This design comes from an exercise in tuning for a short achievable clock period and few clock cycles on the open sky130 flow, not from production work.
Only simulation tests tie the RTL to the original design; equivalence was not proved.
The series may have gaps, and a smaller design here may also do less where the tests do not look.

## design/flow/design.v

```verilog
module reuleaux(input logic clk, input logic rst_n, input logic [2:0] colour,
                input logic [7:0] centre_x, input logic [6:0] centre_y, input logic [7:0] diameter,
                input logic start, output logic done,
                output logic [7:0] vga_x, output logic [6:0] vga_y,
                output logic [2:0] vga_colour, output logic vga_plot);
     localparam int F = 8;    
     logic [7:0] p_cx, p_d;
     logic [6:0] p_cy;
     logic [7:0] c_x1, c_x2, c_x3;
     logic [6:0] c_y1;
     logic [7:0] ox, oy;
     logic signed [10:0] crit;
     logic stepping;
     logic clearing, ld, busy;
     logic [7:0] clr_x;
     logic [6:0] clr_y;
     logic [7:0]  q_ox [F];
     logic [7:0]  q_oy [F];
     logic [23:0] q_m  [F];
     logic [3:0] q_n;
     logic [7:0] n_x1, n_x2;
     logic [6:0] n_y1;
     logic [23:0] m_first;
     reuleaux_vis u_vf (.cx1(n_x1), .cx2(n_x2), .cx3(p_cx), .cy1(n_y1), .ox(p_d), .oy(8'd0), .m(m_first));
     always_comb begin
          n_x1 = p_cx + 8'((9'(p_d) + 9'd1) >> 1);
          n_x2 = p_cx - (p_d >> 1);
          n_y1 = p_cy + 7'(p_d * 7'd74);
     end
     logic act, adv, push;
     logic [23:0] m_step;
     reuleaux_vis u_vs (.cx1(c_x1), .cx2(c_x2), .cx3(c_x3), .cy1(c_y1), .ox(ox), .oy(oy), .m(m_step));
     logic [7:0] oy_n, ox_n;
     logic signed [10:0] crit_n;
     always_comb begin
          act = stepping && (oy <= ox);
          adv = act && (q_n < F);
          oy_n = oy + 8'd1;
          if (crit <= 0) begin
               ox_n = ox;
               crit_n = crit + 11'(2 * oy_n) + 11'sd1;
          end else begin
               ox_n = ox - 8'd1;
               crit_n = crit + 11'(2 * oy_n) - 11'(2 * ox_n) + 11'sd1;
          end
     end
     logic [23:0] low, rest;
     logic pop, q_any;
     logic [23:0] push_m;
     logic [7:0] push_ox, push_oy;
     logic [7:0] e_x, e_y;
     logic [23:0][7:0] ex, ey;
     reuleaux_cands u_ec (.cx1(c_x1), .cx2(c_x2), .cx3(c_x3), .cy1(c_y1), .ox(q_ox[0]), .oy(q_oy[0]), .px(ex), .py(ey));
     always_comb begin
          q_any = (q_n != 0);
          low = q_m[0] & (~q_m[0] + 24'd1);
          rest = q_m[0] & ~low;
          pop = q_any && (rest == 24'd0);
          if (ld) begin
               push = (m_first != 24'd0); push_m = m_first; push_ox = p_d; push_oy = 8'd0;
          end else begin
               push = adv && (m_step != 24'd0); push_m = m_step; push_ox = ox; push_oy = oy;
          end
          e_x = 8'd0; e_y = 8'd0;
          for (int b = 0; b < 24; b++) begin
               e_x = e_x | (ex[b] & {8{low[b]}});
               e_y = e_y | (ey[b] & {8{low[b]}});
          end
     end
     always_ff @(posedge clk) begin
          if (clearing) begin
               p_cx <= 8'd80; p_cy <= 7'd60; p_d <= 8'd80;
          end else if (done) begin
               p_cx <= centre_x; p_cy <= centre_y; p_d <= diameter;
          end
     end
     always_ff @(posedge clk) begin
          if (ld) begin
               c_x1 <= n_x1; c_x2 <= n_x2; c_x3 <= p_cx; c_y1 <= n_y1;
               ox <= (p_d == 8'd0) ? 8'd255 : p_d;
               oy <= 8'd1;
               crit <= (p_d == 8'd0) ? -11'sd506 : 11'sd4 - 11'(p_d);
          end else if (adv) begin
               ox <= ox_n; oy <= oy_n; crit <= crit_n;
          end
     end
     logic [3:0] widx;
     always_comb widx = pop ? q_n - 1'b1 : q_n;
     always_ff @(posedge clk) begin
          for (int i = 0; i < F; i++) begin
               if (push && widx == i) begin
                    q_ox[i] <= push_ox; q_oy[i] <= push_oy; q_m[i] <= push_m;
               end else if (pop) begin
                    if (i < F - 1) begin
                         q_ox[i] <= q_ox[i+1]; q_oy[i] <= q_oy[i+1]; q_m[i] <= q_m[i+1];
                    end
               end else if (i == 0 && q_any) begin
                    q_m[0] <= rest;
               end
          end
     end
     always_ff @(posedge clk) begin
          vga_colour <= clearing ? 3'd0 : colour;
          if (clearing) begin
               vga_x <= clr_x; vga_y <= clr_y;
          end else begin
               vga_x <= e_x; vga_y <= e_y[6:0];
          end
     end
     always_ff @(posedge clk) begin
          if (!rst_n) begin
               done <= 1'b0;
               vga_plot <= 1'b0;
               clearing <= 1'b1;
               clr_x <= 8'd0;
               clr_y <= 7'd0;
               ld <= 1'b0;
               busy <= 1'b0;
               stepping <= 1'b0;
               q_n <= '0;
          end else begin
               vga_plot <= clearing || q_any;
               q_n <= q_n + push - pop;
               if (clearing) begin
                    if (clr_y == 7'd119) begin
                         clr_y <= 7'd0;
                         clr_x <= clr_x + 8'd1;
                         if (clr_x == 8'd159) begin
                              clearing <= 1'b0;
                              ld <= 1'b1;
                              busy <= 1'b1;
                         end
                    end else begin
                         clr_y <= clr_y + 7'd1;
                    end
               end
               if (done && start) begin
                    done <= 1'b0;
                    ld <= 1'b1;
                    busy <= 1'b1;
               end
               if (ld) begin
                    ld <= 1'b0;
                    stepping <= 1'b1;
               end else if (stepping && !act) begin
                    stepping <= 1'b0;
               end
               if (busy && !ld && !act && q_n == 0) begin
                    busy <= 1'b0;
                    done <= 1'b1;
               end
          end
     end
endmodule
module reuleaux_cands(input logic [7:0] cx1, input logic [7:0] cx2, input logic [7:0] cx3,
                      input logic [6:0] cy1, input logic [7:0] ox, input logic [7:0] oy,
                      output logic [23:0][7:0] px, output logic [23:0][7:0] py);
     logic [2:0][7:0] cx, cy;
     always_comb begin
          cx[0] = cx1; cx[1] = cx2; cx[2] = cx3;
          cy[0] = {1'b0, cy1}; cy[1] = {1'b0, cy1}; cy[2] = 8'd23;
          for (int k = 0; k < 3; k++) begin
               px[8*k+0] = cx[k] + ox; py[8*k+0] = cy[k] + oy;
               px[8*k+1] = cx[k] + oy; py[8*k+1] = cy[k] + ox;
               px[8*k+2] = cx[k] - oy; py[8*k+2] = cy[k] + ox;
               px[8*k+3] = cx[k] - ox; py[8*k+3] = cy[k] + oy;
               px[8*k+4] = cx[k] - ox; py[8*k+4] = cy[k] - oy;
               px[8*k+5] = cx[k] - oy; py[8*k+5] = cy[k] - ox;
               px[8*k+6] = cx[k] + oy; py[8*k+6] = cy[k] - ox;
               px[8*k+7] = cx[k] + ox; py[8*k+7] = cy[k] - oy;
          end
     end
endmodule
module reuleaux_vis(input logic [7:0] cx1, input logic [7:0] cx2, input logic [7:0] cx3,
                    input logic [6:0] cy1, input logic [7:0] ox, input logic [7:0] oy,
                    output logic [23:0] m);
     logic [23:0][7:0] px, py;
     logic [23:0] v;
     logic [7:0] dup;
     reuleaux_cands u_c (.cx1(cx1), .cx2(cx2), .cx3(cx3), .cy1(cy1), .ox(ox), .oy(oy), .px(px), .py(py));
     always_comb begin
          for (int o = 0; o < 8; o++) begin
               v[o]    = px[o] < 8'd160 && py[o] < 8'd120 && px[o] <= cx3 && px[o] >= cx2
                         && py[o] <= {1'b0, cy1} && py[o] >= 8'd23;
               v[8+o]  = px[8+o] < 8'd160 && py[8+o] < 8'd120 && px[8+o] <= cx1 && px[8+o] >= cx3
                         && py[8+o] <= {1'b0, cy1} && py[8+o] >= 8'd23;
               v[16+o] = px[16+o] < 8'd160 && py[16+o] < 8'd120 && px[16+o] <= cx1 && px[16+o] >= cx2
                         && py[16+o] >= {1'b0, cy1};
          end
          dup = 8'd0;
          if (oy == 8'd0) dup = dup | 8'b1101_0100;
          if (ox == oy)   dup = dup | 8'b1010_1010;
          m = v & ~{dup, dup, dup};
     end
endmodule
```

## design/flow/run.sh

```bash
#!/bin/bash
# synth_recipe.tcl (not shown) runs the flow's synth.tcl, then flattens the netlist and writes it again
# the make line also repeats each setting of config.mk as NAME=value (left out here)
make -C /OpenROAD-flow-scripts/flow DESIGN_CONFIG=/design/flow/config.mk WORK_HOME=/design/flow/orfs CLKGATE_MAP_FILE= SYNTH_SCRIPT=/design/flow/synth_recipe.tcl finish
```

## design/flow/config.mk

```make
export PLATFORM = sky130hd
export DESIGN_NAME = reuleaux
export DESIGN_NICKNAME = reuleaux
export VERILOG_FILES = /design/flow/design.v
export SDC_FILE = /design/flow/constraint.sdc
export NUM_CORES = 4
export LEC_CHECK = 0
export CAP_MARGIN = 20
export CORE_MARGIN = 2
export CORE_UTILIZATION = 40
export SLEW_MARGIN = 20
```

## design/flow/constraint.sdc

```tcl
create_clock -name core_clock -period 18.0 [get_ports {clk}]
set_input_delay 3.6000 -clock core_clock [delete_from_list [all_inputs] [get_ports {clk}]]
set_output_delay 3.6000 -clock core_clock [all_outputs]
set_load 0.01 [all_outputs]
```

==> notes.md, run 1 <==
status - complete, no violations
largest net degree at the start of global routing - 80
ys flop type - edfxtp_1
cell mode on critical path - ha_1
Synth cell types - 106
post-CTS setup buffer count - 0
first drt pass iteration count - 6
Die Wd - 340 um
design area - 49100 sq um
area delta synth->final - 8.56%
row cnt - 123
Initial Util - 0.403
Routed Antenna Nets - 0
cell taking the most area after synthesis - edfxtp_1
clk slew on worst S/H paths - 60 ps
H-tree lvl count - 2
Final Cycle Share - 0.448
initial antenna violation count - 0
All-Layer GR Usage - 0.236
final hold slack - 502 ps
commonest non-fill, non-tap cell in the layout - ha_1
hpwl dp - 109000 um
share of cells above drive strength 1 - 0.111
Mean Syn Cell Area - 10.0 sq um
area of the multi-input gates - 30800 sq um
# setup viols final - 0
gp weighted congestion - 0.994
synth top area cells - edfxtp_1 (25%), ha_1 (21%), mux2_4 (8.9%), xnor2_1 (3.7%), a21oi_1 (3.5%)
sequential area share after synthesis - 0.278
hold violation count in the final report - 0
RSZ-0062 raised after global routing - no
delay-heaviest family, CP - adder cells
Max Clock Skew - 25.9 ps
Post-Syn Area - 45200 sq um
number of global-route vias before repair - 33.9k
hold buffers post-CTS - 0
Hold WC Path Type - reg2reg
# DRC - 0
vias - 35.5k
Worst Path Max Fanout - 42
core footprint - 112000 sq um
Die H - 340 um
Pins Over Slew Limit - 0
Post-synth EDFFs - 370
CTS resizes - 0
DIE AREA - 116000 sq um
# IOs - 49
CP Buf/Inv Count - 5
maximum clock path buffer count - 3
I/O Buffers - 48
CTS tree - built
global-route wire length before repair - 211000 um
Fmax - 124 MHz
Yosys top cell area share - 0.246
slowest CP cell - or2_1
# fillers - 10.7k
critical path startpoint category - flop
Tightest Pin Transition - 1240 ps
drt total wl - 141000 um
slew margin rel. - 0.173
maxcap violations - 0
Required @ worst endpoint - 18230 ps
GR Overflow Total - 0
DR WL/cell - 23.2 um
Mapped Nets - 5328
clock root cell - clkbuf_16
final worst path period need - 8060 ps
Mapped Cells - 4503
crit end category - flop
CP max stage delay - 880 ps
Yosys reg bits - 444
setup TNS - 0 ps
Final #Nets - 5369
vias per cell - 5.83
ys async rst share - 0
Setup CP Type - reg2reg
Cell Area, Placed - 47400 sq um
Sequential cell area - 12600 sq um
worst path arrival time - 8300 ps
1st-iter DRT viols - 3233
most frequent cells in the layout - ha_1 (750), edfxtp_1 (370), a21oi_1 (320)
Ys Warns - 9
Testbench counts for the RTL of run 1, summed over its fixed seeds: cycles 25,345.
## run 1: flip-flops by register name, summed over array words and instances, names as in the netlist, 11 cells and up
signal / flops
crit: 11
q_m: 192
q_ox: 64
q_oy: 64
## run 1: through the flow
step / worst slack, ps / instances
final: 9940 / 6084
after global routing: 9500 / 6083
after CTS: 10060 / 6083
after detailed placement: 10080 / 5993
after global placement: 10210 / 5993
after floorplan: 11010 / 4503
## run 1: logic make-up (layout without fill, tap and decap cells)
family	after synthesis	count (layout)	synth area share
xor gates and xnor gates	259	259	0.0505
buffers and inverters	431	511	0.0414
muxes	309	309	0.0985
DFF	444	444	0.278
AOI/OAI and AO/OA	1226	1226	0.184
adders and majority gates	799	799	0.229
other	0	1	0
and+or+nand+nor	1035	1035	0.119
## run 1: cells in the mapped netlist, drive strengths merged, types with 25 or more instances
| cell type | count |
|---|---|
| o22ai | 44 |
| or3 | 32 |
| clkbuf | 72 |
| a221o | 25 |
| nor2b | 78 |
| or2 | 26 |
| a21o | 93 |
| inv | 291 |
| fa | 46 |
| a221oi | 25 |
| nand3 | 55 |
| xnor2 | 189 |
| and2 | 33 |
| o21a | 66 |
| nand2b | 77 |
| dfxtp | 74 |
| o211ai | 42 |
| o21ai | 224 |
| ha | 750 |
| buf | 65 |
| a211oi | 51 |
| and3 | 32 |
| mux2i | 28 |
| nor2 | 281 |
| o21bai | 64 |
| a21oi | 320 |
| nand2 | 188 |
| mux2 | 281 |
| xor2 | 69 |
| nor3 | 69 |
| edfxtp | 370 |
| nand4 | 53 |
| o221ai | 30 |
| nor4 | 27 |
## run 1: layout make-up
cell class	count	share of cell area
diodes	1	0.0000510
inverters	294	0.0225
multi-input cells	3628	0.627
repair buffers	127	0.0219
flip-flops and latches	444	0.257
well taps	1500	0.0382
clock inverters	29	0.00647
clock buffers	61	0.0270
## run 1: worst min-delay path: stages (launching register included)
cell and delay [ps]:
dfxtp_1 340, mux2i_1 70, nand2_1 60
## run 1: per-layer routing
layer	vias to the layer above	share of wire
li1	17000	-
met1	17200	0.47
met2	1074	0.44
met3	220	0.054
met4	0	0.035
met5	-	0
## run 1: worst paths after layout
check | start | end | slack, ps | cells after the start
setup reg to reg | p_d[1] | q_m[0][18] | 9940 | 27
hold reg to reg | p_cy[4] | p_cy[4] | 500 | 2
hold / removal | p_cy[4] | p_cy[4] | 500 | 2
setup / recovery | p_d[1] | q_m[0][18] | 9940 | 27
Run 1, clock distribution:
Bar = 100 um.
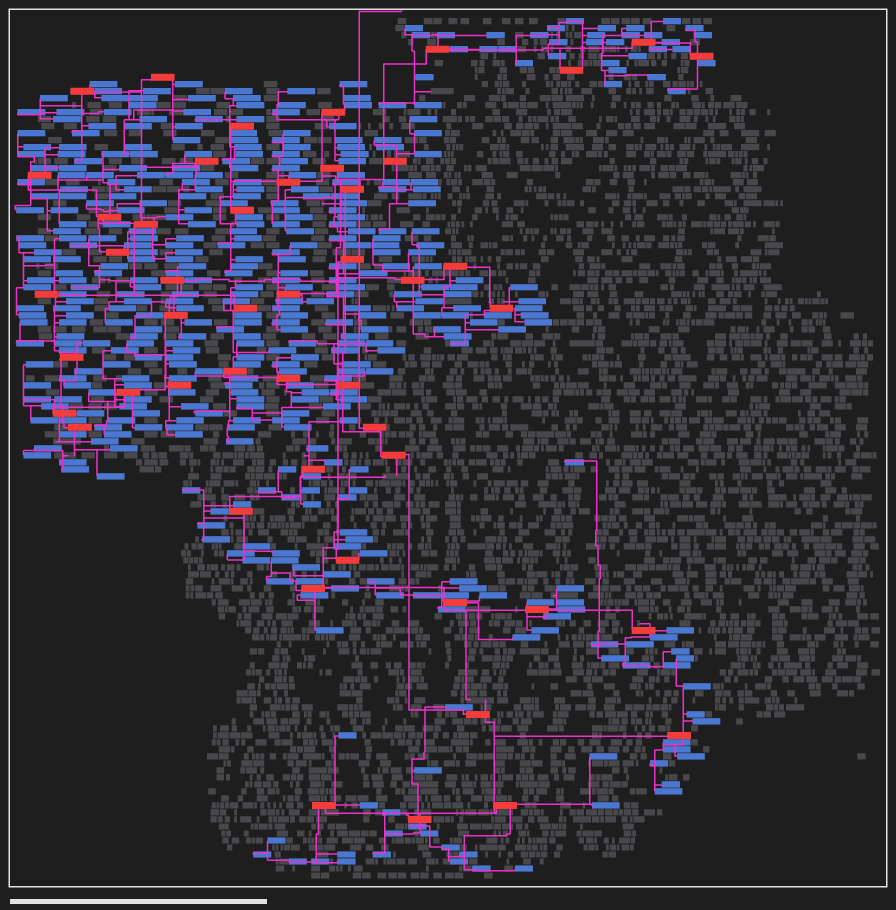
[cells driving clock nets] red | count: 49
[clock wires] magenta | length: 5940 um
[flip-flops] blue | count: 444
routed clock nets	50

Run 1, clock wiring as the flow saved it:
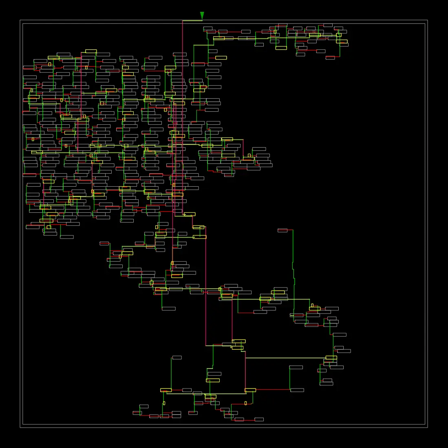
Num CTS Buffers: 49
clock latency (worst-skew pair): 620 ps
Seq cells: 444
clock sinks: 444

Run 1, routing congestion map:
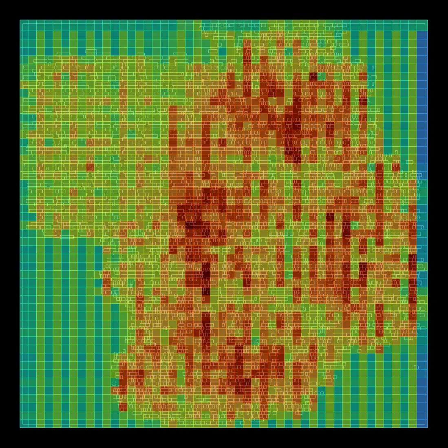
Final Core Density: 0.437
Most Used Layer, Global Route: met2
met3 Track Usage GR: 0.0224
met2 Usage GRT: 0.370
met1 Resource Use GR: 0.339

## Run 2: files that changed since run 1, shown whole
==> design/flow/design.v <==
module reuleaux(input logic clk, input logic rst_n, input logic [2:0] colour,
                input logic [7:0] centre_x, input logic [6:0] centre_y, input logic [7:0] diameter,
                input logic start, output logic done,
                output logic [7:0] vga_x, output logic [6:0] vga_y,
                output logic [2:0] vga_colour, output logic vga_plot);
     localparam int F = 8;    
     logic [7:0] p_cx, p_d;
     logic [6:0] p_cy;
     logic [7:0] b_x1, b_x2, b_x3, b_y1;
     logic [7:0] ox, oy;
     logic signed [10:0] crit, c_a, c_b;
     logic stepping;
     logic [2:0][3:0][7:0] cx_r;
     logic [1:0][3:0][7:0] cy_r;
     logic clearing, ld, busy;
     logic [7:0] clr_x;
     logic [6:0] clr_y;
     logic [23:0] h_m;
     logic [7:0]  h_ox, h_oy;
     logic [23:0] f_m  [F];
     logic [7:0]  f_ox [F];
     logic [7:0]  f_oy [F];
     logic [2:0]  f_rd, f_wr;
     logic [3:0]  f_n;
     logic [7:0] n_x1, n_x2;
     logic [6:0] n_y1;
     always_comb begin
          n_x1 = p_cx + 8'((9'(p_d) + 9'd1) >> 1);
          n_x2 = p_cx - (p_d >> 1);
          n_y1 = p_cy + 7'(p_d * 7'd74);
     end
     logic act, adv, push, dec;
     logic [23:0] vis, m_step;
     logic [7:0] dup;
     always_comb begin
          act = stepping && (oy <= ox);
          adv = act && (f_n != 4'(F));
          dec = (crit > 0);
          for (int k = 0; k < 3; k++) begin
               logic [7:0] xs [8];
               logic [7:0] ys [8];
               logic [7:0] lo, hi;
               logic r;
               r = (k == 2);
               xs[0] = cx_r[k][0]; ys[0] = cy_r[r][0];
               xs[1] = cx_r[k][2]; ys[1] = cy_r[r][2];
               xs[2] = cx_r[k][3]; ys[2] = cy_r[r][2];
               xs[3] = cx_r[k][1]; ys[3] = cy_r[r][0];
               xs[4] = cx_r[k][1]; ys[4] = cy_r[r][1];
               xs[5] = cx_r[k][3]; ys[5] = cy_r[r][3];
               xs[6] = cx_r[k][2]; ys[6] = cy_r[r][3];
               xs[7] = cx_r[k][0]; ys[7] = cy_r[r][1];
               lo = (k == 1) ? b_x3 : b_x2;
               hi = (k == 0) ? b_x3 : b_x1;
               for (int o = 0; o < 8; o++) begin
                    if (k == 2)
                         vis[8*k+o] = xs[o] < 8'd160 && ys[o] < 8'd120 && xs[o] >= lo && xs[o] <= hi
                                      && ys[o] >= b_y1;
                    else
                         vis[8*k+o] = xs[o] < 8'd160 && ys[o] < 8'd120 && xs[o] >= lo && xs[o] <= hi
                                      && ys[o] <= b_y1 && ys[o] >= 8'd23;
               end
          end
          dup = 8'd0;
          if (oy == 8'd0) dup = dup | 8'b1101_0100;
          if (ox == oy)   dup = dup | 8'b1010_1010;
          m_step = vis & ~{dup, dup, dup};
          push = adv && (m_step != 24'd0);
     end
     always_ff @(posedge clk) begin
          if (ld) begin
               b_x1 <= n_x1; b_x2 <= n_x2; b_x3 <= p_cx; b_y1 <= {1'b0, n_y1};
               ox <= p_d;
               oy <= 8'd0;
               crit <= 11'sd1 - 11'(p_d);
               c_a <= 11'sd3;
               c_b <= (p_d == 8'd0) ? -11'sd507 : 11'sd5 - 11'(2 * p_d);
               cx_r[0] <= {n_x1, n_x1, n_x2, n_x1 + p_d};
               cx_r[1] <= {n_x2, n_x2, n_x2 - p_d, n_x1};
               cx_r[2] <= {p_cx, p_cx, p_cx - p_d, p_cx + p_d};
               cy_r[0] <= {{1'b0, n_y1} - p_d, {1'b0, n_y1} + p_d, {1'b0, n_y1}, {1'b0, n_y1}};
               cy_r[1] <= {8'd23 - p_d, 8'd23 + p_d, 8'd23, 8'd23};
          end else if (adv) begin
               ox <= ox - 8'(dec);
               oy <= oy + 8'd1;
               crit <= crit + (dec ? c_b : c_a);
               c_a <= c_a + 11'sd2;
               c_b <= c_b + (dec ? 11'sd4 : 11'sd2);
               for (int k = 0; k < 3; k++) begin
                    cx_r[k][0] <= cx_r[k][0] - 8'(dec);
                    cx_r[k][1] <= cx_r[k][1] + 8'(dec);
                    cx_r[k][2] <= cx_r[k][2] + 8'd1;
                    cx_r[k][3] <= cx_r[k][3] - 8'd1;
               end
               for (int r = 0; r < 2; r++) begin
                    cy_r[r][0] <= cy_r[r][0] + 8'd1;
                    cy_r[r][1] <= cy_r[r][1] - 8'd1;
                    cy_r[r][2] <= cy_r[r][2] - 8'(dec);
                    cy_r[r][3] <= cy_r[r][3] + 8'(dec);
               end
          end
     end
     logic [23:0] low, rest;
     logic take, f_any, byp;
     logic [7:0] e_x, e_y;
     always_comb begin
          low = h_m & (~h_m + 24'd1);
          rest = h_m & ~low;
          take = (rest == 24'd0);           
          f_any = (f_n != 4'd0);
          byp = take && !f_any;             
          e_x = 8'd0; e_y = 8'd0;
          for (int k = 0; k < 3; k++) begin
               logic [7:0] c, cy;
               logic [7:0] xa, xb, xc, xd, ya, yb, yc, yd;
               c = (k == 0) ? b_x1 : (k == 1) ? b_x2 : b_x3;
               cy = (k == 2) ? 8'd23 : b_y1;
               xa = c + h_ox; xb = c - h_ox; xc = c + h_oy; xd = c - h_oy;
               ya = cy + h_oy; yb = cy - h_oy; yc = cy + h_ox; yd = cy - h_ox;
               e_x = e_x | ({8{low[8*k+0] | low[8*k+7]}} & xa) | ({8{low[8*k+3] | low[8*k+4]}} & xb)
                         | ({8{low[8*k+1] | low[8*k+6]}} & xc) | ({8{low[8*k+2] | low[8*k+5]}} & xd);
               e_y = e_y | ({8{low[8*k+0] | low[8*k+3]}} & ya) | ({8{low[8*k+4] | low[8*k+7]}} & yb)
                         | ({8{low[8*k+1] | low[8*k+2]}} & yc) | ({8{low[8*k+5] | low[8*k+6]}} & yd);
          end
     end
     always_ff @(posedge clk) begin
          if (take) begin
               if (f_any) begin
                    h_m <= f_m[f_rd]; h_ox <= f_ox[f_rd]; h_oy <= f_oy[f_rd];
               end else begin
                    h_m <= push ? m_step : 24'd0; h_ox <= ox; h_oy <= oy;
               end
          end else begin
               h_m <= rest;
          end
          if (push && !byp) begin
               f_m[f_wr] <= m_step; f_ox[f_wr] <= ox; f_oy[f_wr] <= oy;
          end
          if (!rst_n) h_m <= 24'd0;
     end
     always_ff @(posedge clk) begin
          if (clearing) begin
               p_cx <= 8'd80; p_cy <= 7'd60; p_d <= 8'd80;
          end else if (done) begin
               p_cx <= centre_x; p_cy <= centre_y; p_d <= diameter;
          end
     end
     always_ff @(posedge clk) begin
          vga_colour <= clearing ? 3'd0 : colour;
          if (clearing) begin
               vga_x <= clr_x; vga_y <= clr_y;
          end else begin
               vga_x <= e_x; vga_y <= e_y[6:0];
          end
     end
     always_ff @(posedge clk) begin
          if (!rst_n) begin
               done <= 1'b0;
               vga_plot <= 1'b0;
               clearing <= 1'b1;
               clr_x <= 8'd0;
               clr_y <= 7'd0;
               ld <= 1'b0;
               busy <= 1'b0;
               stepping <= 1'b0;
               f_n <= 4'd0;
               f_rd <= 3'd0;
               f_wr <= 3'd0;
          end else begin
               vga_plot <= clearing || (h_m != 24'd0);
               f_n <= f_n + 4'(push && !byp) - 4'(take && f_any);
               if (push && !byp) f_wr <= f_wr + 3'd1;
               if (take && f_any) f_rd <= f_rd + 3'd1;
               if (clearing) begin
                    if (clr_y == 7'd119) begin
                         clr_y <= 7'd0;
                         clr_x <= clr_x + 8'd1;
                         if (clr_x == 8'd159) begin
                              clearing <= 1'b0;
                              ld <= 1'b1;
                              busy <= 1'b1;
                         end
                    end else begin
                         clr_y <= clr_y + 7'd1;
                    end
               end
               if (done && start) begin
                    done <= 1'b0;
                    ld <= 1'b1;
                    busy <= 1'b1;
               end
               if (ld) begin
                    ld <= 1'b0;
                    stepping <= 1'b1;
               end else if (stepping && !act) begin
                    stepping <= 1'b0;
               end
               if (busy && !ld && !act && f_n == 4'd0 && h_m == 24'd0) begin
                    busy <= 1'b0;
                    done <= 1'b1;
               end
          end
     end
endmodule
==> design/flow/config.mk <==
export PLATFORM = sky130hd
export DESIGN_NAME = reuleaux
export DESIGN_NICKNAME = reuleaux
export VERILOG_FILES = /design/flow/design.v
export SDC_FILE = /design/flow/constraint.sdc
export NUM_CORES = 4
export LEC_CHECK = 0
export ABC_CLOCK_PERIOD_IN_PS = 4000
export CAP_MARGIN = 20
export CORE_MARGIN = 2
export CORE_UTILIZATION = 40
export SLEW_MARGIN = 20
Run 2, cell sizes after repair:
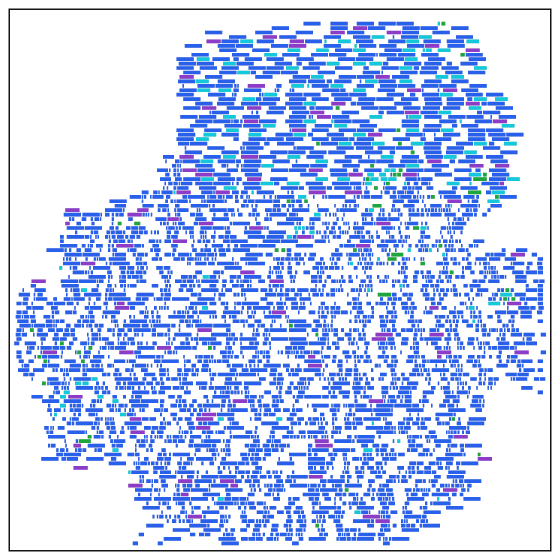
size	colour	cells	share
drive 6 and up	purple	100	2.5%
drive 2	cyan	147	3.7%
drive 1 or less	blue	3692	92%
drive 3 to 4	green	54	1.4%

Run 2, where the registers sit:
Other sequential cells in the stronger grey, the rest of the logic in the fainter grey.
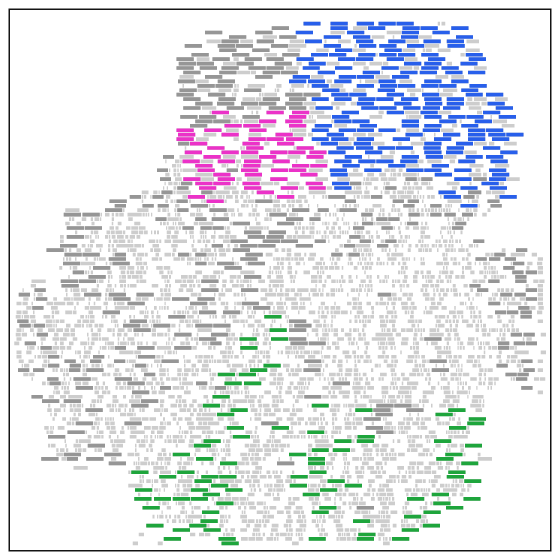
netlist name	colour	placed flops
`cx_r`	green	96
`f_m`	blue	192
`f_ox`	magenta	64
not coloured	321

Run 2, clock wiring as the flow saved it:
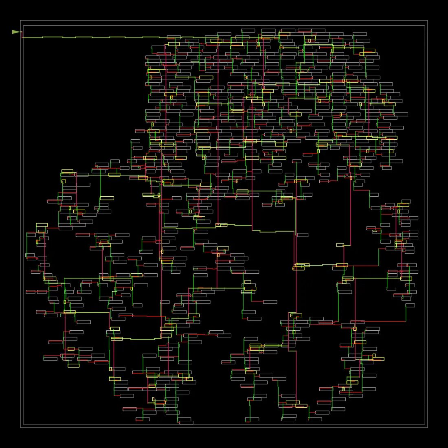
Num CTS Buffers: 77
clk_buf instances: 99
Seq cells: 673
clock sinks: 673

Run 2, clock distribution:
Bar = 100 um.
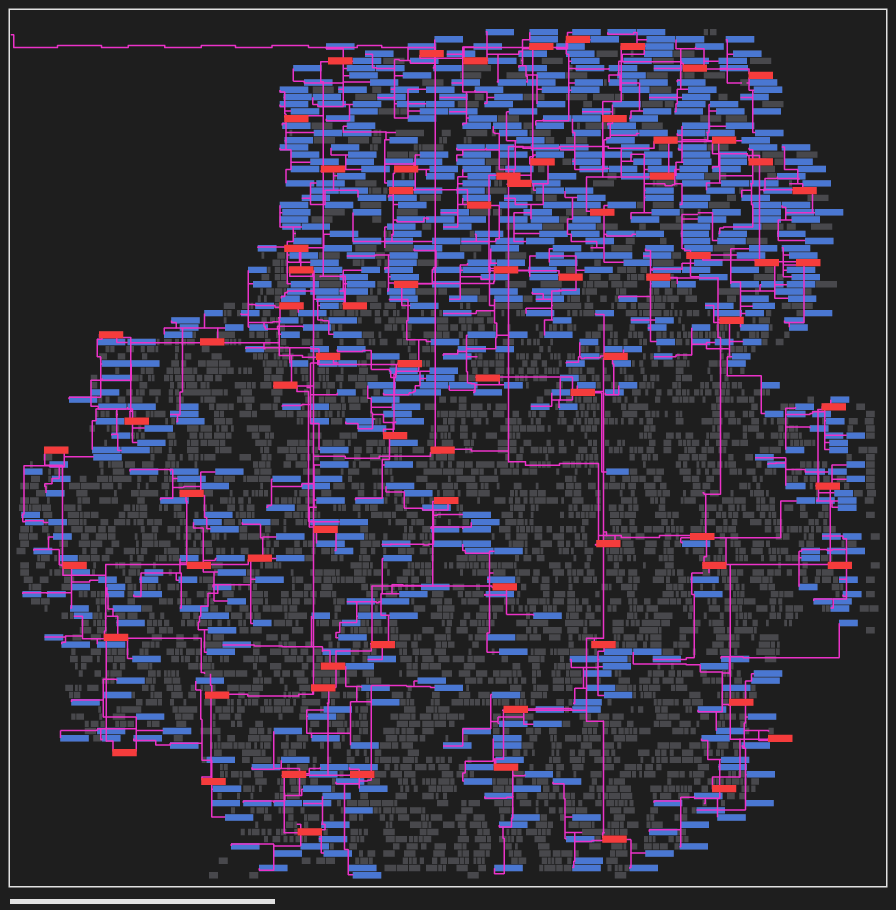
[clock wires] magenta | length: 9470 um
[cells driving clock nets] red | count: 77
[flip-flops] blue | count: 673
flops lie	all over the die
routed clock nets	78

==> run 2 against run 1 <==
Net effect: still clean; non-clock buffer count fell by 39; register-to-register slack improved by 2100 ps; worst setup slack better by 2100 ps; critical endpoint is now done; highest routed layer unchanged.
==> notes.md, run 2 <==
hpwl dp - 85800 um
r2r setup slk - 12080 ps
crit end category - primary output
H-tree lvl count - 3
share of cells above drive strength 1 - 0.0754
Fmax - 168 MHz
# DRC - 0
final worst path period need - 5970 ps
Setup CP Type - reg2out
most numerous cell in the Yosys netlist - edfxtp_1
Synth Area in Simple Gates - 0.107
DIE AREA - 109000 sq um
most flop-heavy register - f_m
gp weighted congestion - 0.978
# fillers - 9725
vias - 30.9k
largest family of logic cells by synthesized area - adder cells
Min-Delay Endpoint - vga_x[1]
Max Clock Skew - 63.9 ps
area of the multi-input gates - 22600 sq um
Sequential cell area - 18900 sq um
Mapped Cells - 3879
Pins Over Slew Limit - 0
area delta synth->final - 11.2%
vias per cell - 5.73
critical path startpoint category - flop
slew margin rel. - 0.268
Mean Syn Cell Area - 11.0 sq um
Final #Nets - 4491
Worst Path Max Fanout - 28
sequential area share after synthesis - 0.442
row cnt - 119
Initial Util - 0.404
number of global-route vias before repair - 29.8k
Tightest Pin Transition - 1090 ps
Required @ worst endpoint - 14400 ps
clk slew on worst S/H paths - 60 ps
ys async rst share - 0
I/O Buffers - 48
1st-iter DRT viols - 2995
core footprint - 106000 sq um
synth top area cells - edfxtp_1 (38%), ha_1 (15%), dfxtp_1 (6.3%), mux4_2 (4.2%), xnor2_1 (3.8%)
Post-Syn Area - 42700 sq um
delay-heaviest family, CP - flip-flops
Yosys reg bits - 673
post-synthesis mux area share - 0.0658
initial antenna violation count - 3
Yosys top cell area share - 0.379
RSZ-0062 raised after global routing - no
diodes inserted - 0
drt total wl - 122000 um
DR WL/cell - 22.6 um
Ys Warns - 7
XOR/XNOR Fraction of Synth Area - 0.0605
min-delay src - clr_x[1]
Post-synth EDFFs - 538
worst path arrival time - 2370 ps
setup TNS - 0 ps
post-CTS setup buffer count - 0
Hold Path Depth - 2
# setup viols final - 0
post-synthesis adder-cell area fraction - 0.162
maximum clock path buffer count - 3
GR Overflow Total - 0
most frequent cells in the layout - edfxtp_1 (538), ha_1 (504), a21oi_1 (306)
first drt pass iteration count - 5
Die H - 331 um
hold buffers post-CTS - 0
clock root cell - clkbuf_16
crit-path cells - clkdlybuf4s50_1
CP Buf/Inv Count - 1
hold violation count in the final report - 0
ys flop type - edfxtp_1
clock latency (worst-skew pair) - 670 ps
Mapped Nets - 4440
cell taking the most area after synthesis - edfxtp_1
max reg flops - 192
Die Wd - 331 um
commonest non-fill, non-tap cell in the layout - edfxtp_1
Routed Antenna Nets - 0
Worst R2R End - f_ox[6][0]
Synth cell types - 82
CTS tree - built
status - complete, no violations
Regs by FF count - f_m x192, cx_r x96
Final Cycle Share - 0.331
FF-to-FF path depth - 13
maxcap violations - 0
CTS resizes - 0
CP max stage delay - 990 ps
global-route wire length before repair - 185000 um
largest net degree at the start of global routing - 121
# IOs - 49
slowest CP cell - dfxtp_2
Compound-Gate Fraction of Synth Area - 0.132
All-Layer GR Usage - 0.223
Worst R2R Start - b_y1[1]
Synth top cells by count - edfxtp_1 (538), ha_1 (504), a21oi_1 (306)
Hold WC Path Type - reg2reg
Testbench counts for the RTL of run 2, summed over its fixed seeds: cycles 25,527.
## run 2: cell count changes after synthesis, moves of 54 or more
cell | before | now
dfxtp_1 | 74 | 135
edfxtp_1 | 370 | 538
ha_1 | 750 | 504
mux4_2 | 0 | 80
nand2_1 | 188 | 268
o21a_1 | 66 | 12
inv_1 | 290 | 225
mux2_4 | 269 | 0
## run 2: through the flow
| stage | setup WS, ps | area (sq um) | std cells | hold slack, ps | util |
|---|---|---|---|---|---|
| floorplan | 10450 | 42700 | 3879 | 406 | - |
| global placement | 12210 | 44800 | 5241 | 468 | 0.425 |
| detailed placement | 11970 | 44800 | 5241 | 477 | 0.425 |
| CTS | 11910 | 47400 | 5383 | 488 | 0.449 |
| global route | 11520 | 47400 | 5384 | 518 | 0.449 |
| finish | 12030 | 47400 | 5384 | 486 | 0.449 |
## run 2: cell type report
class | count | area share
Sequential cell | 673 | 0.398
Clock buffer | 99 | 0.0434
Clock inverter | 43 | 0.0114
Inverter | 228 | 0.0181
Timing Repair Buffer | 88 | 0.0166
Multi-Input combinational cell | 2862 | 0.476
Tap cell | 1391 | 0.0367
## run 2: per-layer routing
layer  up-vias  track usage  routed length, um
li1      14500            -                  -
met2       987        0.346              54200
met4         0       0.0728               3800
met5         -            0                  0
met1     15100        0.317              55700
met3       172       0.0359               7920
## run 2: cell families (layout without fill, tap and decap cells)
family | Yosys count | count (layout)
buffers and inverters | 344 | 458
flip-flops | 673 | 673
adder cells (fa/ha/maj) | 536 | 536
AO/OA/AOI/OAI | 897 | 897
multiplexers | 178 | 178
AND/OR/NAND/NOR | 956 | 956
XOR/XNOR | 295 | 295
## run 2: worst max-delay path by stage
| stage | depth (start not counted) | slack, ps | startpoint | endpoint |
|---|---|---|---|---|
| global route | 13 | 11520 | b_y1[1] | f_oy[6][1] |
| global placement | 13 | 12210 | b_y1[1] | f_oy[7][2] |
| CTS | 13 | 11910 | b_y1[1] | f_oy[7][1] |
| floorplan | 12 | 10450 | b_x1[1] | f_m[2][0] |
| finish | 1 | 12030 | done | done |
| detailed placement | 13 | 11970 | b_y1[1] | f_oy[7][2] |
## Run 3: files that changed since run 2, shown whole
removed: design/flow/run.sh
==> design/flow/design.v <==
module reuleaux(input logic clk, input logic rst_n, input logic [2:0] colour,
                input logic [7:0] centre_x, input logic [6:0] centre_y, input logic [7:0] diameter,
                input logic start, output logic done,
                output logic [7:0] vga_x, output logic [6:0] vga_y,
                output logic [2:0] vga_colour, output logic vga_plot);
     localparam int F = 8;    
     logic [7:0] p_cx, p_d;
     logic [6:0] p_cy;
     logic [7:0] b_x1, b_x2, b_x3, b_y1;
     logic [7:0] ox, oy;
     logic signed [10:0] crit, c_a, c_b;
     logic stepping;
     logic act_r, first_r, eq_r;    
     logic [2:0][3:0][7:0] cx_r;
     logic [1:0][3:0][7:0] cy_r;
     logic clearing, ld, busy;
     logic [7:0] clr_x;
     logic [6:0] clr_y;
     logic [23:0] h_m;
     logic [7:0]  h_ox, h_oy;
     logic [23:0] f_m  [F];
     logic [7:0]  f_ox [F];
     logic [7:0]  f_oy [F];
     logic [2:0]  f_rd, f_wr;
     logic [3:0]  f_n;
     logic [7:0] n_x1, n_x2;
     logic [6:0] n_y1;
     always_comb begin
          n_x1 = p_cx + 8'((9'(p_d) + 9'd1) >> 1);
          n_x2 = p_cx - (p_d >> 1);
          n_y1 = p_cy + 7'(p_d * 7'd74);
     end
     logic act, adv, push, dec;
     logic [23:0] vis, m_step;
     logic [7:0] dup;
     logic [7:0] ox_n, oy_n;
     always_comb begin
          act = stepping && act_r;
          adv = act && (f_n != 4'(F));
          dec = (crit > 0);
          ox_n = ox - 8'(dec);
          oy_n = oy + 8'd1;
          for (int k = 0; k < 3; k++) begin
               logic [7:0] xs [8];
               logic [7:0] ys [8];
               logic [7:0] lo, hi;
               logic r;
               r = (k == 2);
               xs[0] = cx_r[k][0]; ys[0] = cy_r[r][0];
               xs[1] = cx_r[k][2]; ys[1] = cy_r[r][2];
               xs[2] = cx_r[k][3]; ys[2] = cy_r[r][2];
               xs[3] = cx_r[k][1]; ys[3] = cy_r[r][0];
               xs[4] = cx_r[k][1]; ys[4] = cy_r[r][1];
               xs[5] = cx_r[k][3]; ys[5] = cy_r[r][3];
               xs[6] = cx_r[k][2]; ys[6] = cy_r[r][3];
               xs[7] = cx_r[k][0]; ys[7] = cy_r[r][1];
               lo = (k == 1) ? b_x3 : b_x2;
               hi = (k == 0) ? b_x3 : b_x1;
               for (int o = 0; o < 8; o++) begin
                    if (k == 2)
                         vis[8*k+o] = xs[o] < 8'd160 && ys[o] < 8'd120 && xs[o] >= lo && xs[o] <= hi
                                      && ys[o] >= b_y1;
                    else
                         vis[8*k+o] = xs[o] < 8'd160 && ys[o] < 8'd120 && xs[o] >= lo && xs[o] <= hi
                                      && ys[o] <= b_y1 && ys[o] >= 8'd23;
               end
          end
          dup = 8'd0;
          if (first_r) dup = dup | 8'b1101_0100;
          if (eq_r)    dup = dup | 8'b1010_1010;
          m_step = vis & ~{dup, dup, dup};
          push = adv && (m_step != 24'd0);
     end
     always_ff @(posedge clk) begin
          if (ld) begin
               b_x1 <= n_x1; b_x2 <= n_x2; b_x3 <= p_cx; b_y1 <= {1'b0, n_y1};
               ox <= p_d;
               oy <= 8'd0;
               act_r <= 1'b1;
               first_r <= 1'b1;
               eq_r <= (p_d == 8'd0);
               crit <= 11'sd1 - 11'(p_d);
               c_a <= 11'sd3;
               c_b <= (p_d == 8'd0) ? -11'sd507 : 11'sd5 - 11'(2 * p_d);
               cx_r[0] <= {n_x1, n_x1, n_x2, n_x1 + p_d};
               cx_r[1] <= {n_x2, n_x2, n_x2 - p_d, n_x1};
               cx_r[2] <= {p_cx, p_cx, p_cx - p_d, p_cx + p_d};
               cy_r[0] <= {{1'b0, n_y1} - p_d, {1'b0, n_y1} + p_d, {1'b0, n_y1}, {1'b0, n_y1}};
               cy_r[1] <= {8'd23 - p_d, 8'd23 + p_d, 8'd23, 8'd23};
          end else if (adv) begin
               ox <= ox_n;
               oy <= oy_n;
               act_r <= (oy_n <= ox_n);
               first_r <= 1'b0;
               eq_r <= (ox_n == oy_n);
               crit <= crit + (dec ? c_b : c_a);
               c_a <= c_a + 11'sd2;
               c_b <= c_b + (dec ? 11'sd4 : 11'sd2);
               for (int k = 0; k < 3; k++) begin
                    cx_r[k][0] <= cx_r[k][0] - 8'(dec);
                    cx_r[k][1] <= cx_r[k][1] + 8'(dec);
                    cx_r[k][2] <= cx_r[k][2] + 8'd1;
                    cx_r[k][3] <= cx_r[k][3] - 8'd1;
               end
               for (int r = 0; r < 2; r++) begin
                    cy_r[r][0] <= cy_r[r][0] + 8'd1;
                    cy_r[r][1] <= cy_r[r][1] - 8'd1;
                    cy_r[r][2] <= cy_r[r][2] - 8'(dec);
                    cy_r[r][3] <= cy_r[r][3] + 8'(dec);
               end
          end
     end
     logic [23:0] pm, low, rest;
     logic live, take, f_any, byp;
     logic [7:0] e_x, e_y, l_x, l_y;
     always_comb begin
          f_any = (f_n != 4'd0);
          live = (h_m == 24'd0) && !f_any;
          pm = live ? (adv ? m_step : 24'd0) : h_m;
          low = pm & (~pm + 24'd1);
          rest = pm & ~low;
          take = (rest == 24'd0);           
          byp = !f_any && (live || take);   
          e_x = 8'd0; e_y = 8'd0; l_x = 8'd0; l_y = 8'd0;
          for (int k = 0; k < 3; k++) begin
               logic [7:0] c, cy;
               logic [7:0] xa, xb, xc, xd, ya, yb, yc, yd;
               logic r;
               r = (k == 2);
               c = (k == 0) ? b_x1 : (k == 1) ? b_x2 : b_x3;
               cy = (k == 2) ? 8'd23 : b_y1;
               xa = c + h_ox; xb = c - h_ox; xc = c + h_oy; xd = c - h_oy;
               ya = cy + h_oy; yb = cy - h_oy; yc = cy + h_ox; yd = cy - h_ox;
               e_x = e_x | ({8{low[8*k+0] | low[8*k+7]}} & xa) | ({8{low[8*k+3] | low[8*k+4]}} & xb)
                         | ({8{low[8*k+1] | low[8*k+6]}} & xc) | ({8{low[8*k+2] | low[8*k+5]}} & xd);
               e_y = e_y | ({8{low[8*k+0] | low[8*k+3]}} & ya) | ({8{low[8*k+4] | low[8*k+7]}} & yb)
                         | ({8{low[8*k+1] | low[8*k+2]}} & yc) | ({8{low[8*k+5] | low[8*k+6]}} & yd);
               l_x = l_x | ({8{low[8*k+0] | low[8*k+7]}} & cx_r[k][0]) | ({8{low[8*k+3] | low[8*k+4]}} & cx_r[k][1])
                         | ({8{low[8*k+1] | low[8*k+6]}} & cx_r[k][2]) | ({8{low[8*k+2] | low[8*k+5]}} & cx_r[k][3]);
               l_y = l_y | ({8{low[8*k+0] | low[8*k+3]}} & cy_r[r][0]) | ({8{low[8*k+4] | low[8*k+7]}} & cy_r[r][1])
                         | ({8{low[8*k+1] | low[8*k+2]}} & cy_r[r][2]) | ({8{low[8*k+5] | low[8*k+6]}} & cy_r[r][3]);
          end
          if (live) begin
               e_x = l_x; e_y = l_y;
          end
     end
     always_ff @(posedge clk) begin
          if (live) begin
               h_m <= rest; h_ox <= ox; h_oy <= oy;
          end else if (take) begin
               if (f_any) begin
                    h_m <= f_m[f_rd]; h_ox <= f_ox[f_rd]; h_oy <= f_oy[f_rd];
               end else begin
                    h_m <= adv ? m_step : 24'd0; h_ox <= ox; h_oy <= oy;
               end
          end else begin
               h_m <= rest;
          end
          if (adv) begin
               f_m[f_wr] <= m_step; f_ox[f_wr] <= ox; f_oy[f_wr] <= oy;
          end
     end
     always_ff @(posedge clk) begin
          if (clearing) begin
               p_cx <= 8'd80; p_cy <= 7'd60; p_d <= 8'd80;
          end else if (!busy_n) begin
               p_cx <= centre_x; p_cy <= centre_y; p_d <= diameter;
          end
     end
     always_ff @(posedge clk) begin
          vga_colour <= clearing ? 3'd0 : colour;
          if (clearing) begin
               vga_x <= clr_x; vga_y <= clr_y;
          end else begin
               vga_x <= e_x; vga_y <= e_y[6:0];
          end
     end
     logic rst_q;
     always_ff @(posedge clk) rst_q <= rst_n;
     logic busy_n, fin;
     always_comb fin = busy && !ld && !act && f_n == 4'd0 && h_m == 24'd0;
     always_ff @(posedge clk) begin
          if (!rst_n || !rst_q) begin
               done <= 1'b0;
               busy_n <= 1'b1;
          end else if (!busy_n && start) begin
               done <= 1'b0;
               busy_n <= 1'b1;
          end else if (fin) begin
               done <= 1'b1;
               busy_n <= 1'b0;
          end
     end
     always_ff @(posedge clk) begin
          if (!rst_q) begin
               vga_plot <= 1'b0;
               clearing <= 1'b1;
               clr_x <= 8'd0;
               clr_y <= 7'd0;
               ld <= 1'b0;
               busy <= 1'b0;
               stepping <= 1'b0;
               f_n <= 4'd0;
               f_rd <= 3'd0;
               f_wr <= 3'd0;
          end else begin
               vga_plot <= clearing || (pm != 24'd0);
               f_n <= f_n + 4'(push && !byp) - 4'(take && f_any);
               if (push && !byp) f_wr <= f_wr + 3'd1;
               if (take && f_any) f_rd <= f_rd + 3'd1;
               if (clearing) begin
                    if (clr_y == 7'd119) begin
                         clr_y <= 7'd0;
                         clr_x <= clr_x + 8'd1;
                         if (clr_x == 8'd159) begin
                              clearing <= 1'b0;
                              ld <= 1'b1;
                              busy <= 1'b1;
                         end
                    end else begin
                         clr_y <= clr_y + 7'd1;
                    end
               end
               if (!busy_n && start) begin
                    ld <= 1'b1;
                    busy <= 1'b1;
               end
               if (ld) begin
                    ld <= 1'b0;
                    stepping <= 1'b1;
               end else if (stepping && !act) begin
                    stepping <= 1'b0;
               end
               if (fin)
                    busy <= 1'b0;
          end
     end
endmodule
==> design/flow/flow/run.sh <==
#!/bin/bash
set -euo pipefail
MARGIN=$(cat flow/margin.txt 2>/dev/null || echo 14)
EXTRA=$(cat flow/extra.txt 2>/dev/null || true)
bash standard.sh SETUP_SLACK_MARGIN=$MARGIN $EXTRA finish > flow_make.log 2>&1
==> design/flow/flow/margin.txt <==
14
==> design/flow/standard.sh <==
#!/bin/bash
# synth_recipe.tcl (not shown) runs the flow's synth.tcl, then flattens the netlist and writes it again
# the make line also repeats each setting of config.mk as NAME=value (left out here)
make -C /OpenROAD-flow-scripts/flow DESIGN_CONFIG=/design/flow/config.mk WORK_HOME=/design/flow/orfs CLKGATE_MAP_FILE= SYNTH_SCRIPT=/design/flow/synth_recipe.tcl "${@:-finish}"
Run 3, clock distribution:
Bar = 100 um.
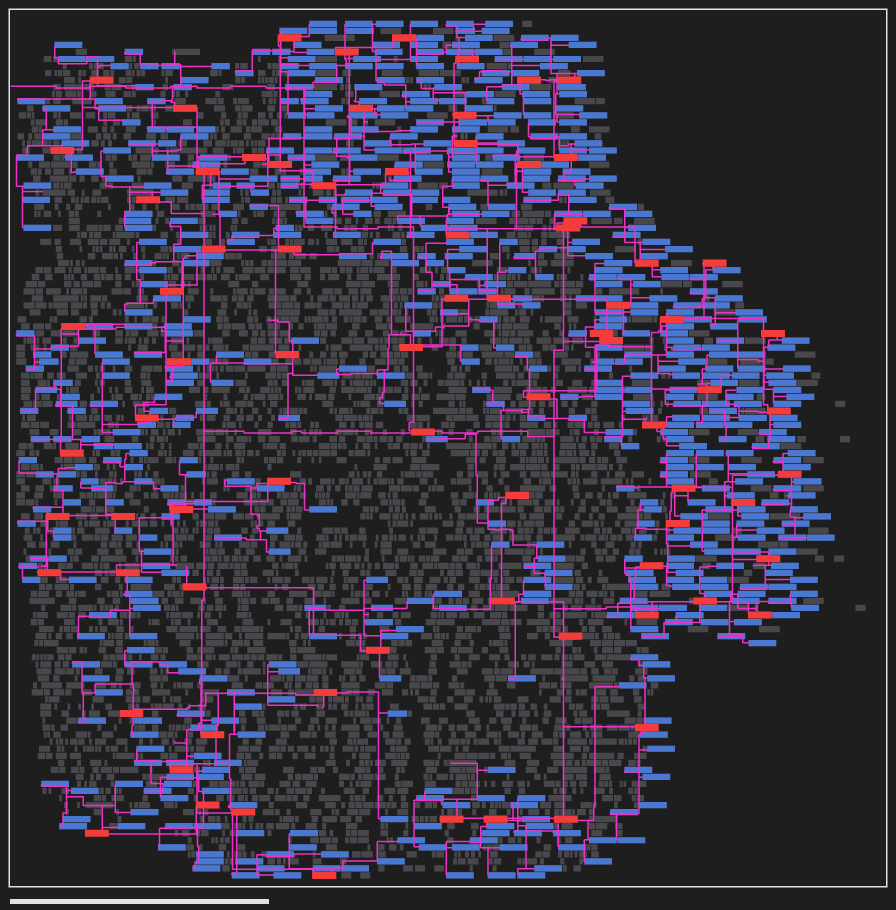
[cells driving clock nets] red | count: 78
[flip-flops] blue | count: 678
[clock wires] magenta | length: 9570 um
flops lie	all over the die
routed clock nets	79

Run 3, clock wiring as the flow saved it:
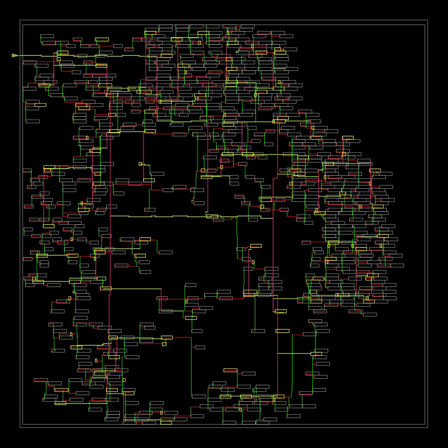
Num CTS Buffers: 78
clk_buf instances: 112
clock latency (worst-skew pair): 690 ps
Seq cells: 678
Max Clock Skew: 52.2 ps

Run 3, routing congestion map:
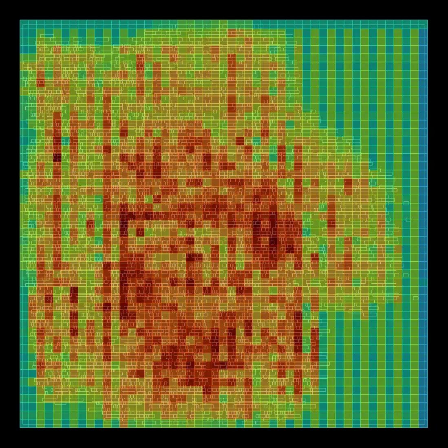
Final Core Density: 0.484
All-Layer GR Usage: 0.264

Run 3, where the registers sit:
Other sequential cells in the stronger grey, the rest of the logic in the fainter grey.
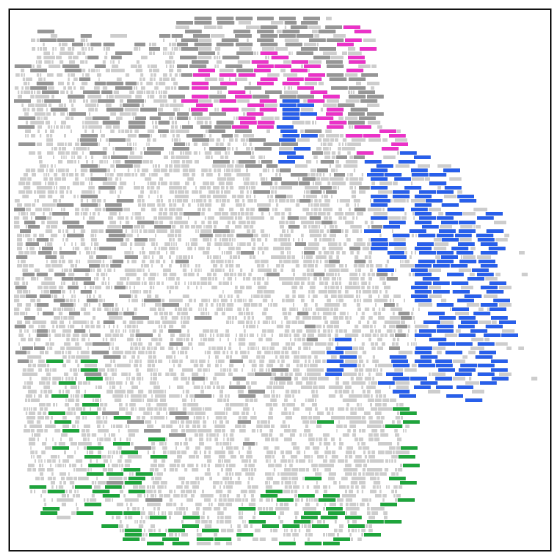
netlist name	colour	placed flops	where
`f_ox`	magenta	64	top middle
`f_m`	blue	192	right middle
`cx_r`	green	96	a band across the bottom
not coloured	326

==> run 3 against run 2 <==
Net effect: still clean on timing, DRC and antenna; critical path depth grew 19; die area grew 4.8%; sequential share of layout area shrank 4.3 points.
==> notes.md, run 3 <==
Post-synth EDFFs - 539
ys async rst share - 0
hold violation count in the final report - 0
Worst R2R End - f_n[1]
Worst R2R Start - cy_r[3]
Placed Cells - 5587
H-tree lvl count - 3
Hold WC Path Type - reg2reg
Regs by FF count - f_m x192, cx_r x96
Fmax - 198 MHz
largest net degree at the start of global routing - 109
ys flop type - edfxtp_1
# fillers - 10.2k
first drt pass iteration count - 10
Mean Syn Cell Area - 10.8 sq um
sequential area share after synthesis - 0.424
most flop-heavy register - f_m
drt total wl - 156000 um
Yosys reg bits - 678
clk slew on worst S/H paths - 60 ps
Min-Delay Endpoint - clearing
DR WL/cell - 26.1 um
Yosys top cell area share - 0.362
most frequent cells in the layout - edfxtp_1 (539), ha_1 (476), nor2_1 (335)
Tightest Pin Transition - 1070 ps
CTS tree - built
Synth cell types - 111
clock sinks - 678
DIE AREA - 115000 sq um
gp weighted congestion - 0.999
# DRC - 0
global-route wire length before repair - 227000 um
Pins Over Slew Limit - 0
final worst path period need - 5060 ps
vias - 35.7k
cell taking the most area after synthesis - edfxtp_1
Final #Nets - 4967
Hold Path Depth - 1
Cell Area, Placed - 47500 sq um
CP Buf/Inv Count - 3
final hold slack - 431 ps
hold buffers post-CTS - 0
hpwl dp - 110000 um
design area - 53700 sq um
CP max stage delay - 570 ps
Synth top cells by count - edfxtp_1 (539), ha_1 (503), nor2_1 (348)
area delta synth->final - 19.9%
# setup viols final - 0
CP startpoint - cy_r[3]
Mapped Nets - 4690
maximum clock path buffer count - 3
# IOs - 49
setup TNS - 0 ps
min-delay src - rst_q
RSZ-0062 raised after global routing - yes
Initial Util - 0.404
critical path startpoint category - flop
commonest non-fill, non-tap cell in the layout - edfxtp_1
slew margin rel. - 0.284
Die H - 339 um
I/O Buffers - 48
row cnt - 122
Die Wd - 339 um
Worst Path Max Fanout - 6
maxcap violations - 0
vias per cell - 6.00
max reg flops - 192
crit-path cells - ha_1 > nand4_1 > a2bb2oi_1 > a31o_1 > nor4_2 > buf_4 > a22o_1 > nor4b_4 > buf_4 > o21ai_4 > nor4_4 > o22ai_4 > nor4_4 > nand2_4 > nor2_4 > ha_4 > inv_4 > ha_4 > fa_2 > and2_4
most numerous cell in the Yosys netlist - edfxtp_1
slowest CP cell - edfxtp_1
Routed Antenna Nets - 0
1st-iter DRT viols - 4103
delay-heaviest family, CP - simple AND/OR/NAND/NOR gates
Final Cycle Share - 0.281
Setup CP Type - reg2reg
core footprint - 111000 sq um
Mapped Cells - 4130
fin cells - 5960
synth top area cells - edfxtp_1 (36%), ha_1 (14%), dfxtp_1 (6.2%), mux4_2 (4.0%), a21oi_1 (3.8%)
initial antenna violation count - 7
Post-Syn Area - 44800 sq um
number of global-route vias before repair - 33.8k
r2r setup slk - 12940 ps
crit end category - flop
FF-to-FF path depth - 20
final worst slack - 12940 ps
Ys Warns - 7
worst path arrival time - 5630 ps
GR Overflow Total - 0
Place WS - 12170 ps
clock root cell - clkbuf_16
Required @ worst endpoint - 18580 ps
status - complete, no violations
share of cells above drive strength 1 - 0.193
Testbench counts for the RTL of run 3, summed over its fixed seeds: cycles 25,282.
==> run 3: what timing repair did <==
action / in CTS / in global routing
endpoints found under the hold margin: 0 / 0
pin swaps: 48 / 67
endpoints found under the setup margin: 123 / 103
resized for setup: 296 / 149
cloned: 2 / 2
buffers inserted: 151 / 73
==> run 3: cell type report <==
cell class,count,area [sq um],area share
flip-flops and latches,678,19000,0.355
diodes,1,2.50,0.0000466
clock inverters,32,380,0.00709
inverters,213,910,0.0169
repair buffers,333,3000,0.0559
multi-input cells,3103,26200,0.489
clock buffers,112,2250,0.0418
well taps,1488,1860,0.0347
==> run 3: routing by layer <==
layer	share of wire	track usage	wire length (um)
met1	0.43	0.369	66500
met2	0.43	0.393	66400
met3	0.098	0.0559	15200
met4	0.048	0.113	7430
met5	0.00017	0	26
==> run 3: kinds of logic (layout without fill, tap and decap cells) <==
group,Yosys count,in the layout,synth area share
AND/OR/NAND/NOR,1075,1079,0.121
XOR/XNOR,307,307,0.0601
flip-flops,678,678,0.424
AO/OA/AOI/OAI,1007,1007,0.149
adder cells (fa/ha/maj),531,531,0.153
multiplexers,179,179,0.0628
buffers and inverters,353,690,0.0303
other,0,1,0
==> run 3: worst max path at each step <==
stage,cells after the start,slack (ps),endpoint
after floorplan,6,13030,f_m[5][0]
after global routing,21,12890,f_n[1]
final,20,12940,f_n[1]
after global placement,15,12200,vga_x[2]
after detailed placement,15,12170,vga_x[2]
after CTS,20,13140,f_n[1]
==> run 3: worst register-to-register path, cell delays in order (launching register included) <==
cell and delay [ps]:
edfxtp_1 570, ha_1 400, nand4_1 150, a2bb2oi_1 220, a31o_1 230, nor4_2 80
buf_4 190, a22o_1 290, nor4b_4 350, buf_4 190, o21ai_4 100, nor4_4 400
o22ai_4 120, nor4_4 420, nand2_4 100, nor2_4 160, ha_4 230, inv_4 50
ha_4 120, fa_2 420, and2_4 160
==> inputs of run 4 (changes only) <==
--- a/design/flow/design.v
+++ b/design/flow/design.v
@@ -110,17 +110,20 @@
                end
           end
      end
-     logic [23:0] pm, low, rest;
-     logic live, take, f_any, byp;
+     logic [23:0] ms, low_h, rest_h, low_l, rest_l;
+     logic live, take_h, f_any, pop, byp;
      logic [7:0] e_x, e_y, l_x, l_y;
      always_comb begin
           f_any = (f_n != 4'd0);
           live = (h_m == 24'd0) && !f_any;
-          pm = live ? (adv ? m_step : 24'd0) : h_m;
-          low = pm & (~pm + 24'd1);
-          rest = pm & ~low;
-          take = (rest == 24'd0);           
-          byp = !f_any && (live || take);   
+          low_h = h_m & (~h_m + 24'd1);
+          rest_h = h_m & ~low_h;
+          take_h = (rest_h == 24'd0);       
+          pop = take_h && f_any;
+          byp = take_h && !f_any;           
+          ms = adv ? m_step : 24'd0;
+          low_l = ms & (~ms + 24'd1);
+          rest_l = ms & ~low_l;
           e_x = 8'd0; e_y = 8'd0; l_x = 8'd0; l_y = 8'd0;
           for (int k = 0; k < 3; k++) begin
                logic [7:0] c, cy;
@@ -131,14 +134,14 @@
                cy = (k == 2) ? 8'd23 : b_y1;
                xa = c + h_ox; xb = c - h_ox; xc = c + h_oy; xd = c - h_oy;
                ya = cy + h_oy; yb = cy - h_oy; yc = cy + h_ox; yd = cy - h_ox;
-               e_x = e_x | ({8{low[8*k+0] | low[8*k+7]}} & xa) | ({8{low[8*k+3] | low[8*k+4]}} & xb)
-                         | ({8{low[8*k+1] | low[8*k+6]}} & xc) | ({8{low[8*k+2] | low[8*k+5]}} & xd);
-               e_y = e_y | ({8{low[8*k+0] | low[8*k+3]}} & ya) | ({8{low[8*k+4] | low[8*k+7]}} & yb)
-                         | ({8{low[8*k+1] | low[8*k+2]}} & yc) | ({8{low[8*k+5] | low[8*k+6]}} & yd);
-               l_x = l_x | ({8{low[8*k+0] | low[8*k+7]}} & cx_r[k][0]) | ({8{low[8*k+3] | low[8*k+4]}} & cx_r[k][1])
-                         | ({8{low[8*k+1] | low[8*k+6]}} & cx_r[k][2]) | ({8{low[8*k+2] | low[8*k+5]}} & cx_r[k][3]);
-               l_y = l_y | ({8{low[8*k+0] | low[8*k+3]}} & cy_r[r][0]) | ({8{low[8*k+4] | low[8*k+7]}} & cy_r[r][1])
-                         | ({8{low[8*k+1] | low[8*k+2]}} & cy_r[r][2]) | ({8{low[8*k+5] | low[8*k+6]}} & cy_r[r][3]);
+               e_x = e_x | ({8{low_h[8*k+0] | low_h[8*k+7]}} & xa) | ({8{low_h[8*k+3] | low_h[8*k+4]}} & xb)
+                         | ({8{low_h[8*k+1] | low_h[8*k+6]}} & xc) | ({8{low_h[8*k+2] | low_h[8*k+5]}} & xd);
+               e_y = e_y | ({8{low_h[8*k+0] | low_h[8*k+3]}} & ya) | ({8{low_h[8*k+4] | low_h[8*k+7]}} & yb)
+                         | ({8{low_h[8*k+1] | low_h[8*k+2]}} & yc) | ({8{low_h[8*k+5] | low_h[8*k+6]}} & yd);
+               l_x = l_x | ({8{low_l[8*k+0] | low_l[8*k+7]}} & cx_r[k][0]) | ({8{low_l[8*k+3] | low_l[8*k+4]}} & cx_r[k][1])
+                         | ({8{low_l[8*k+1] | low_l[8*k+6]}} & cx_r[k][2]) | ({8{low_l[8*k+2] | low_l[8*k+5]}} & cx_r[k][3]);
+               l_y = l_y | ({8{low_l[8*k+0] | low_l[8*k+3]}} & cy_r[r][0]) | ({8{low_l[8*k+4] | low_l[8*k+7]}} & cy_r[r][1])
+                         | ({8{low_l[8*k+1] | low_l[8*k+2]}} & cy_r[r][2]) | ({8{low_l[8*k+5] | low_l[8*k+6]}} & cy_r[r][3]);
           end
           if (live) begin
                e_x = l_x; e_y = l_y;
@@ -146,15 +149,15 @@
      end
      always_ff @(posedge clk) begin
           if (live) begin
-               h_m <= rest; h_ox <= ox; h_oy <= oy;
-          end else if (take) begin
+               h_m <= rest_l; h_ox <= ox; h_oy <= oy;
+          end else if (take_h) begin
                if (f_any) begin
                     h_m <= f_m[f_rd]; h_ox <= f_ox[f_rd]; h_oy <= f_oy[f_rd];
                end else begin
-                    h_m <= adv ? m_step : 24'd0; h_ox <= ox; h_oy <= oy;
+                    h_m <= ms; h_ox <= ox; h_oy <= oy;
                end
           end else begin
-               h_m <= rest;
+               h_m <= rest_h;
           end
           if (adv) begin
                f_m[f_wr] <= m_step; f_ox[f_wr] <= ox; f_oy[f_wr] <= oy;
@@ -204,10 +207,10 @@
                f_rd <= 3'd0;
                f_wr <= 3'd0;
           end else begin
-               vga_plot <= clearing || (pm != 24'd0);
-               f_n <= f_n + 4'(push && !byp) - 4'(take && f_any);
+               vga_plot <= clearing || (live ? (ms != 24'd0) : (h_m != 24'd0));
+               f_n <= f_n + 4'(push && !byp) - 4'(pop);
                if (push && !byp) f_wr <= f_wr + 3'd1;
-               if (take && f_any) f_rd <= f_rd + 3'd1;
+               if (pop) f_rd <= f_rd + 3'd1;
                if (clearing) begin
                     if (clr_y == 7'd119) begin
                          clr_y <= 7'd0;
==> design/flow/flow/margin.txt (replaced) <==
13.5
Run 4, where the registers sit:
Other sequential cells in the stronger grey, the rest of the logic in the fainter grey.
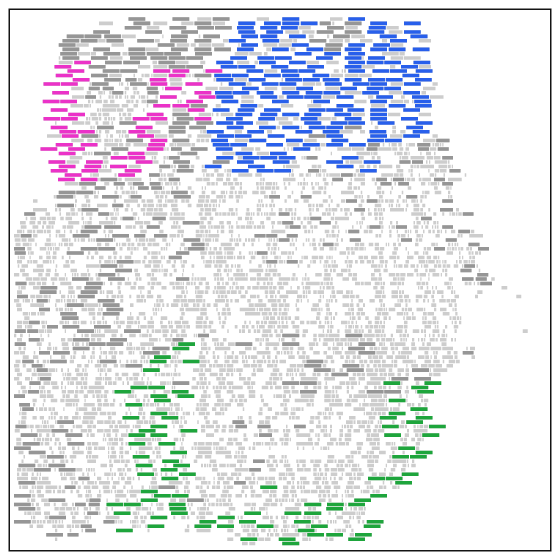
netlist name	colour	placed flops
`f_m`	blue	192
`f_ox`	magenta	64
`cx_r`	green	96
not coloured	326

Run 4, cell sizes after repair:
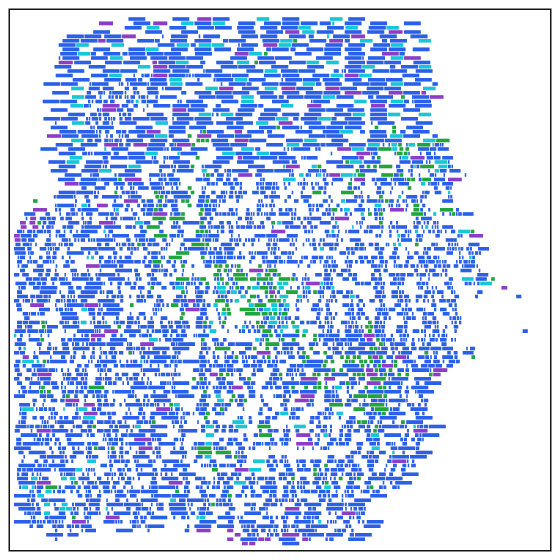
size	colour	cells	share
drive 2	cyan	224	5.1%
drive 3 to 4	green	288	6.5%
drive 6 and up	purple	127	2.9%
drive 1 or less	blue	3793	86%

Run 4, clock wiring as the flow saved it:
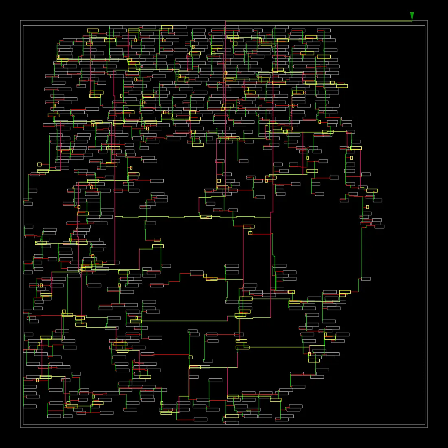
Max Clock Skew: 29.1 ps
Num CTS Buffers: 77
clock sinks: 678
clock latency (worst-skew pair): 680 ps
clk_buf instances: 97

Run 4, clock distribution:
Bar = 100 um.
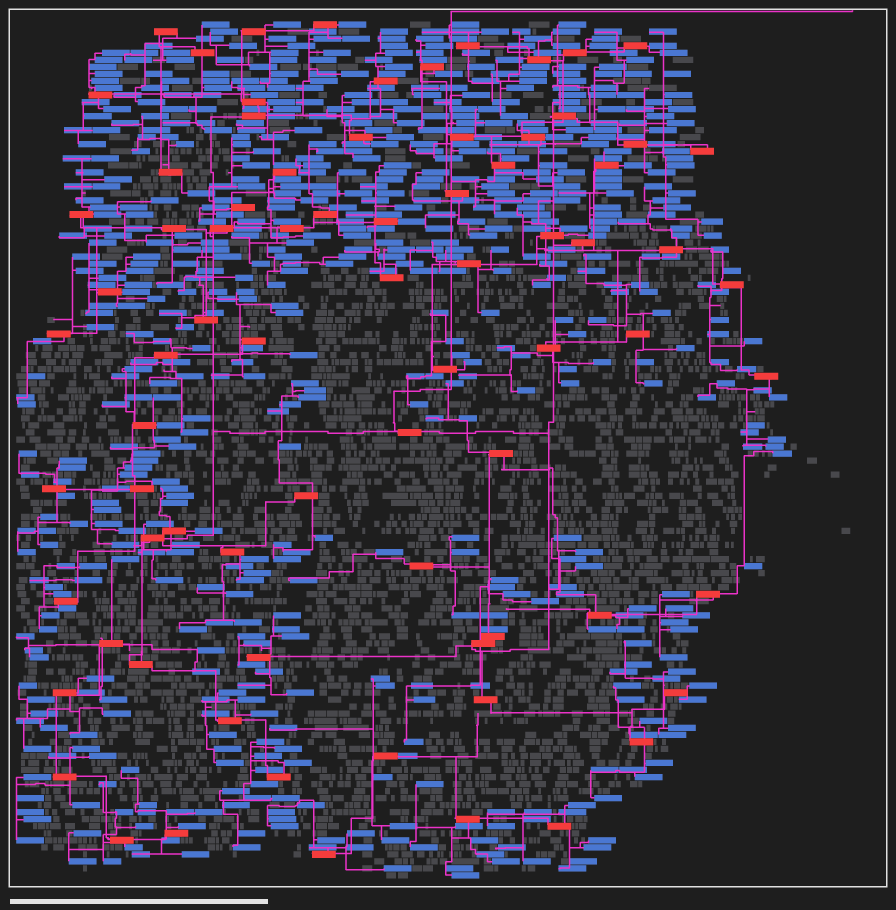
[flip-flops] blue | count: 678
[clock wires] magenta | length: 9700 um
[cells driving clock nets] red | count: 77
flops lie	all over the die
routed clock nets	78

==> run 4 against run 3 <==
Net effect: non-clock buffer count down 89; clock-buffer cell count down 15; sequential share of layout area increased by 1.3 points; still clean on timing, DRC and antenna.
==> notes.md, run 4 <==
status - complete, no violations
first drt pass iteration count - 11
setup TNS - 0 ps
All-Layer GR Usage - 0.259
Die Wd - 339 um
hold buffers post-CTS - 0
DIE AREA - 115000 sq um
Required @ worst endpoint - 14400 ps
Synth cell types - 99
drt total wl - 153000 um
most flop-heavy register - f_m
Synth top cells by count - edfxtp_1 (539), ha_1 (503), a21oi_1 (344)
H-tree lvl count - 3
Final #Nets - 4928
Post-synth EDFFs - 539
Pins Over Slew Limit - 0
crit end category - primary output
maximum clock path buffer count - 3
Regs by FF count - f_m x192, cx_r x96
gp weighted congestion - 0.994
# setup viols final - 0
CP Buf/Inv Count - 1
sequential area share after synthesis - 0.423
critical path startpoint category - flop
# IOs - 49
share of cells above drive strength 1 - 0.144
DR WL/cell - 25.8 um
clock root cell - clkbuf_16
maxcap violations - 0
GR Overflow Total - 0
CTS tree - built
1st-iter DRT viols - 3730
delay-heaviest family, CP - flip-flops
final worst path period need - 4780 ps
I/O Buffers - 48
Hold WC Path Type - reg2reg
most frequent cells in the layout - edfxtp_1 (539), ha_1 (497), a21oi_1 (339)
Mapped Nets - 4741
largest net degree at the start of global routing - 113
clk slew on worst S/H paths - 60 ps
ys flop type - edfxtp_1
# DRC - 0
CP max stage delay - 390 ps
Ys Warns - 7
row cnt - 122
Final Core Density - 0.467
Post-Syn Area - 44900 sq um
final hold slack - 458 ps
Setup CP Type - reg2out
vias - 35.9k
number of global-route vias before repair - 34.2k
slowest CP cell - dfxtp_4
Die H - 339 um
Final Cycle Share - 0.265
area delta synth->final - 15.4%
commonest non-fill, non-tap cell in the layout - edfxtp_1
RSZ-0062 raised after global routing - yes
worst path arrival time - 1180 ps
initial antenna violation count - 10
Routed Antenna Nets - 0
hold violation count in the final report - 0
Tightest Pin Transition - 1260 ps
ys async rst share - 0
global-route wire length before repair - 224000 um
Mapped Cells - 4181
Initial Util - 0.404
hpwl dp - 110000 um
cell taking the most area after synthesis - edfxtp_1
synth top area cells - edfxtp_1 (36%), ha_1 (14%), dfxtp_1 (6.2%), mux4_2 (4.0%), a21oi_1 (3.8%)
crit-path cells - buf_6
max reg flops - 192
Fmax - 209 MHz
vias per cell - 6.07
slew margin rel. - 0.155
core footprint - 111000 sq um
Mean Syn Cell Area - 10.7 sq um
Yosys top cell area share - 0.361
most numerous cell in the Yosys netlist - edfxtp_1
Worst Path Max Fanout - 1
Yosys reg bits - 678
Testbench counts for the RTL of run 4, summed over its fixed seeds: cycles 25,282.
==> run 4: final timing paths <==
kind | slack (ps) | end | cells past startpoint | startpoint
setup / recovery | 13220 | vga_y[2] | 1 | vga_y[2]
hold / removal | 460 | busy | 2 | busy
setup reg to reg | 13510 | f_n[2] | 20 | b_x2[2]
hold reg to reg | 460 | busy | 2 | busy
==> run 4: kinds of logic (layout without fill, tap and decap cells) <==
| kind of cell | count (synthesis) | in the layout | share of synthesized area |
|---|---|---|---|
| mux | 186 | 186 | 0.0643 |
| flops | 678 | 678 | 0.423 |
| fa+ha+maj | 534 | 534 | 0.153 |
| xor+xnor | 296 | 296 | 0.0578 |
| other cells | 0 | 2 | 0 |
| buf+inv | 354 | 605 | 0.0302 |
| compound gates | 1042 | 1042 | 0.151 |
| simple gates | 1091 | 1091 | 0.120 |
==> run 4: routing by layer <==
layer	vias up	wire length, um	GRT usage
li1	16200	-	-
met1	17600	64200	0.355
met2	1706	67600	0.402
met3	392	14400	0.0487
met5	-	23	0
met4	4	6810	0.108
==> run 4: metrics by stage <==
stage / instance area, sq um / cells / setup WS [ps]
after CTS: 50800 / 5862 / 13200
after global placement: 47300 / 5643 / 12430
after detailed placement: 47300 / 5643 / 12340
after global routing: 51800 / 5920 / 13200
after floorplan: 44900 / 4181 / 12770
final: 51800 / 5922 / 13220
==> run 4: what timing repair did <==
action | in CTS | in global routing
endpoints found under the setup margin | 54 | 42
gates resized for setup | 185 | 90
pin swaps | 7 | 20
setup buffers | 76 | 58
==> run 4: area by class of cell <==
type,count,area [sq um]
repair buffers,244,2050
well taps,1488,1860
clock buffers,97,2050
multi-input cells,3149,25300
fillers,10300,59200
flip-flops and latches,678,19000
clock inverters,46,510
diodes,2,5.00
inverters,218,918
==> inputs of run 5 (changes only) <==
--- a/design/flow/design.v
+++ b/design/flow/design.v
@@ -11,6 +11,7 @@
      logic signed [10:0] crit, c_a, c_b;
      logic stepping;
      logic act_r, first_r, eq_r;    
+     logic more_r;                  
      logic [2:0][3:0][7:0] cx_r;
      logic [1:0][3:0][7:0] cy_r;
      logic clearing, ld, busy;
@@ -35,7 +36,7 @@
      logic [7:0] dup;
      logic [7:0] ox_n, oy_n;
      always_comb begin
-          act = stepping && act_r;
+          act = stepping && act_r && more_r;
           adv = act && (f_n != 4'(F));
           dec = (crit > 0);
           ox_n = ox - 8'(dec);
@@ -71,6 +72,29 @@
           m_step = vis & ~{dup, dup, dup};
           push = adv && (m_step != 24'd0);
      end
+     function automatic logic run_hits(input logic [7:0] s, input logic [7:0] len1,
+                                       input logic [7:0] a, input logic [7:0] b);
+          logic [7:0] d;
+          d = a - s;
+          run_hits = (a <= b) && ((a <= s && s <= b) || d <= len1);
+     endfunction
+     logic maybe;
+     always_comb begin
+          logic [7:0] len1, x1h, x2h, y12h;
+          logic h0, h1, h2;
+          len1 = ox - oy;
+          x1h = (b_x3 < 8'd160) ? b_x3 : 8'd159;
+          x2h = (b_x1 < 8'd160) ? b_x1 : 8'd159;
+          y12h = (b_y1 < 8'd120) ? b_y1 : 8'd119;
+          h0 = (run_hits(cx_r[0][2], len1, b_x2, x1h) || run_hits(cx_r[0][1], len1, b_x2, x1h))
+               && (run_hits(cy_r[0][0], len1, 8'd23, y12h) || run_hits(cy_r[0][3], len1, 8'd23, y12h));
+          h1 = (run_hits(cx_r[1][2], len1, b_x3, x2h) || run_hits(cx_r[1][1], len1, b_x3, x2h))
+               && (run_hits(cy_r[0][0], len1, 8'd23, y12h) || run_hits(cy_r[0][3], len1, 8'd23, y12h));
+          h2 = (run_hits(cx_r[2][2], len1, b_x2, x2h) || run_hits(cx_r[2][1], len1, b_x2, x2h))
+               && (run_hits(cy_r[1][0], len1, b_y1, 8'd119) || run_hits(cy_r[1][3], len1, b_y1, 8'd119));
+          maybe = first_r || h0 || h1 || h2;
+     end
+     always_ff @(posedge clk) more_r <= ld || maybe;
      always_ff @(posedge clk) begin
           if (ld) begin
                b_x1 <= n_x1; b_x2 <= n_x2; b_x3 <= p_cx; b_y1 <= {1'b0, n_y1};
Run 5, cell sizes after repair:
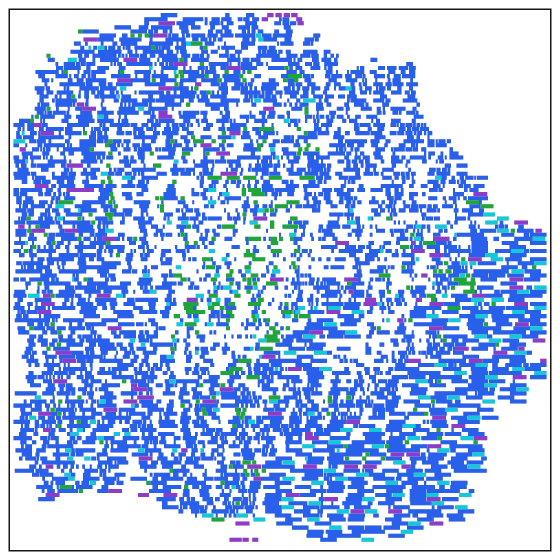
size	colour	cells	share
drive 2	cyan	208	3.9%
drive 1 or less	blue	4643	88%
drive 3 to 4	green	293	5.6%
drive 6 and up	purple	126	2.4%

Run 5, where the registers sit:
Other sequential cells in the stronger grey, the rest of the logic in the fainter grey.
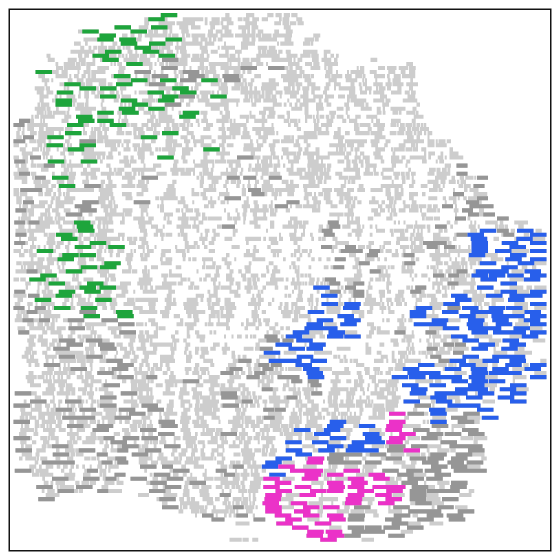
netlist name	colour	placed flops
`f_ox`	magenta	64
`cx_r`	green	96
`f_m`	blue	192
not coloured	327

Run 5, clock wiring as the flow saved it:
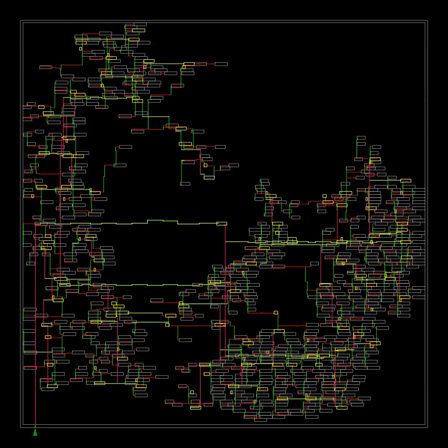
clock latency (worst-skew pair): 720 ps
clk_buf instances: 110
Num CTS Buffers: 79
Seq cells: 679

Run 5, routing congestion map:
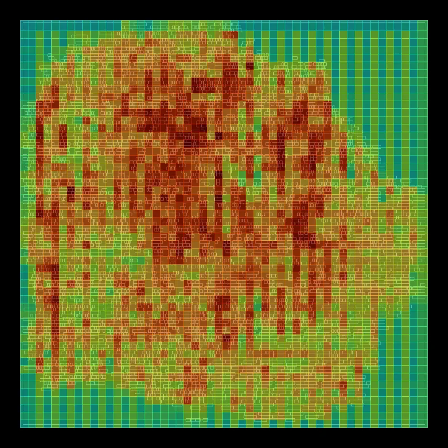
Final Core Density: 0.456
DR WL/cell: 28.2 um
All-Layer GR Usage: 0.293

==> run 5 against run 4 <==
Net effect: core utilization decreased by 1.0 points; clock-buffer cell count grew 13; worst setup slack got worse by 73 ps; sequential share of layout area fell by 3.9 points; fmax decreased by 1.5%; critical path depth unchanged; area after synthesis grew 14%; non-clock buffer count rose by 14; highest routed layer unchanged.
==> notes.md, run 5 <==
ys async rst share - 0
clock root cell - clkbuf_16
crit-path cells - buf_6
Synth top cells by count - ha_1 (679), edfxtp_1 (539), a21oi_1 (453)
critical path startpoint category - flop
Worst Path Max Fanout - 1
CTS tree - built
Required @ worst endpoint - 14400 ps
final hold slack - 471 ps
most flop-heavy register - f_m
Final #Nets - 5953
Yosys reg bits - 679
design area - 58000 sq um
Hold WC Path Type - reg2reg
I/O Buffers - 48
Cell Area, Placed - 53800 sq um
maxcap violations - 0
largest net degree at the start of global routing - 108
initial antenna violation count - 4
Final Cycle Share - 0.269
Ys Warns - 7
H-tree lvl count - 3
Initial Util - 0.402
Die Wd - 361 um
Pins Over Slew Limit - 0
hold violation count in the final report - 0
CP max stage delay - 410 ps
Post-synth EDFFs - 539
core footprint - 127000 sq um
sequential area share after synthesis - 0.372
clock sinks - 679
crit end category - primary output
Die H - 361 um
number of global-route vias before repair - 40.1k
Routed Antenna Nets - 0
Synth cell types - 106
cell taking the most area after synthesis - edfxtp_1
most numerous cell in the Yosys netlist - ha_1
gp weighted congestion - 1.04
hpwl dp - 149000 um
Fmax - 206 MHz
delay-heaviest family, CP - flip-flops
final worst path period need - 4850 ps
drt total wl - 196000 um
vias per cell - 6.15
slowest CP cell - dfxtp_4
Placed Cells - 6674
share of cells above drive strength 1 - 0.119
global-route wire length before repair - 281000 um
# IOs - 49
# DRC - 0
row cnt - 131
fin cells - 6933
maximum clock path buffer count - 3
area delta synth->final - 13.6%
Yosys top cell area share - 0.317
CP Buf/Inv Count - 1
GR Overflow Total - 0
RSZ-0062 raised after global routing - yes
worst path arrival time - 1250 ps
clk slew on worst S/H paths - 60 ps
most frequent cells in the layout - ha_1 (678), edfxtp_1 (539), a21oi_1 (448)
Post-Syn Area - 51000 sq um
setup TNS - 0 ps
vias - 42.6k
DIE AREA - 130000 sq um
Mean Syn Cell Area - 10.2 sq um
Tightest Pin Transition - 1140 ps
Regs by FF count - f_m x192, cx_r x96
status - complete, no violations
commonest non-fill, non-tap cell in the layout - ha_1
1st-iter DRT viols - 5040
slew margin rel. - 0.240
ys flop type - edfxtp_1
Mapped Cells - 5024
# setup viols final - 0
Setup CP Type - reg2out
Mapped Nets - 5769
first drt pass iteration count - 10
synth top area cells - edfxtp_1 (32%), ha_1 (17%), dfxtp_1 (5.5%), a21oi_1 (4.4%), xnor2_1 (4.0%)
max reg flops - 192
Max Clock Skew - 55.1 ps
Testbench counts for the RTL of run 5, summed over its fixed seeds: cycles 24,895.
## run 5: metrics by stage
stage,worst slack (ps)
after detailed placement,12150
after CTS,13130
after global routing,13110
after global placement,12100
after floorplan,12960
final,13150
## run 5: worst paths after layout
kind / from / slack [ps] / end / cells after the start
min: busy / 470 / busy / 2
max: vga_y[6] / 13150 / vga_y[6] / 1
min reg2reg: busy / 470 / busy / 2
max reg2reg: cx_r[23] / 13330 / vga_y[5] / 13
## run 5: kinds of logic after synthesis
| family | after synthesis | share of synthesized area |
|---|---|---|
| XOR/XNOR | 359 | 0.0616 |
| multiplexers | 185 | 0.0564 |
| AO/OA/AOI/OAI | 1286 | 0.161 |
| buffers and inverters | 461 | 0.0351 |
| AND/OR/NAND/NOR | 1334 | 0.132 |
| adder cells (fa/ha/maj) | 720 | 0.182 |
| flip-flops | 679 | 0.372 |
## run 5: area by class of cell
class	instances	area, sq um
multi-input cells	3884	30900
flip-flops and latches	679	19100
inverters	306	1190
well taps	1662	2080
clock buffers	110	2160
fillers	11900	69100
repair buffers	258	2140
clock inverters	33	380
diodes	1	2.50
## run 5: per-layer routing
metal	vias to the layer above	GRT usage	share of wire
met4	4	0.149	0.059
met5	-	0	0.00013
met2	2010	0.442	0.43
li1	19200	-	-
met1	21000	0.408	0.43
met3	438	0.0451	0.083
## run 5: what timing repair did
item                       CTS  global route
hold buffers                 0             0
pin swaps                    7            15
setup endpoints to repair   65            54
resized for setup          202            59
buffers inserted            70            45
==> inputs of run 6 (changes only) <==
--- a/design/flow/design.v
+++ b/design/flow/design.v
@@ -33,7 +33,10 @@
      end
      logic act, adv, push, dec;
      logic [23:0] vis, m_step;
-     logic [7:0] dup;
+     logic [7:0] dup, dup2;
+     logic [3:0][3:0] xeq, yeq;
+     localparam logic [15:0] XT = {2'd0, 2'd2, 2'd3, 2'd1, 2'd1, 2'd3, 2'd2, 2'd0};
+     localparam logic [15:0] YT = {2'd1, 2'd3, 2'd3, 2'd1, 2'd0, 2'd2, 2'd2, 2'd0};
      logic [7:0] ox_n, oy_n;
      always_comb begin
           act = stepping && act_r && more_r;
@@ -66,10 +69,22 @@
                                       && ys[o] <= b_y1 && ys[o] >= 8'd23;
                end
           end
+          for (int a = 0; a < 4; a++)
+               for (int b = 0; b < 4; b++) begin
+                    xeq[a][b] = (cx_r[0][a] == cx_r[1][b]);
+                    yeq[a][b] = (cy_r[0][a] == cy_r[0][b]);
+               end
+          for (int o2 = 0; o2 < 8; o2++) begin
+               logic any;
+               any = 1'b0;
+               for (int o1 = 0; o1 < 8; o1++)
+                    any = any | (xeq[XT[2*o1 +: 2]][XT[2*o2 +: 2]] & yeq[YT[2*o1 +: 2]][YT[2*o2 +: 2]]);
+               dup2[o2] = any && (cx_r[1][XT[2*o2 +: 2]] == b_x3) && (b_x2 <= b_x3);
+          end
           dup = 8'd0;
           if (first_r) dup = dup | 8'b1101_0100;
           if (eq_r)    dup = dup | 8'b1010_1010;
-          m_step = vis & ~{dup, dup, dup};
+          m_step = vis & ~{dup, dup | dup2, dup};
           push = adv && (m_step != 24'd0);
      end
      function automatic logic run_hits(input logic [7:0] s, input logic [7:0] len1,
Run 6, nets reached from selected ports:
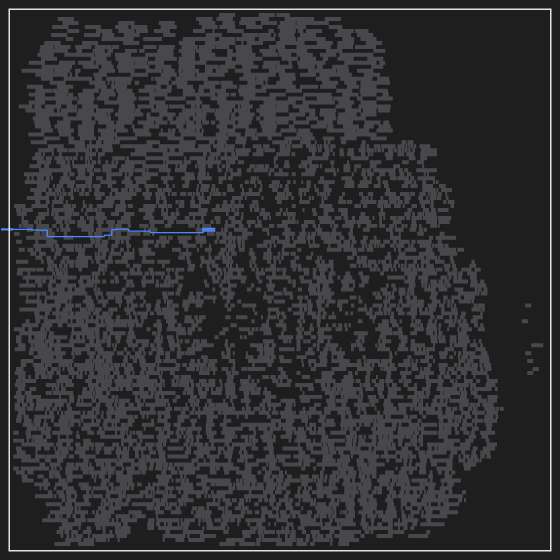
port	colour	bits	direction	edge	end cells	buffers	wire
`vga_plot`	blue	1	output	left	1	1	156 um

Run 6, clock wiring as the flow saved it:
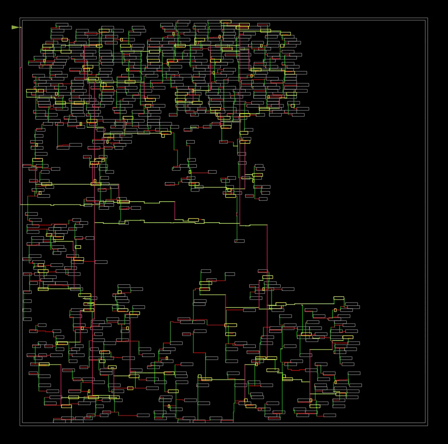
clock sinks: 679
clk_buf instances: 101
Num CTS Buffers: 76

Run 6, clock distribution:
Bar = 100 um.
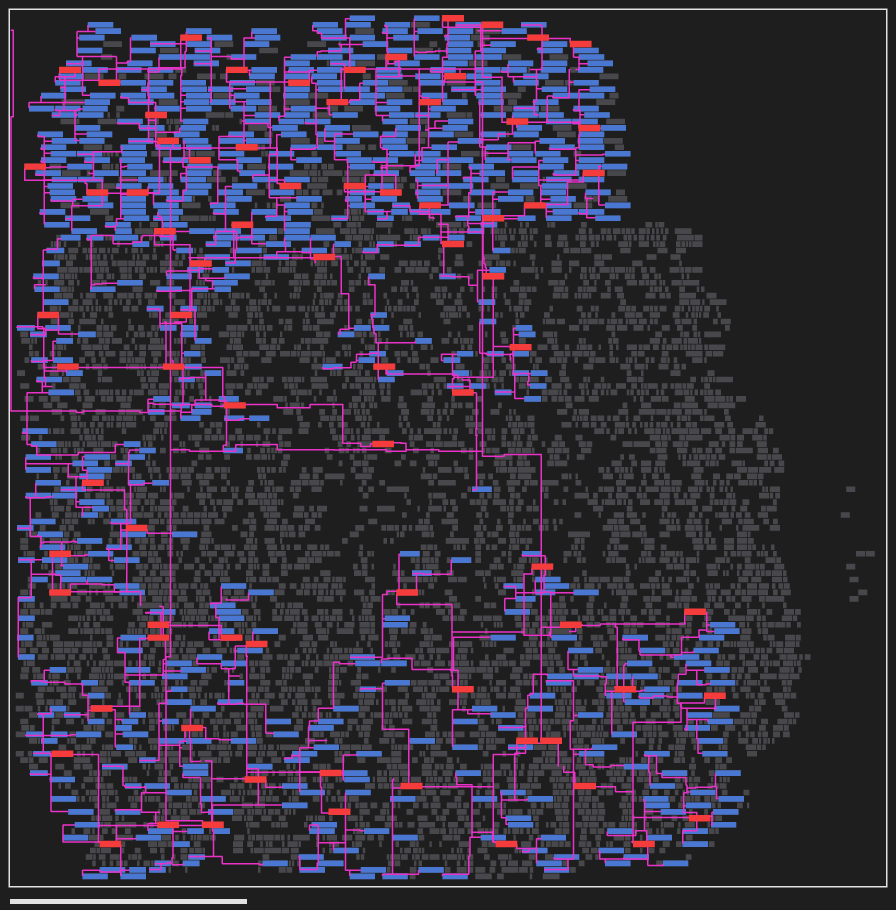
[cells driving clock nets] red | count: 76
[clock wires] magenta | length: 9870 um
[flip-flops] blue | count: 679
routed clock nets	77

Run 6, cell sizes after repair:
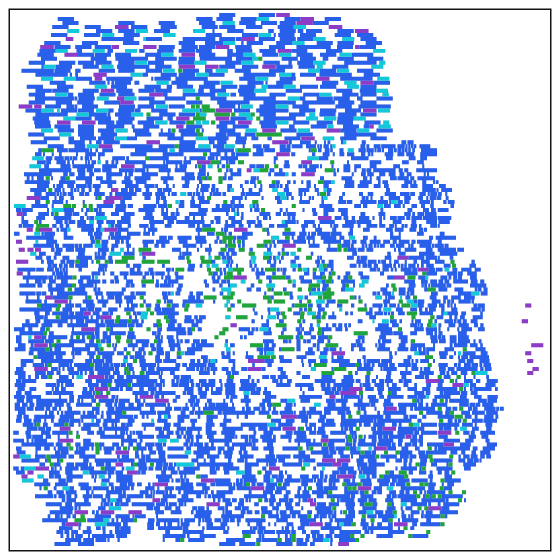
size	colour	cells	share
drive 1 or less	blue	4827	86%
drive 2	cyan	255	4.5%
drive 3 to 4	green	402	7.1%
drive 6 and up	purple	142	2.5%

==> run 6 against run 5 <==
Net effect: still clean; die area up 4.6%; cell count up 6.7%; first-iteration DRC count grew 16%; critical endpoint is now vga_x[0]; highest routed layer unchanged.
==> notes.md, run 6 <==
status - complete, no violations
largest net degree at the start of global routing - 89
Synth cell types - 101
hold violation count in the final report - 0
area delta synth->final - 14.9%
vias - 46.0k
vias per cell - 6.22
Required @ worst endpoint - 14400 ps
share of cells above drive strength 1 - 0.142
gp weighted congestion - 1.06
FF-to-FF path depth - 12
max reg flops - 192
CP Buf/Inv Count - 1
Regs by FF count - f_m x192, cx_r x96
post-synthesis adder-cell area fraction - 0.177
Yosys reg bits - 679
initial antenna violation count - 11
Worst Path Max Fanout - 1
Initial Util - 0.402
GR Overflow Total - 0
worst path arrival time - 1230 ps
CTS tree - built
Post-Syn Area - 53400 sq um
clk slew on worst S/H paths - 70 ps
1st-iter DRT viols - 5830
Yosys top cell area share - 0.303
Mapped Nets - 6101
# DRC - 0
Setup CP Type - reg2out
Final #Nets - 6318
ys flop type - edfxtp_1
Mapped Cells - 5346
sequential area share after synthesis - 0.356
most flop-heavy register - f_m
Placed Cells - 7043
area of the multi-input gates - 33100 sq um
clock latency (worst-skew pair) - 710 ps
hpwl dp - 153000 um
CP max stage delay - 410 ps
min-delay src - busy
most numerous cell in the Yosys netlist - ha_1
setup TNS - 0 ps
I/O Buffers - 48
RSZ-0062 raised after global routing - yes
post-synthesis mux area share - 0.0535
drt total wl - 208000 um
Pins Over Slew Limit - 0
Synth top cells by count - ha_1 (689), edfxtp_1 (539), a21oi_1 (423)
# setup viols final - 0
critical path startpoint category - flop
Sequential cell area - 19100 sq um
Final Cycle Share - 0.268
# IOs - 49
DIE AREA - 136000 sq um
slew margin rel. - 0.203
DR WL/cell - 28.2 um
ys async rst share - 0
clock root cell - clkbuf_16
global-route wire length before repair - 297000 um
largest family of logic cells by synthesized area - adder cells
Mean Syn Cell Area - 9.99 sq um
commonest non-fill, non-tap cell in the layout - ha_1
All-Layer GR Usage - 0.298
Die H - 369 um
row cnt - 134
crit-path cells - buf_6
Post-synth EDFFs - 539
final worst path period need - 4830 ps
hold buffers post-CTS - 0
cell taking the most area after synthesis - edfxtp_1
H-tree lvl count - 3
Testbench counts for the RTL of run 6, summed over its fixed seeds: cycles 24,845.
==> run 6: cell count changes after synthesis, sizes merged, moves of 14 or more <==
cell    delta
nand4     +25
nor3      +17
xor2      +64
clkbuf    +44
a21oi     -30
buf       +34
a21o      -25
o21bai    +22
xnor2     +78
o22ai     +14
==> run 6: routing by layer <==
metal	GRT usage	up-vias	routed length, um
met3	0.0613	605	21400
met2	0.448	2569	89200
li1	-	20400	-
met5	0	-	115
met4	0.163	10	12900
met1	0.399	22400	84800
==> run 6: cells by family after synthesis <==
group | after synthesis
fa+ha+maj | 732
flops | 679
xor+xnor | 501
simple gates | 1367
compound gates | 1338
mux | 182
buf+inv | 547
==> run 6: worst max-delay path by stage <==
stage               slack, ps  startpoint   endpoint  cells past startpoint
floorplan               12320      f_n[2]  f_m[5][0]                      9
finish                  13170    vga_x[0]   vga_x[0]                      1
global route            13170    vga_x[7]   vga_x[7]                      1
detailed placement      12130     b_x1[1]     f_n[2]                     16
global placement        12290     b_x1[1]     f_n[2]                     16
CTS                     13160    vga_x[7]   vga_x[7]                      1
==> run 6: per-stage QoR <==
stage               hold slack, ps  instance area (sq um)  worst slack (ps)   util
floorplan                      406                  53400             12320      -
global placement               444                  56100             12290  0.422
detailed placement             461                  56100             12130  0.422
CTS                            470                  60300             13160  0.453
global route                   512                  61300             13170  0.461
finish                         466                  61400             13170  0.461
==> run 6: final cells by class <==
type                    instances  area share
diodes                          6    0.000245
clock buffers                 101      0.0347
clock inverters                40     0.00789
inverters                     314      0.0200
multi-input cells            4122       0.540
flip-flops and latches        679       0.311
well taps                    1768      0.0361
repair buffers                370      0.0503
==> run 6: repair_timing <==
action                     CTS  global route
pin swaps                   15            21
hold endpoints to repair     0             0
setup buffers              123            84
cloned                       2             0
setup endpoints to repair   72            44
resized for setup          238            93
==> inputs of run 7 (changes only) <==
==> design/flow/flow/run.sh (replaced) <==
#!/bin/bash
set -euo pipefail
MARGIN=$(cat flow/margin.txt 2>/dev/null || echo 13.5)
bash standard.sh SETUP_SLACK_MARGIN=$MARGIN PRE_DETAIL_PLACE_TCL=$(pwd)/flow/outflops.tcl finish > flow_make.log 2>&1
==> design/flow/flow/outflops.tcl (new file) <==
# Before detailed placement: move the flip-flop that drives each output port's
# buffer next to that buffer, so the flop's output wire is short. Detailed
# placement then legalizes the moved cells.
set block [ord::get_db_block]
set moved 0
foreach bterm [$block getBTerms] {
  if {[$bterm getIoType] != "OUTPUT"} { continue }
  set net [$bterm getNet]
  if {$net == "NULL"} { continue }
  set buf ""
  foreach it [$net getITerms] { if {[$it isOutputSignal]} { set buf [$it getInst] } }
  if {$buf == ""} { continue }
  set in_net ""
  foreach it [$buf getITerms] { if {[$it isInputSignal]} { set in_net [$it getNet] } }
  if {$in_net == "" || $in_net == "NULL"} { continue }
  set ff ""
  set nload 0
  foreach it [$in_net getITerms] {
    if {[$it isOutputSignal]} { set ff [$it getInst] } else { incr nload }
  }
  if {$ff == "" || $nload != 1} { continue }
  if {![[$ff getMaster] isSequential]} { continue }
  set loc [$buf getLocation]
  $ff setLocation [lindex $loc 0] [lindex $loc 1]
  incr moved
}
puts "outflops: moved $moved flip-flops next to their output buffers"
Run 7, clock distribution:
Bar = 100 um.
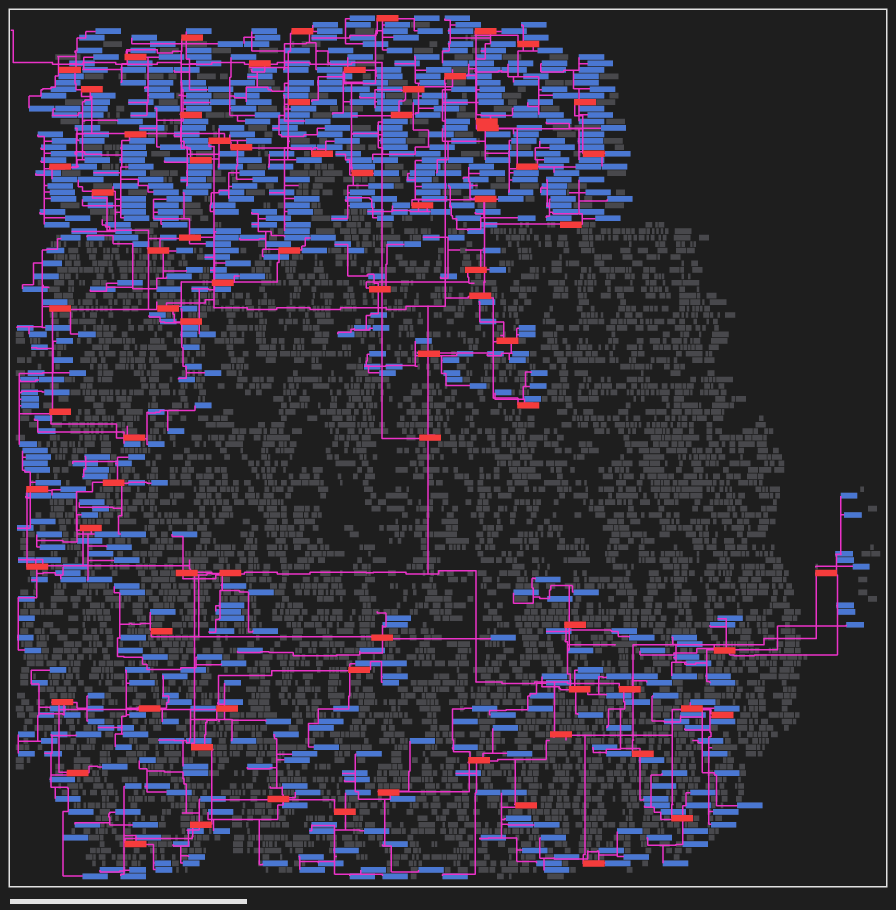
[cells driving clock nets] red | count: 79
[flip-flops] blue | count: 679
[clock wires] magenta | length: 9960 um
routed clock nets	80

Run 7, cell sizes after repair:
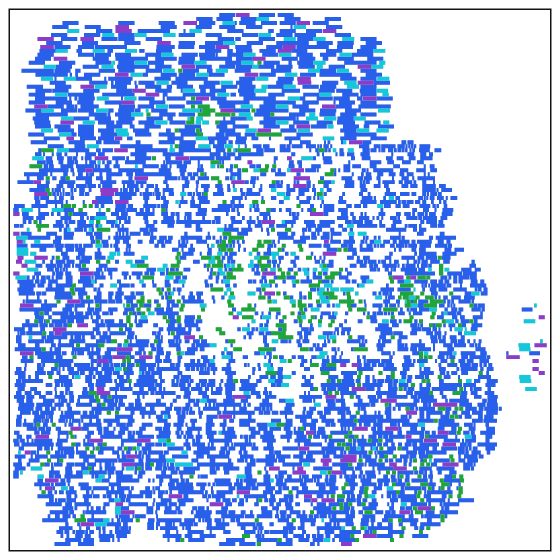
size	colour	cells	share
drive 3 to 4	green	467	8.2%
drive 1 or less	blue	4758	84%
drive 6 and up	purple	144	2.5%
drive 2	cyan	319	5.6%

Run 7, where the registers sit:
Other sequential cells in the stronger grey, the rest of the logic in the fainter grey.
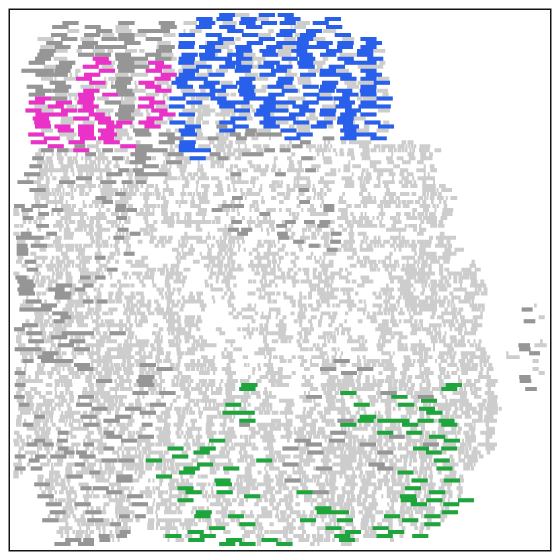
netlist name	colour	placed flops
`f_ox`	magenta	64
`cx_r`	green	96
`f_m`	blue	192

Run 7, nets reached from selected ports:
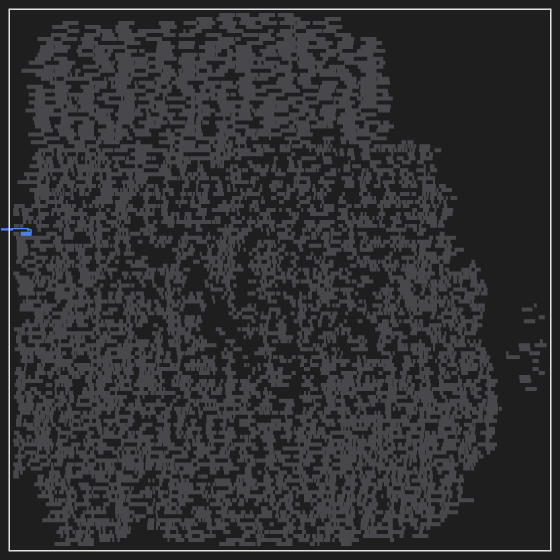
port	colour	bits	direction	edge	end cells	buffers	wire
`vga_plot`	blue	1	output	left	1	1	17.5 um

==> run 7 against run 6 <==
Net effect: global-route usage is 0.22 points higher; worst setup slack better by 71 ps; still clean on timing, DRC and antenna; critical path type unchanged; cell count is 0.86% higher; final area is 1.6% higher; clock skew is 9.2 ps higher; die area stayed put.
==> notes.md, run 7 <==
status - complete, no violations
ys flop type - edfxtp_1
clock latency (worst-skew pair) - 720 ps
clock sinks - 679
Mapped Cells - 5346
DIE AREA - 136000 sq um
first drt pass iteration count - 12
# IOs - 49
Mean Syn Cell Area - 9.99 sq um
Tightest Pin Transition - 1190 ps
slowest CP cell - dfxtp_2
Post-Syn Area - 53400 sq um
Hold WC Path Type - reg2reg
Sequential cell area - 19000 sq um
H-tree lvl count - 3
clk slew on worst S/H paths - 60 ps
CTS tree - built
critical path startpoint category - flop
routed wl met2 - 89500 um
Final #Nets - 6381
Max Clock Skew - 48.8 ps
Min-Delay Endpoint - busy
hold violation count in the final report - 0
metal3 WL - 21700 um
vias - 46.2k
most numerous cell in the Yosys netlist - ha_1
gp weighted congestion - 1.06
Post-synth EDFFs - 539
drt total wl - 211000 um
largest net degree at the start of global routing - 89
Yosys top cell area share - 0.303
Levels on crit path - 1
row cnt - 134
All-Layer GR Usage - 0.300
Ys Warns - 7
maximum clock path buffer count - 3
Yosys reg bits - 679
r2r setup slk - 13490 ps
area delta synth->final - 16.7%
setup TNS - 0 ps
FF-to-FF path depth - 17
max reg flops - 192
sequential area share after synthesis - 0.356
clock root cell - clkbuf_16
cell taking the most area after synthesis - edfxtp_1
most frequent cells in the layout - ha_1 (679), edfxtp_1 (539), a21oi_1 (410)
Cell Area, Placed - 56100 sq um
design area - 62300 sq um
I/O Buffers - 48
synth top area cells - edfxtp_1 (30%), ha_1 (16%), dfxtp_1 (5.3%), xnor2_1 (5.1%), a21oi_1 (4.0%)
Hold Path Depth - 2
vias per cell - 6.19
Synth cell types - 101
min-delay src - busy
highest routed layer - met5
met1 WL - 85500 um
most flop-heavy register - f_m
CP max stage delay - 320 ps
global-route wire length before repair - 300000 um
final worst path period need - 4760 ps
Fmax - 210 MHz
crit end category - primary output
Regs by FF count - f_m x192, cx_r x96
number of global-route vias before repair - 43.0k
slew margin rel. - 0.202
ys async rst share - 0
Worst Path Max Fanout - 1
Worst R2R End - vga_y[6]
# fillers - 12.4k
commonest non-fill, non-tap cell in the layout - ha_1
Mapped Nets - 6101
1st-iter DRT viols - 5221
maxcap violations - 0
area of the multi-input gates - 33600 sq um
Initial Util - 0.402
Setup CP Type - reg2out
crit-path cells - buf_6
Required @ worst endpoint - 14400 ps
core footprint - 133000 sq um
CP Buf/Inv Count - 1
Routed Antenna Nets - 0
RSZ-0062 raised after global routing - yes
Final Cycle Share - 0.264
initial antenna violation count - 13
Worst R2R Start - b_x2[5]
share of cells above drive strength 1 - 0.164
Num CTS Buffers - 79
Synth top cells by count - ha_1 (689), edfxtp_1 (539), a21oi_1 (423)
hpwl dp - 153000 um
Die Wd - 369 um
worst path arrival time - 1160 ps
# DRC - 0
final hold slack - 461 ps
Pins Over Slew Limit - 0
DR WL/cell - 28.2 um
Die H - 369 um
# setup viols final - 0
delay-heaviest family, CP - flip-flops
GR Overflow Total - 0
## run 7: cell counts after synthesis
Identical to the previous run, type by type.
## run 7: timing repair
item	CTS	global route
pin swaps	22	54
endpoints found under the setup margin	72	44
hold buffers	0	0
gates cloned	1	1
resized for setup	260	159
buffers inserted	185	82
## run 7: per-stage QoR
| step | setup WS (ps) | utilization | cells |
|---|---|---|---|
| floorplan | 12320 | - | 5346 |
| global placement | 12290 | 0.422 | 7043 |
| detailed placement | 11950 | 0.422 | 7043 |
| CTS | 13210 | 0.458 | 7372 |
| global route | 13220 | 0.469 | 7456 |
| finish | 13240 | 0.469 | 7464 |
## run 7: worst max-delay path by stage
stage                     slack [ps]             to          start
after CTS                      13210       vga_y[2]       vga_y[2]
after detailed placement       11950       vga_x[7]       cx_r[24]
after global routing           13220  vga_colour[0]  vga_colour[0]
after global placement         12290         f_n[2]        b_x1[1]
after floorplan                12320      f_m[5][0]         f_n[2]
final                          13240  vga_colour[0]  vga_colour[0]
## run 7: cell families after synthesis
logic type                 after synthesis  synth area share
adders and majority gates              732             0.177
buffers and inverters                  547            0.0402
xor gates and xnor gates               501            0.0822
AOI/OAI and AO/OA                     1338             0.162
and+or+nand+nor                       1367             0.130
muxes                                  182            0.0535
DFF                                    679             0.356
## run 7: layout make-up
cell class / count / area share
multi-input combinational: 4122 / 0.539
sequential: 679 / 0.305
timing repair buffer: 430 / 0.0574
tap: 1768 / 0.0355
clock buffer: 108 / 0.0354
inverter: 314 / 0.0201
clock inverter: 35 / 0.00665
antenna: 8 / 0.000321
## run 7: routing by layer
layer | up-vias | track usage
li1 | 20600 | -
met1 | 22400 | 0.397
met2 | 2496 | 0.450
met3 | 664 | 0.0696
met4 | 6 | 0.168
met5 | - | 0
==> inputs of run 8 (changes only) <==
--- a/design/flow/design.v
+++ b/design/flow/design.v
@@ -3,7 +3,7 @@
                 input logic start, output logic done,
                 output logic [7:0] vga_x, output logic [6:0] vga_y,
                 output logic [2:0] vga_colour, output logic vga_plot);
-     localparam int F = 8;    
+     localparam int F = 2;    
      logic [7:0] p_cx, p_d;
      logic [6:0] p_cy;
      logic [7:0] b_x1, b_x2, b_x3, b_y1;
@@ -22,7 +22,7 @@
      logic [23:0] f_m  [F];
      logic [7:0]  f_ox [F];
      logic [7:0]  f_oy [F];
-     logic [2:0]  f_rd, f_wr;
+     logic [0:0]  f_rd, f_wr;
      logic [3:0]  f_n;
      logic [7:0] n_x1, n_x2;
      logic [6:0] n_y1;
@@ -243,13 +243,13 @@
                busy <= 1'b0;
                stepping <= 1'b0;
                f_n <= 4'd0;
-               f_rd <= 3'd0;
-               f_wr <= 3'd0;
+               f_rd <= 1'd0;
+               f_wr <= 1'd0;
           end else begin
                vga_plot <= clearing || (live ? (ms != 24'd0) : (h_m != 24'd0));
                f_n <= f_n + 4'(push && !byp) - 4'(pop);
-               if (push && !byp) f_wr <= f_wr + 3'd1;
-               if (pop) f_rd <= f_rd + 3'd1;
+               if (push && !byp) f_wr <= f_wr + 1'd1;
+               if (pop) f_rd <= f_rd + 1'd1;
                if (clearing) begin
                     if (clr_y == 7'd119) begin
                          clr_y <= 7'd0;
Run 8, where the registers sit:
Other sequential cells in the stronger grey, the rest of the logic in the fainter grey.
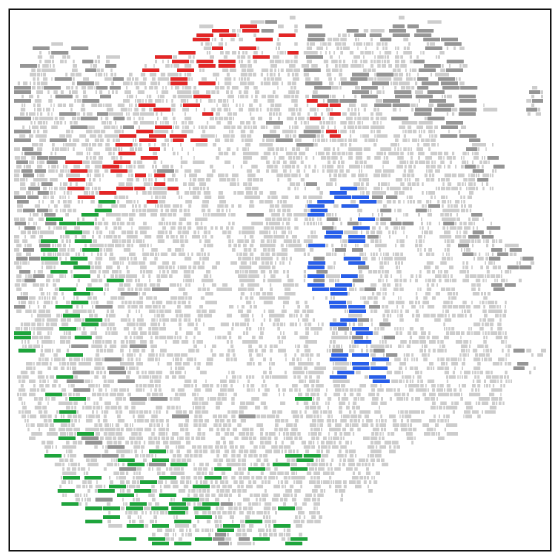
netlist name	colour	placed flops
`f_m`	blue	48
`cy_r`	red	64
`cx_r`	green	96
not coloured	225

Run 8, nets reached from selected ports:
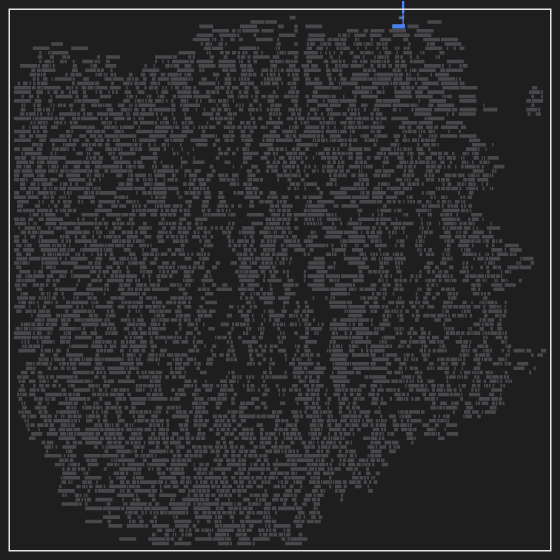
port	colour	bits	direction	edge	end cells	buffers	wire
`vga_plot`	blue	1	output	top	1	1	11.9 um

Run 8, clock wiring as the flow saved it:
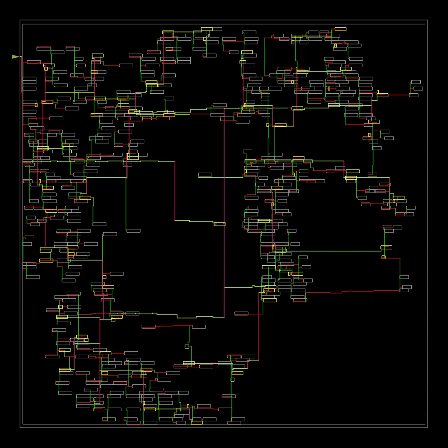
Seq cells: 433
Num CTS Buffers: 53

Run 8, cell sizes after repair:
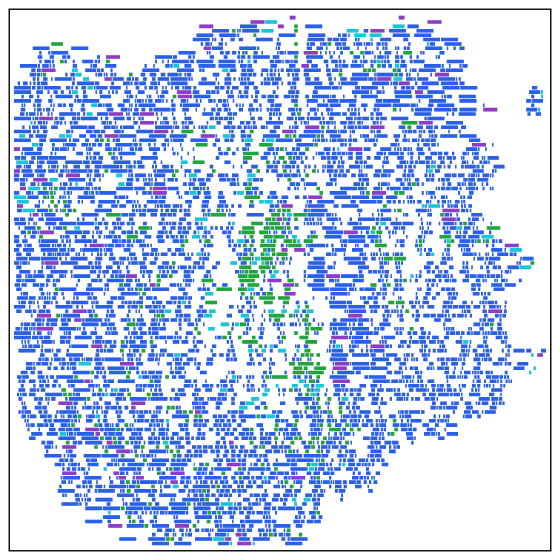
size	colour	cells	share
drive 2	cyan	152	2.9%
drive 3 to 4	green	365	7.1%
drive 1 or less	blue	4545	88%
drive 6 and up	purple	99	1.9%

==> run 8 against run 7 <==
Net effect: highest routed layer unchanged; still clean on timing, DRC and antenna; wire length down 14%; critical path depth unchanged; sequential share of layout area down 7.4 points; die area down 18%; fmax up 0.57%; non-clock buffer count down 108; clock skew down 5.9 ps; hold slack better by 4.4 ps; global-route usage up 1.1 points.
==> notes.md, run 8 <==
ys async rst share - 0
Worst Path Max Fanout - 2
Ys Warns - 7
share of cells above drive strength 1 - 0.119
1st-iter DRT viols - 4340
DIE AREA - 112000 sq um
Tightest Pin Transition - 1290 ps
slowest CP cell - dfxtp_2
# DRC - 0
maximum clock path buffer count - 3
most frequent cells in the layout - ha_1 (682), a21oi_1 (426), nor2_1 (372)
crit end category - primary output
clock root cell - clkbuf_16
Fmax - 211 MHz
CP max stage delay - 350 ps
most numerous cell in the Yosys netlist - ha_1
setup TNS - 0 ps
cell taking the most area after synthesis - edfxtp_1
delay-heaviest family, CP - flip-flops
largest family of logic cells by synthesized area - adder cells
vias - 40.9k
# setup viols final - 0
Die H - 335 um
XOR/XNOR Fraction of Synth Area - 0.102
maxcap violations - 0
largest net degree at the start of global routing - 101
Yosys reg bits - 433
fin cells - 6576
# fillers - 10.4k
vias per cell - 6.22
Die Wd - 335 um
row cnt - 121
Synth cell types - 112
Final Cycle Share - 0.263
status - complete, no violations
post-synthesis adder-cell area fraction - 0.213
Placed Cells - 6293
Pins Over Slew Limit - 0
Setup CP Type - reg2out
hold buffers post-CTS - 0
Post-synth EDFFs - 299
gp weighted congestion - 1.06
post-synthesis mux area share - 0.0235
commonest non-fill, non-tap cell in the layout - ha_1
Mapped Nets - 5698
area delta synth->final - 14.9%
clk slew on worst S/H paths - 60 ps
Final #Nets - 5868
crit-path cells - buf_6
I/O Buffers - 48
global-route wire length before repair - 259000 um
Compound-Gate Fraction of Synth Area - 0.194
RSZ-0062 raised after global routing - yes
All-Layer GR Usage - 0.311
CTS tree - built
Hold WC Path Type - reg2reg
# IOs - 49
final worst path period need - 4730 ps
Testbench counts for the RTL of run 8, summed over its fixed seeds: cycles 24,845.
[run 8: cell count changes after synthesis, sizes merged, moves of 13 or more]
| cell | change |
|---|---|
| edfxtp | -240 |
| inv | -18 |
| o22ai | -19 |
| a21o | +29 |
| a221o | +24 |
| o2111ai | -13 |
| clkbuf | +13 |
| buf | -38 |
| a21oi | +14 |
| o21bai | -21 |
| mux4 | -80 |
[run 8: cells by family (layout without fill, tap and decap cells)]
logic type      after synthesis  after routing
xor+xnor                    512            512
compound gates             1314           1314
fa+ha+maj                   726            726
flops                       433            433
buf+inv                     504            717
simple gates               1357           1358
mux                         101            101
other cells                   0              1
[run 8: layer usage]
| layer | share of wire | GRT usage | vias to the layer above |
|---|---|---|---|
| li1 | - | - | 18500 |
| met1 | 0.42 | 0.414 | 19700 |
| met2 | 0.42 | 0.469 | 2140 |
| met3 | 0.096 | 0.0576 | 522 |
| met4 | 0.066 | 0.186 | 8 |
| met5 | 0.00030 | 0 | - |
[run 8: worst paths after layout]
kind	cells past startpoint	endpoint	slack (ps)	start
setup / recovery	1	done	13270	done
hold / removal	2	busy	470	busy
setup reg to reg	17	f_n[2]	13480	cy_r[18]
hold reg to reg	2	busy	470	busy
[run 8: timing repair]
item / CTS / global route
endpoints found under the hold margin: 0 / 0
endpoints found under the setup margin: 54 / 43
buffers inserted: 101 / 79
cloned: 1 / 2
pin swaps: 19 / 40
gates resized for setup: 218 / 125
[run 8: stage by stage]
stage                      util  hold WS, ps  cell area [sq um]  setup WS (ps)
final                     0.463          465              50400          13270
after detailed placement  0.423          459              46000          11860
after floorplan               -          406              43900          13510
after global routing      0.463          500              50400          13230
after CTS                 0.452          473              49200          13220
after global placement    0.423          442              46000          12430
[run 8: area by class of cell]
cell class,instances,area share
antenna,1,0.0000496
clock buffer,74,0.0312
timing repair buffer,322,0.0523
multi-input combinational,4011,0.622
sequential,433,0.232
tap,1414,0.0351
inverter,296,0.0229
clock inverter,25,0.00489

## Gallery

Routing congestion map.
Plate I
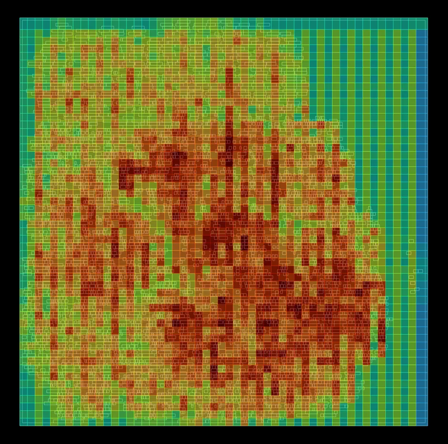
Plate II
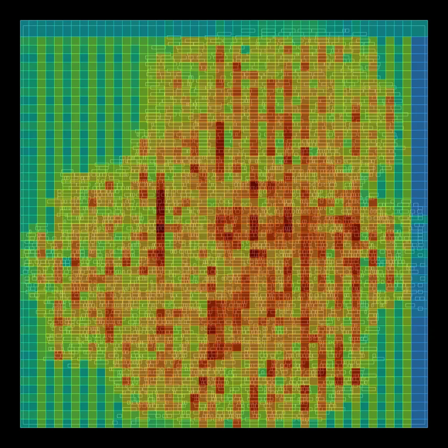
Plate III
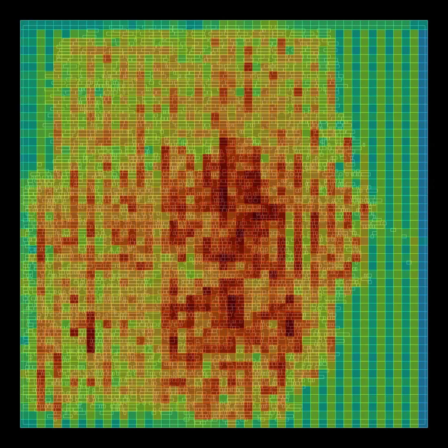
Plate IV
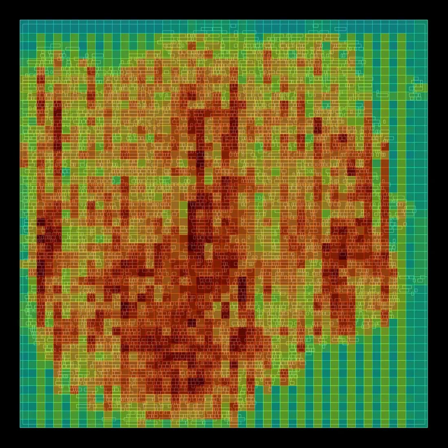
- Plate II = run 2
- Plate IV = run 8
- Plate III = run 4
- Plate I = run 6


==> layout pictures side by side <==
Nets reached from selected ports.
image #1
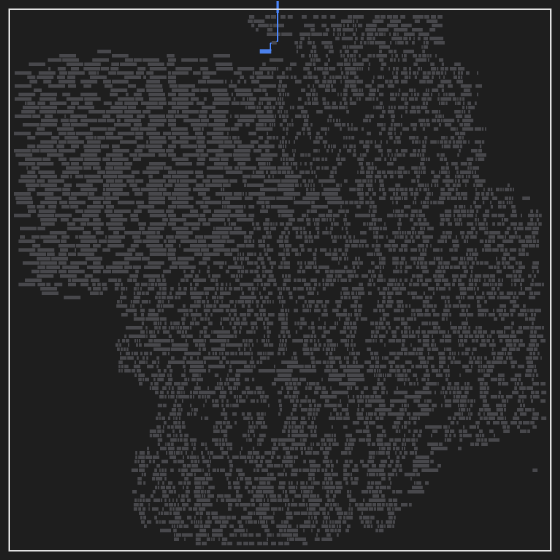
image #2
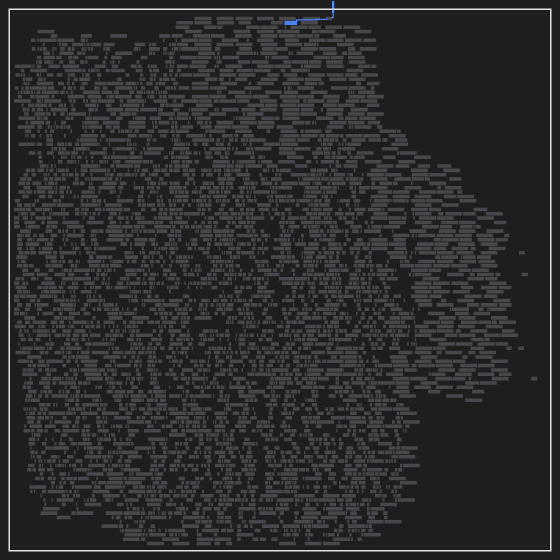
image #3
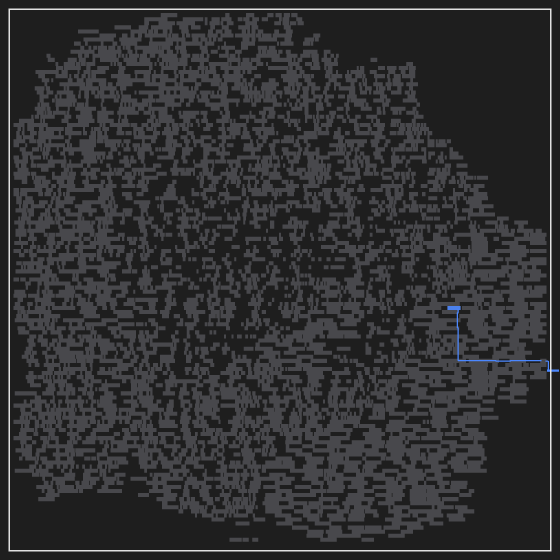
image #4
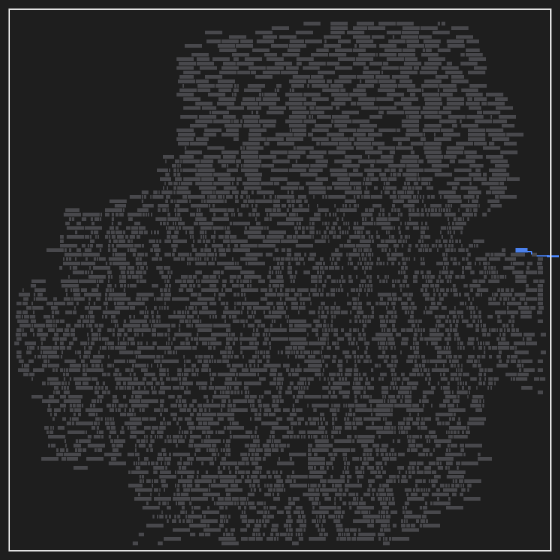
image #5
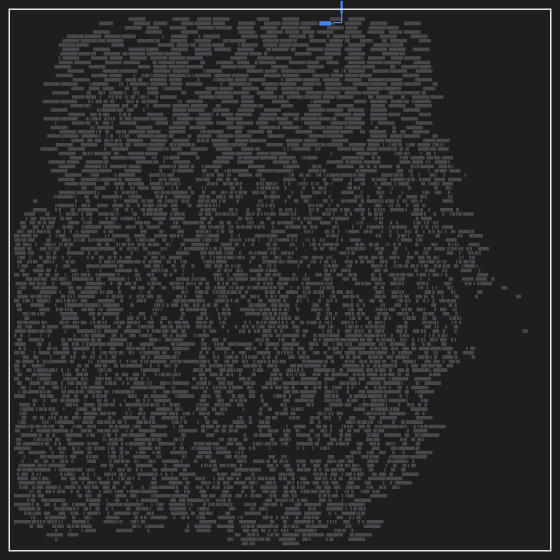
run 1 -> image #1
run 3 -> image #2
run 5 -> image #3
run 4 -> image #5
run 2 -> image #4

Key to image #4:
port	colour	bits	direction	edge	end cells	buffers	wire
`vga_plot`	blue	1	output	right	1	1	12.2 um

## afterwards: timing with drivers on the ports
No port has a modelled driver above. Below, the same layouts with a new extraction and two added sets of constraints. Step 1 sets driving cells, clkbuf_16 on the clock port and buf_2 on the other inputs (assumed; they add their load-dependent delay and slew). Step 2, shift: input delay + t, output delay - t, t = (earliest + latest rising clock arrival at the registers) / 2. This alone moves slack from input paths to output paths. Three values: ideal, step 1, step 2; two values: the first two.
run | t, ns | slack for setup (ns) | slew at the worst register clock pin (ns)
run 1 | 0.661 | 9.939 / 9.939 / 9.939 | 0.06 / 0.06
run 2 | 0.713 | 12.033 / 11.963 / 12.076 | 0.07 / 0.07
run 3 | 0.734 | 12.944 / 12.944 / 12.944 | 0.07 / 0.07
run 4 | 0.742 | 13.223 / 13.149 / 13.151 | 0.07 / 0.07
run 5 | 0.774 | 13.150 / 13.066 / 13.141 | 0.07 / 0.07
run 6 | 0.764 | 13.174 / 13.104 / 13.332 | 0.07 / 0.07
run 7 | 0.778 | 13.245 / 13.163 / 13.331 | 0.07 / 0.07
run 8 | 0.728 | 13.272 / 13.196 / 13.200 | 0.07 / 0.07
After both steps every run listed still meets setup and hold.
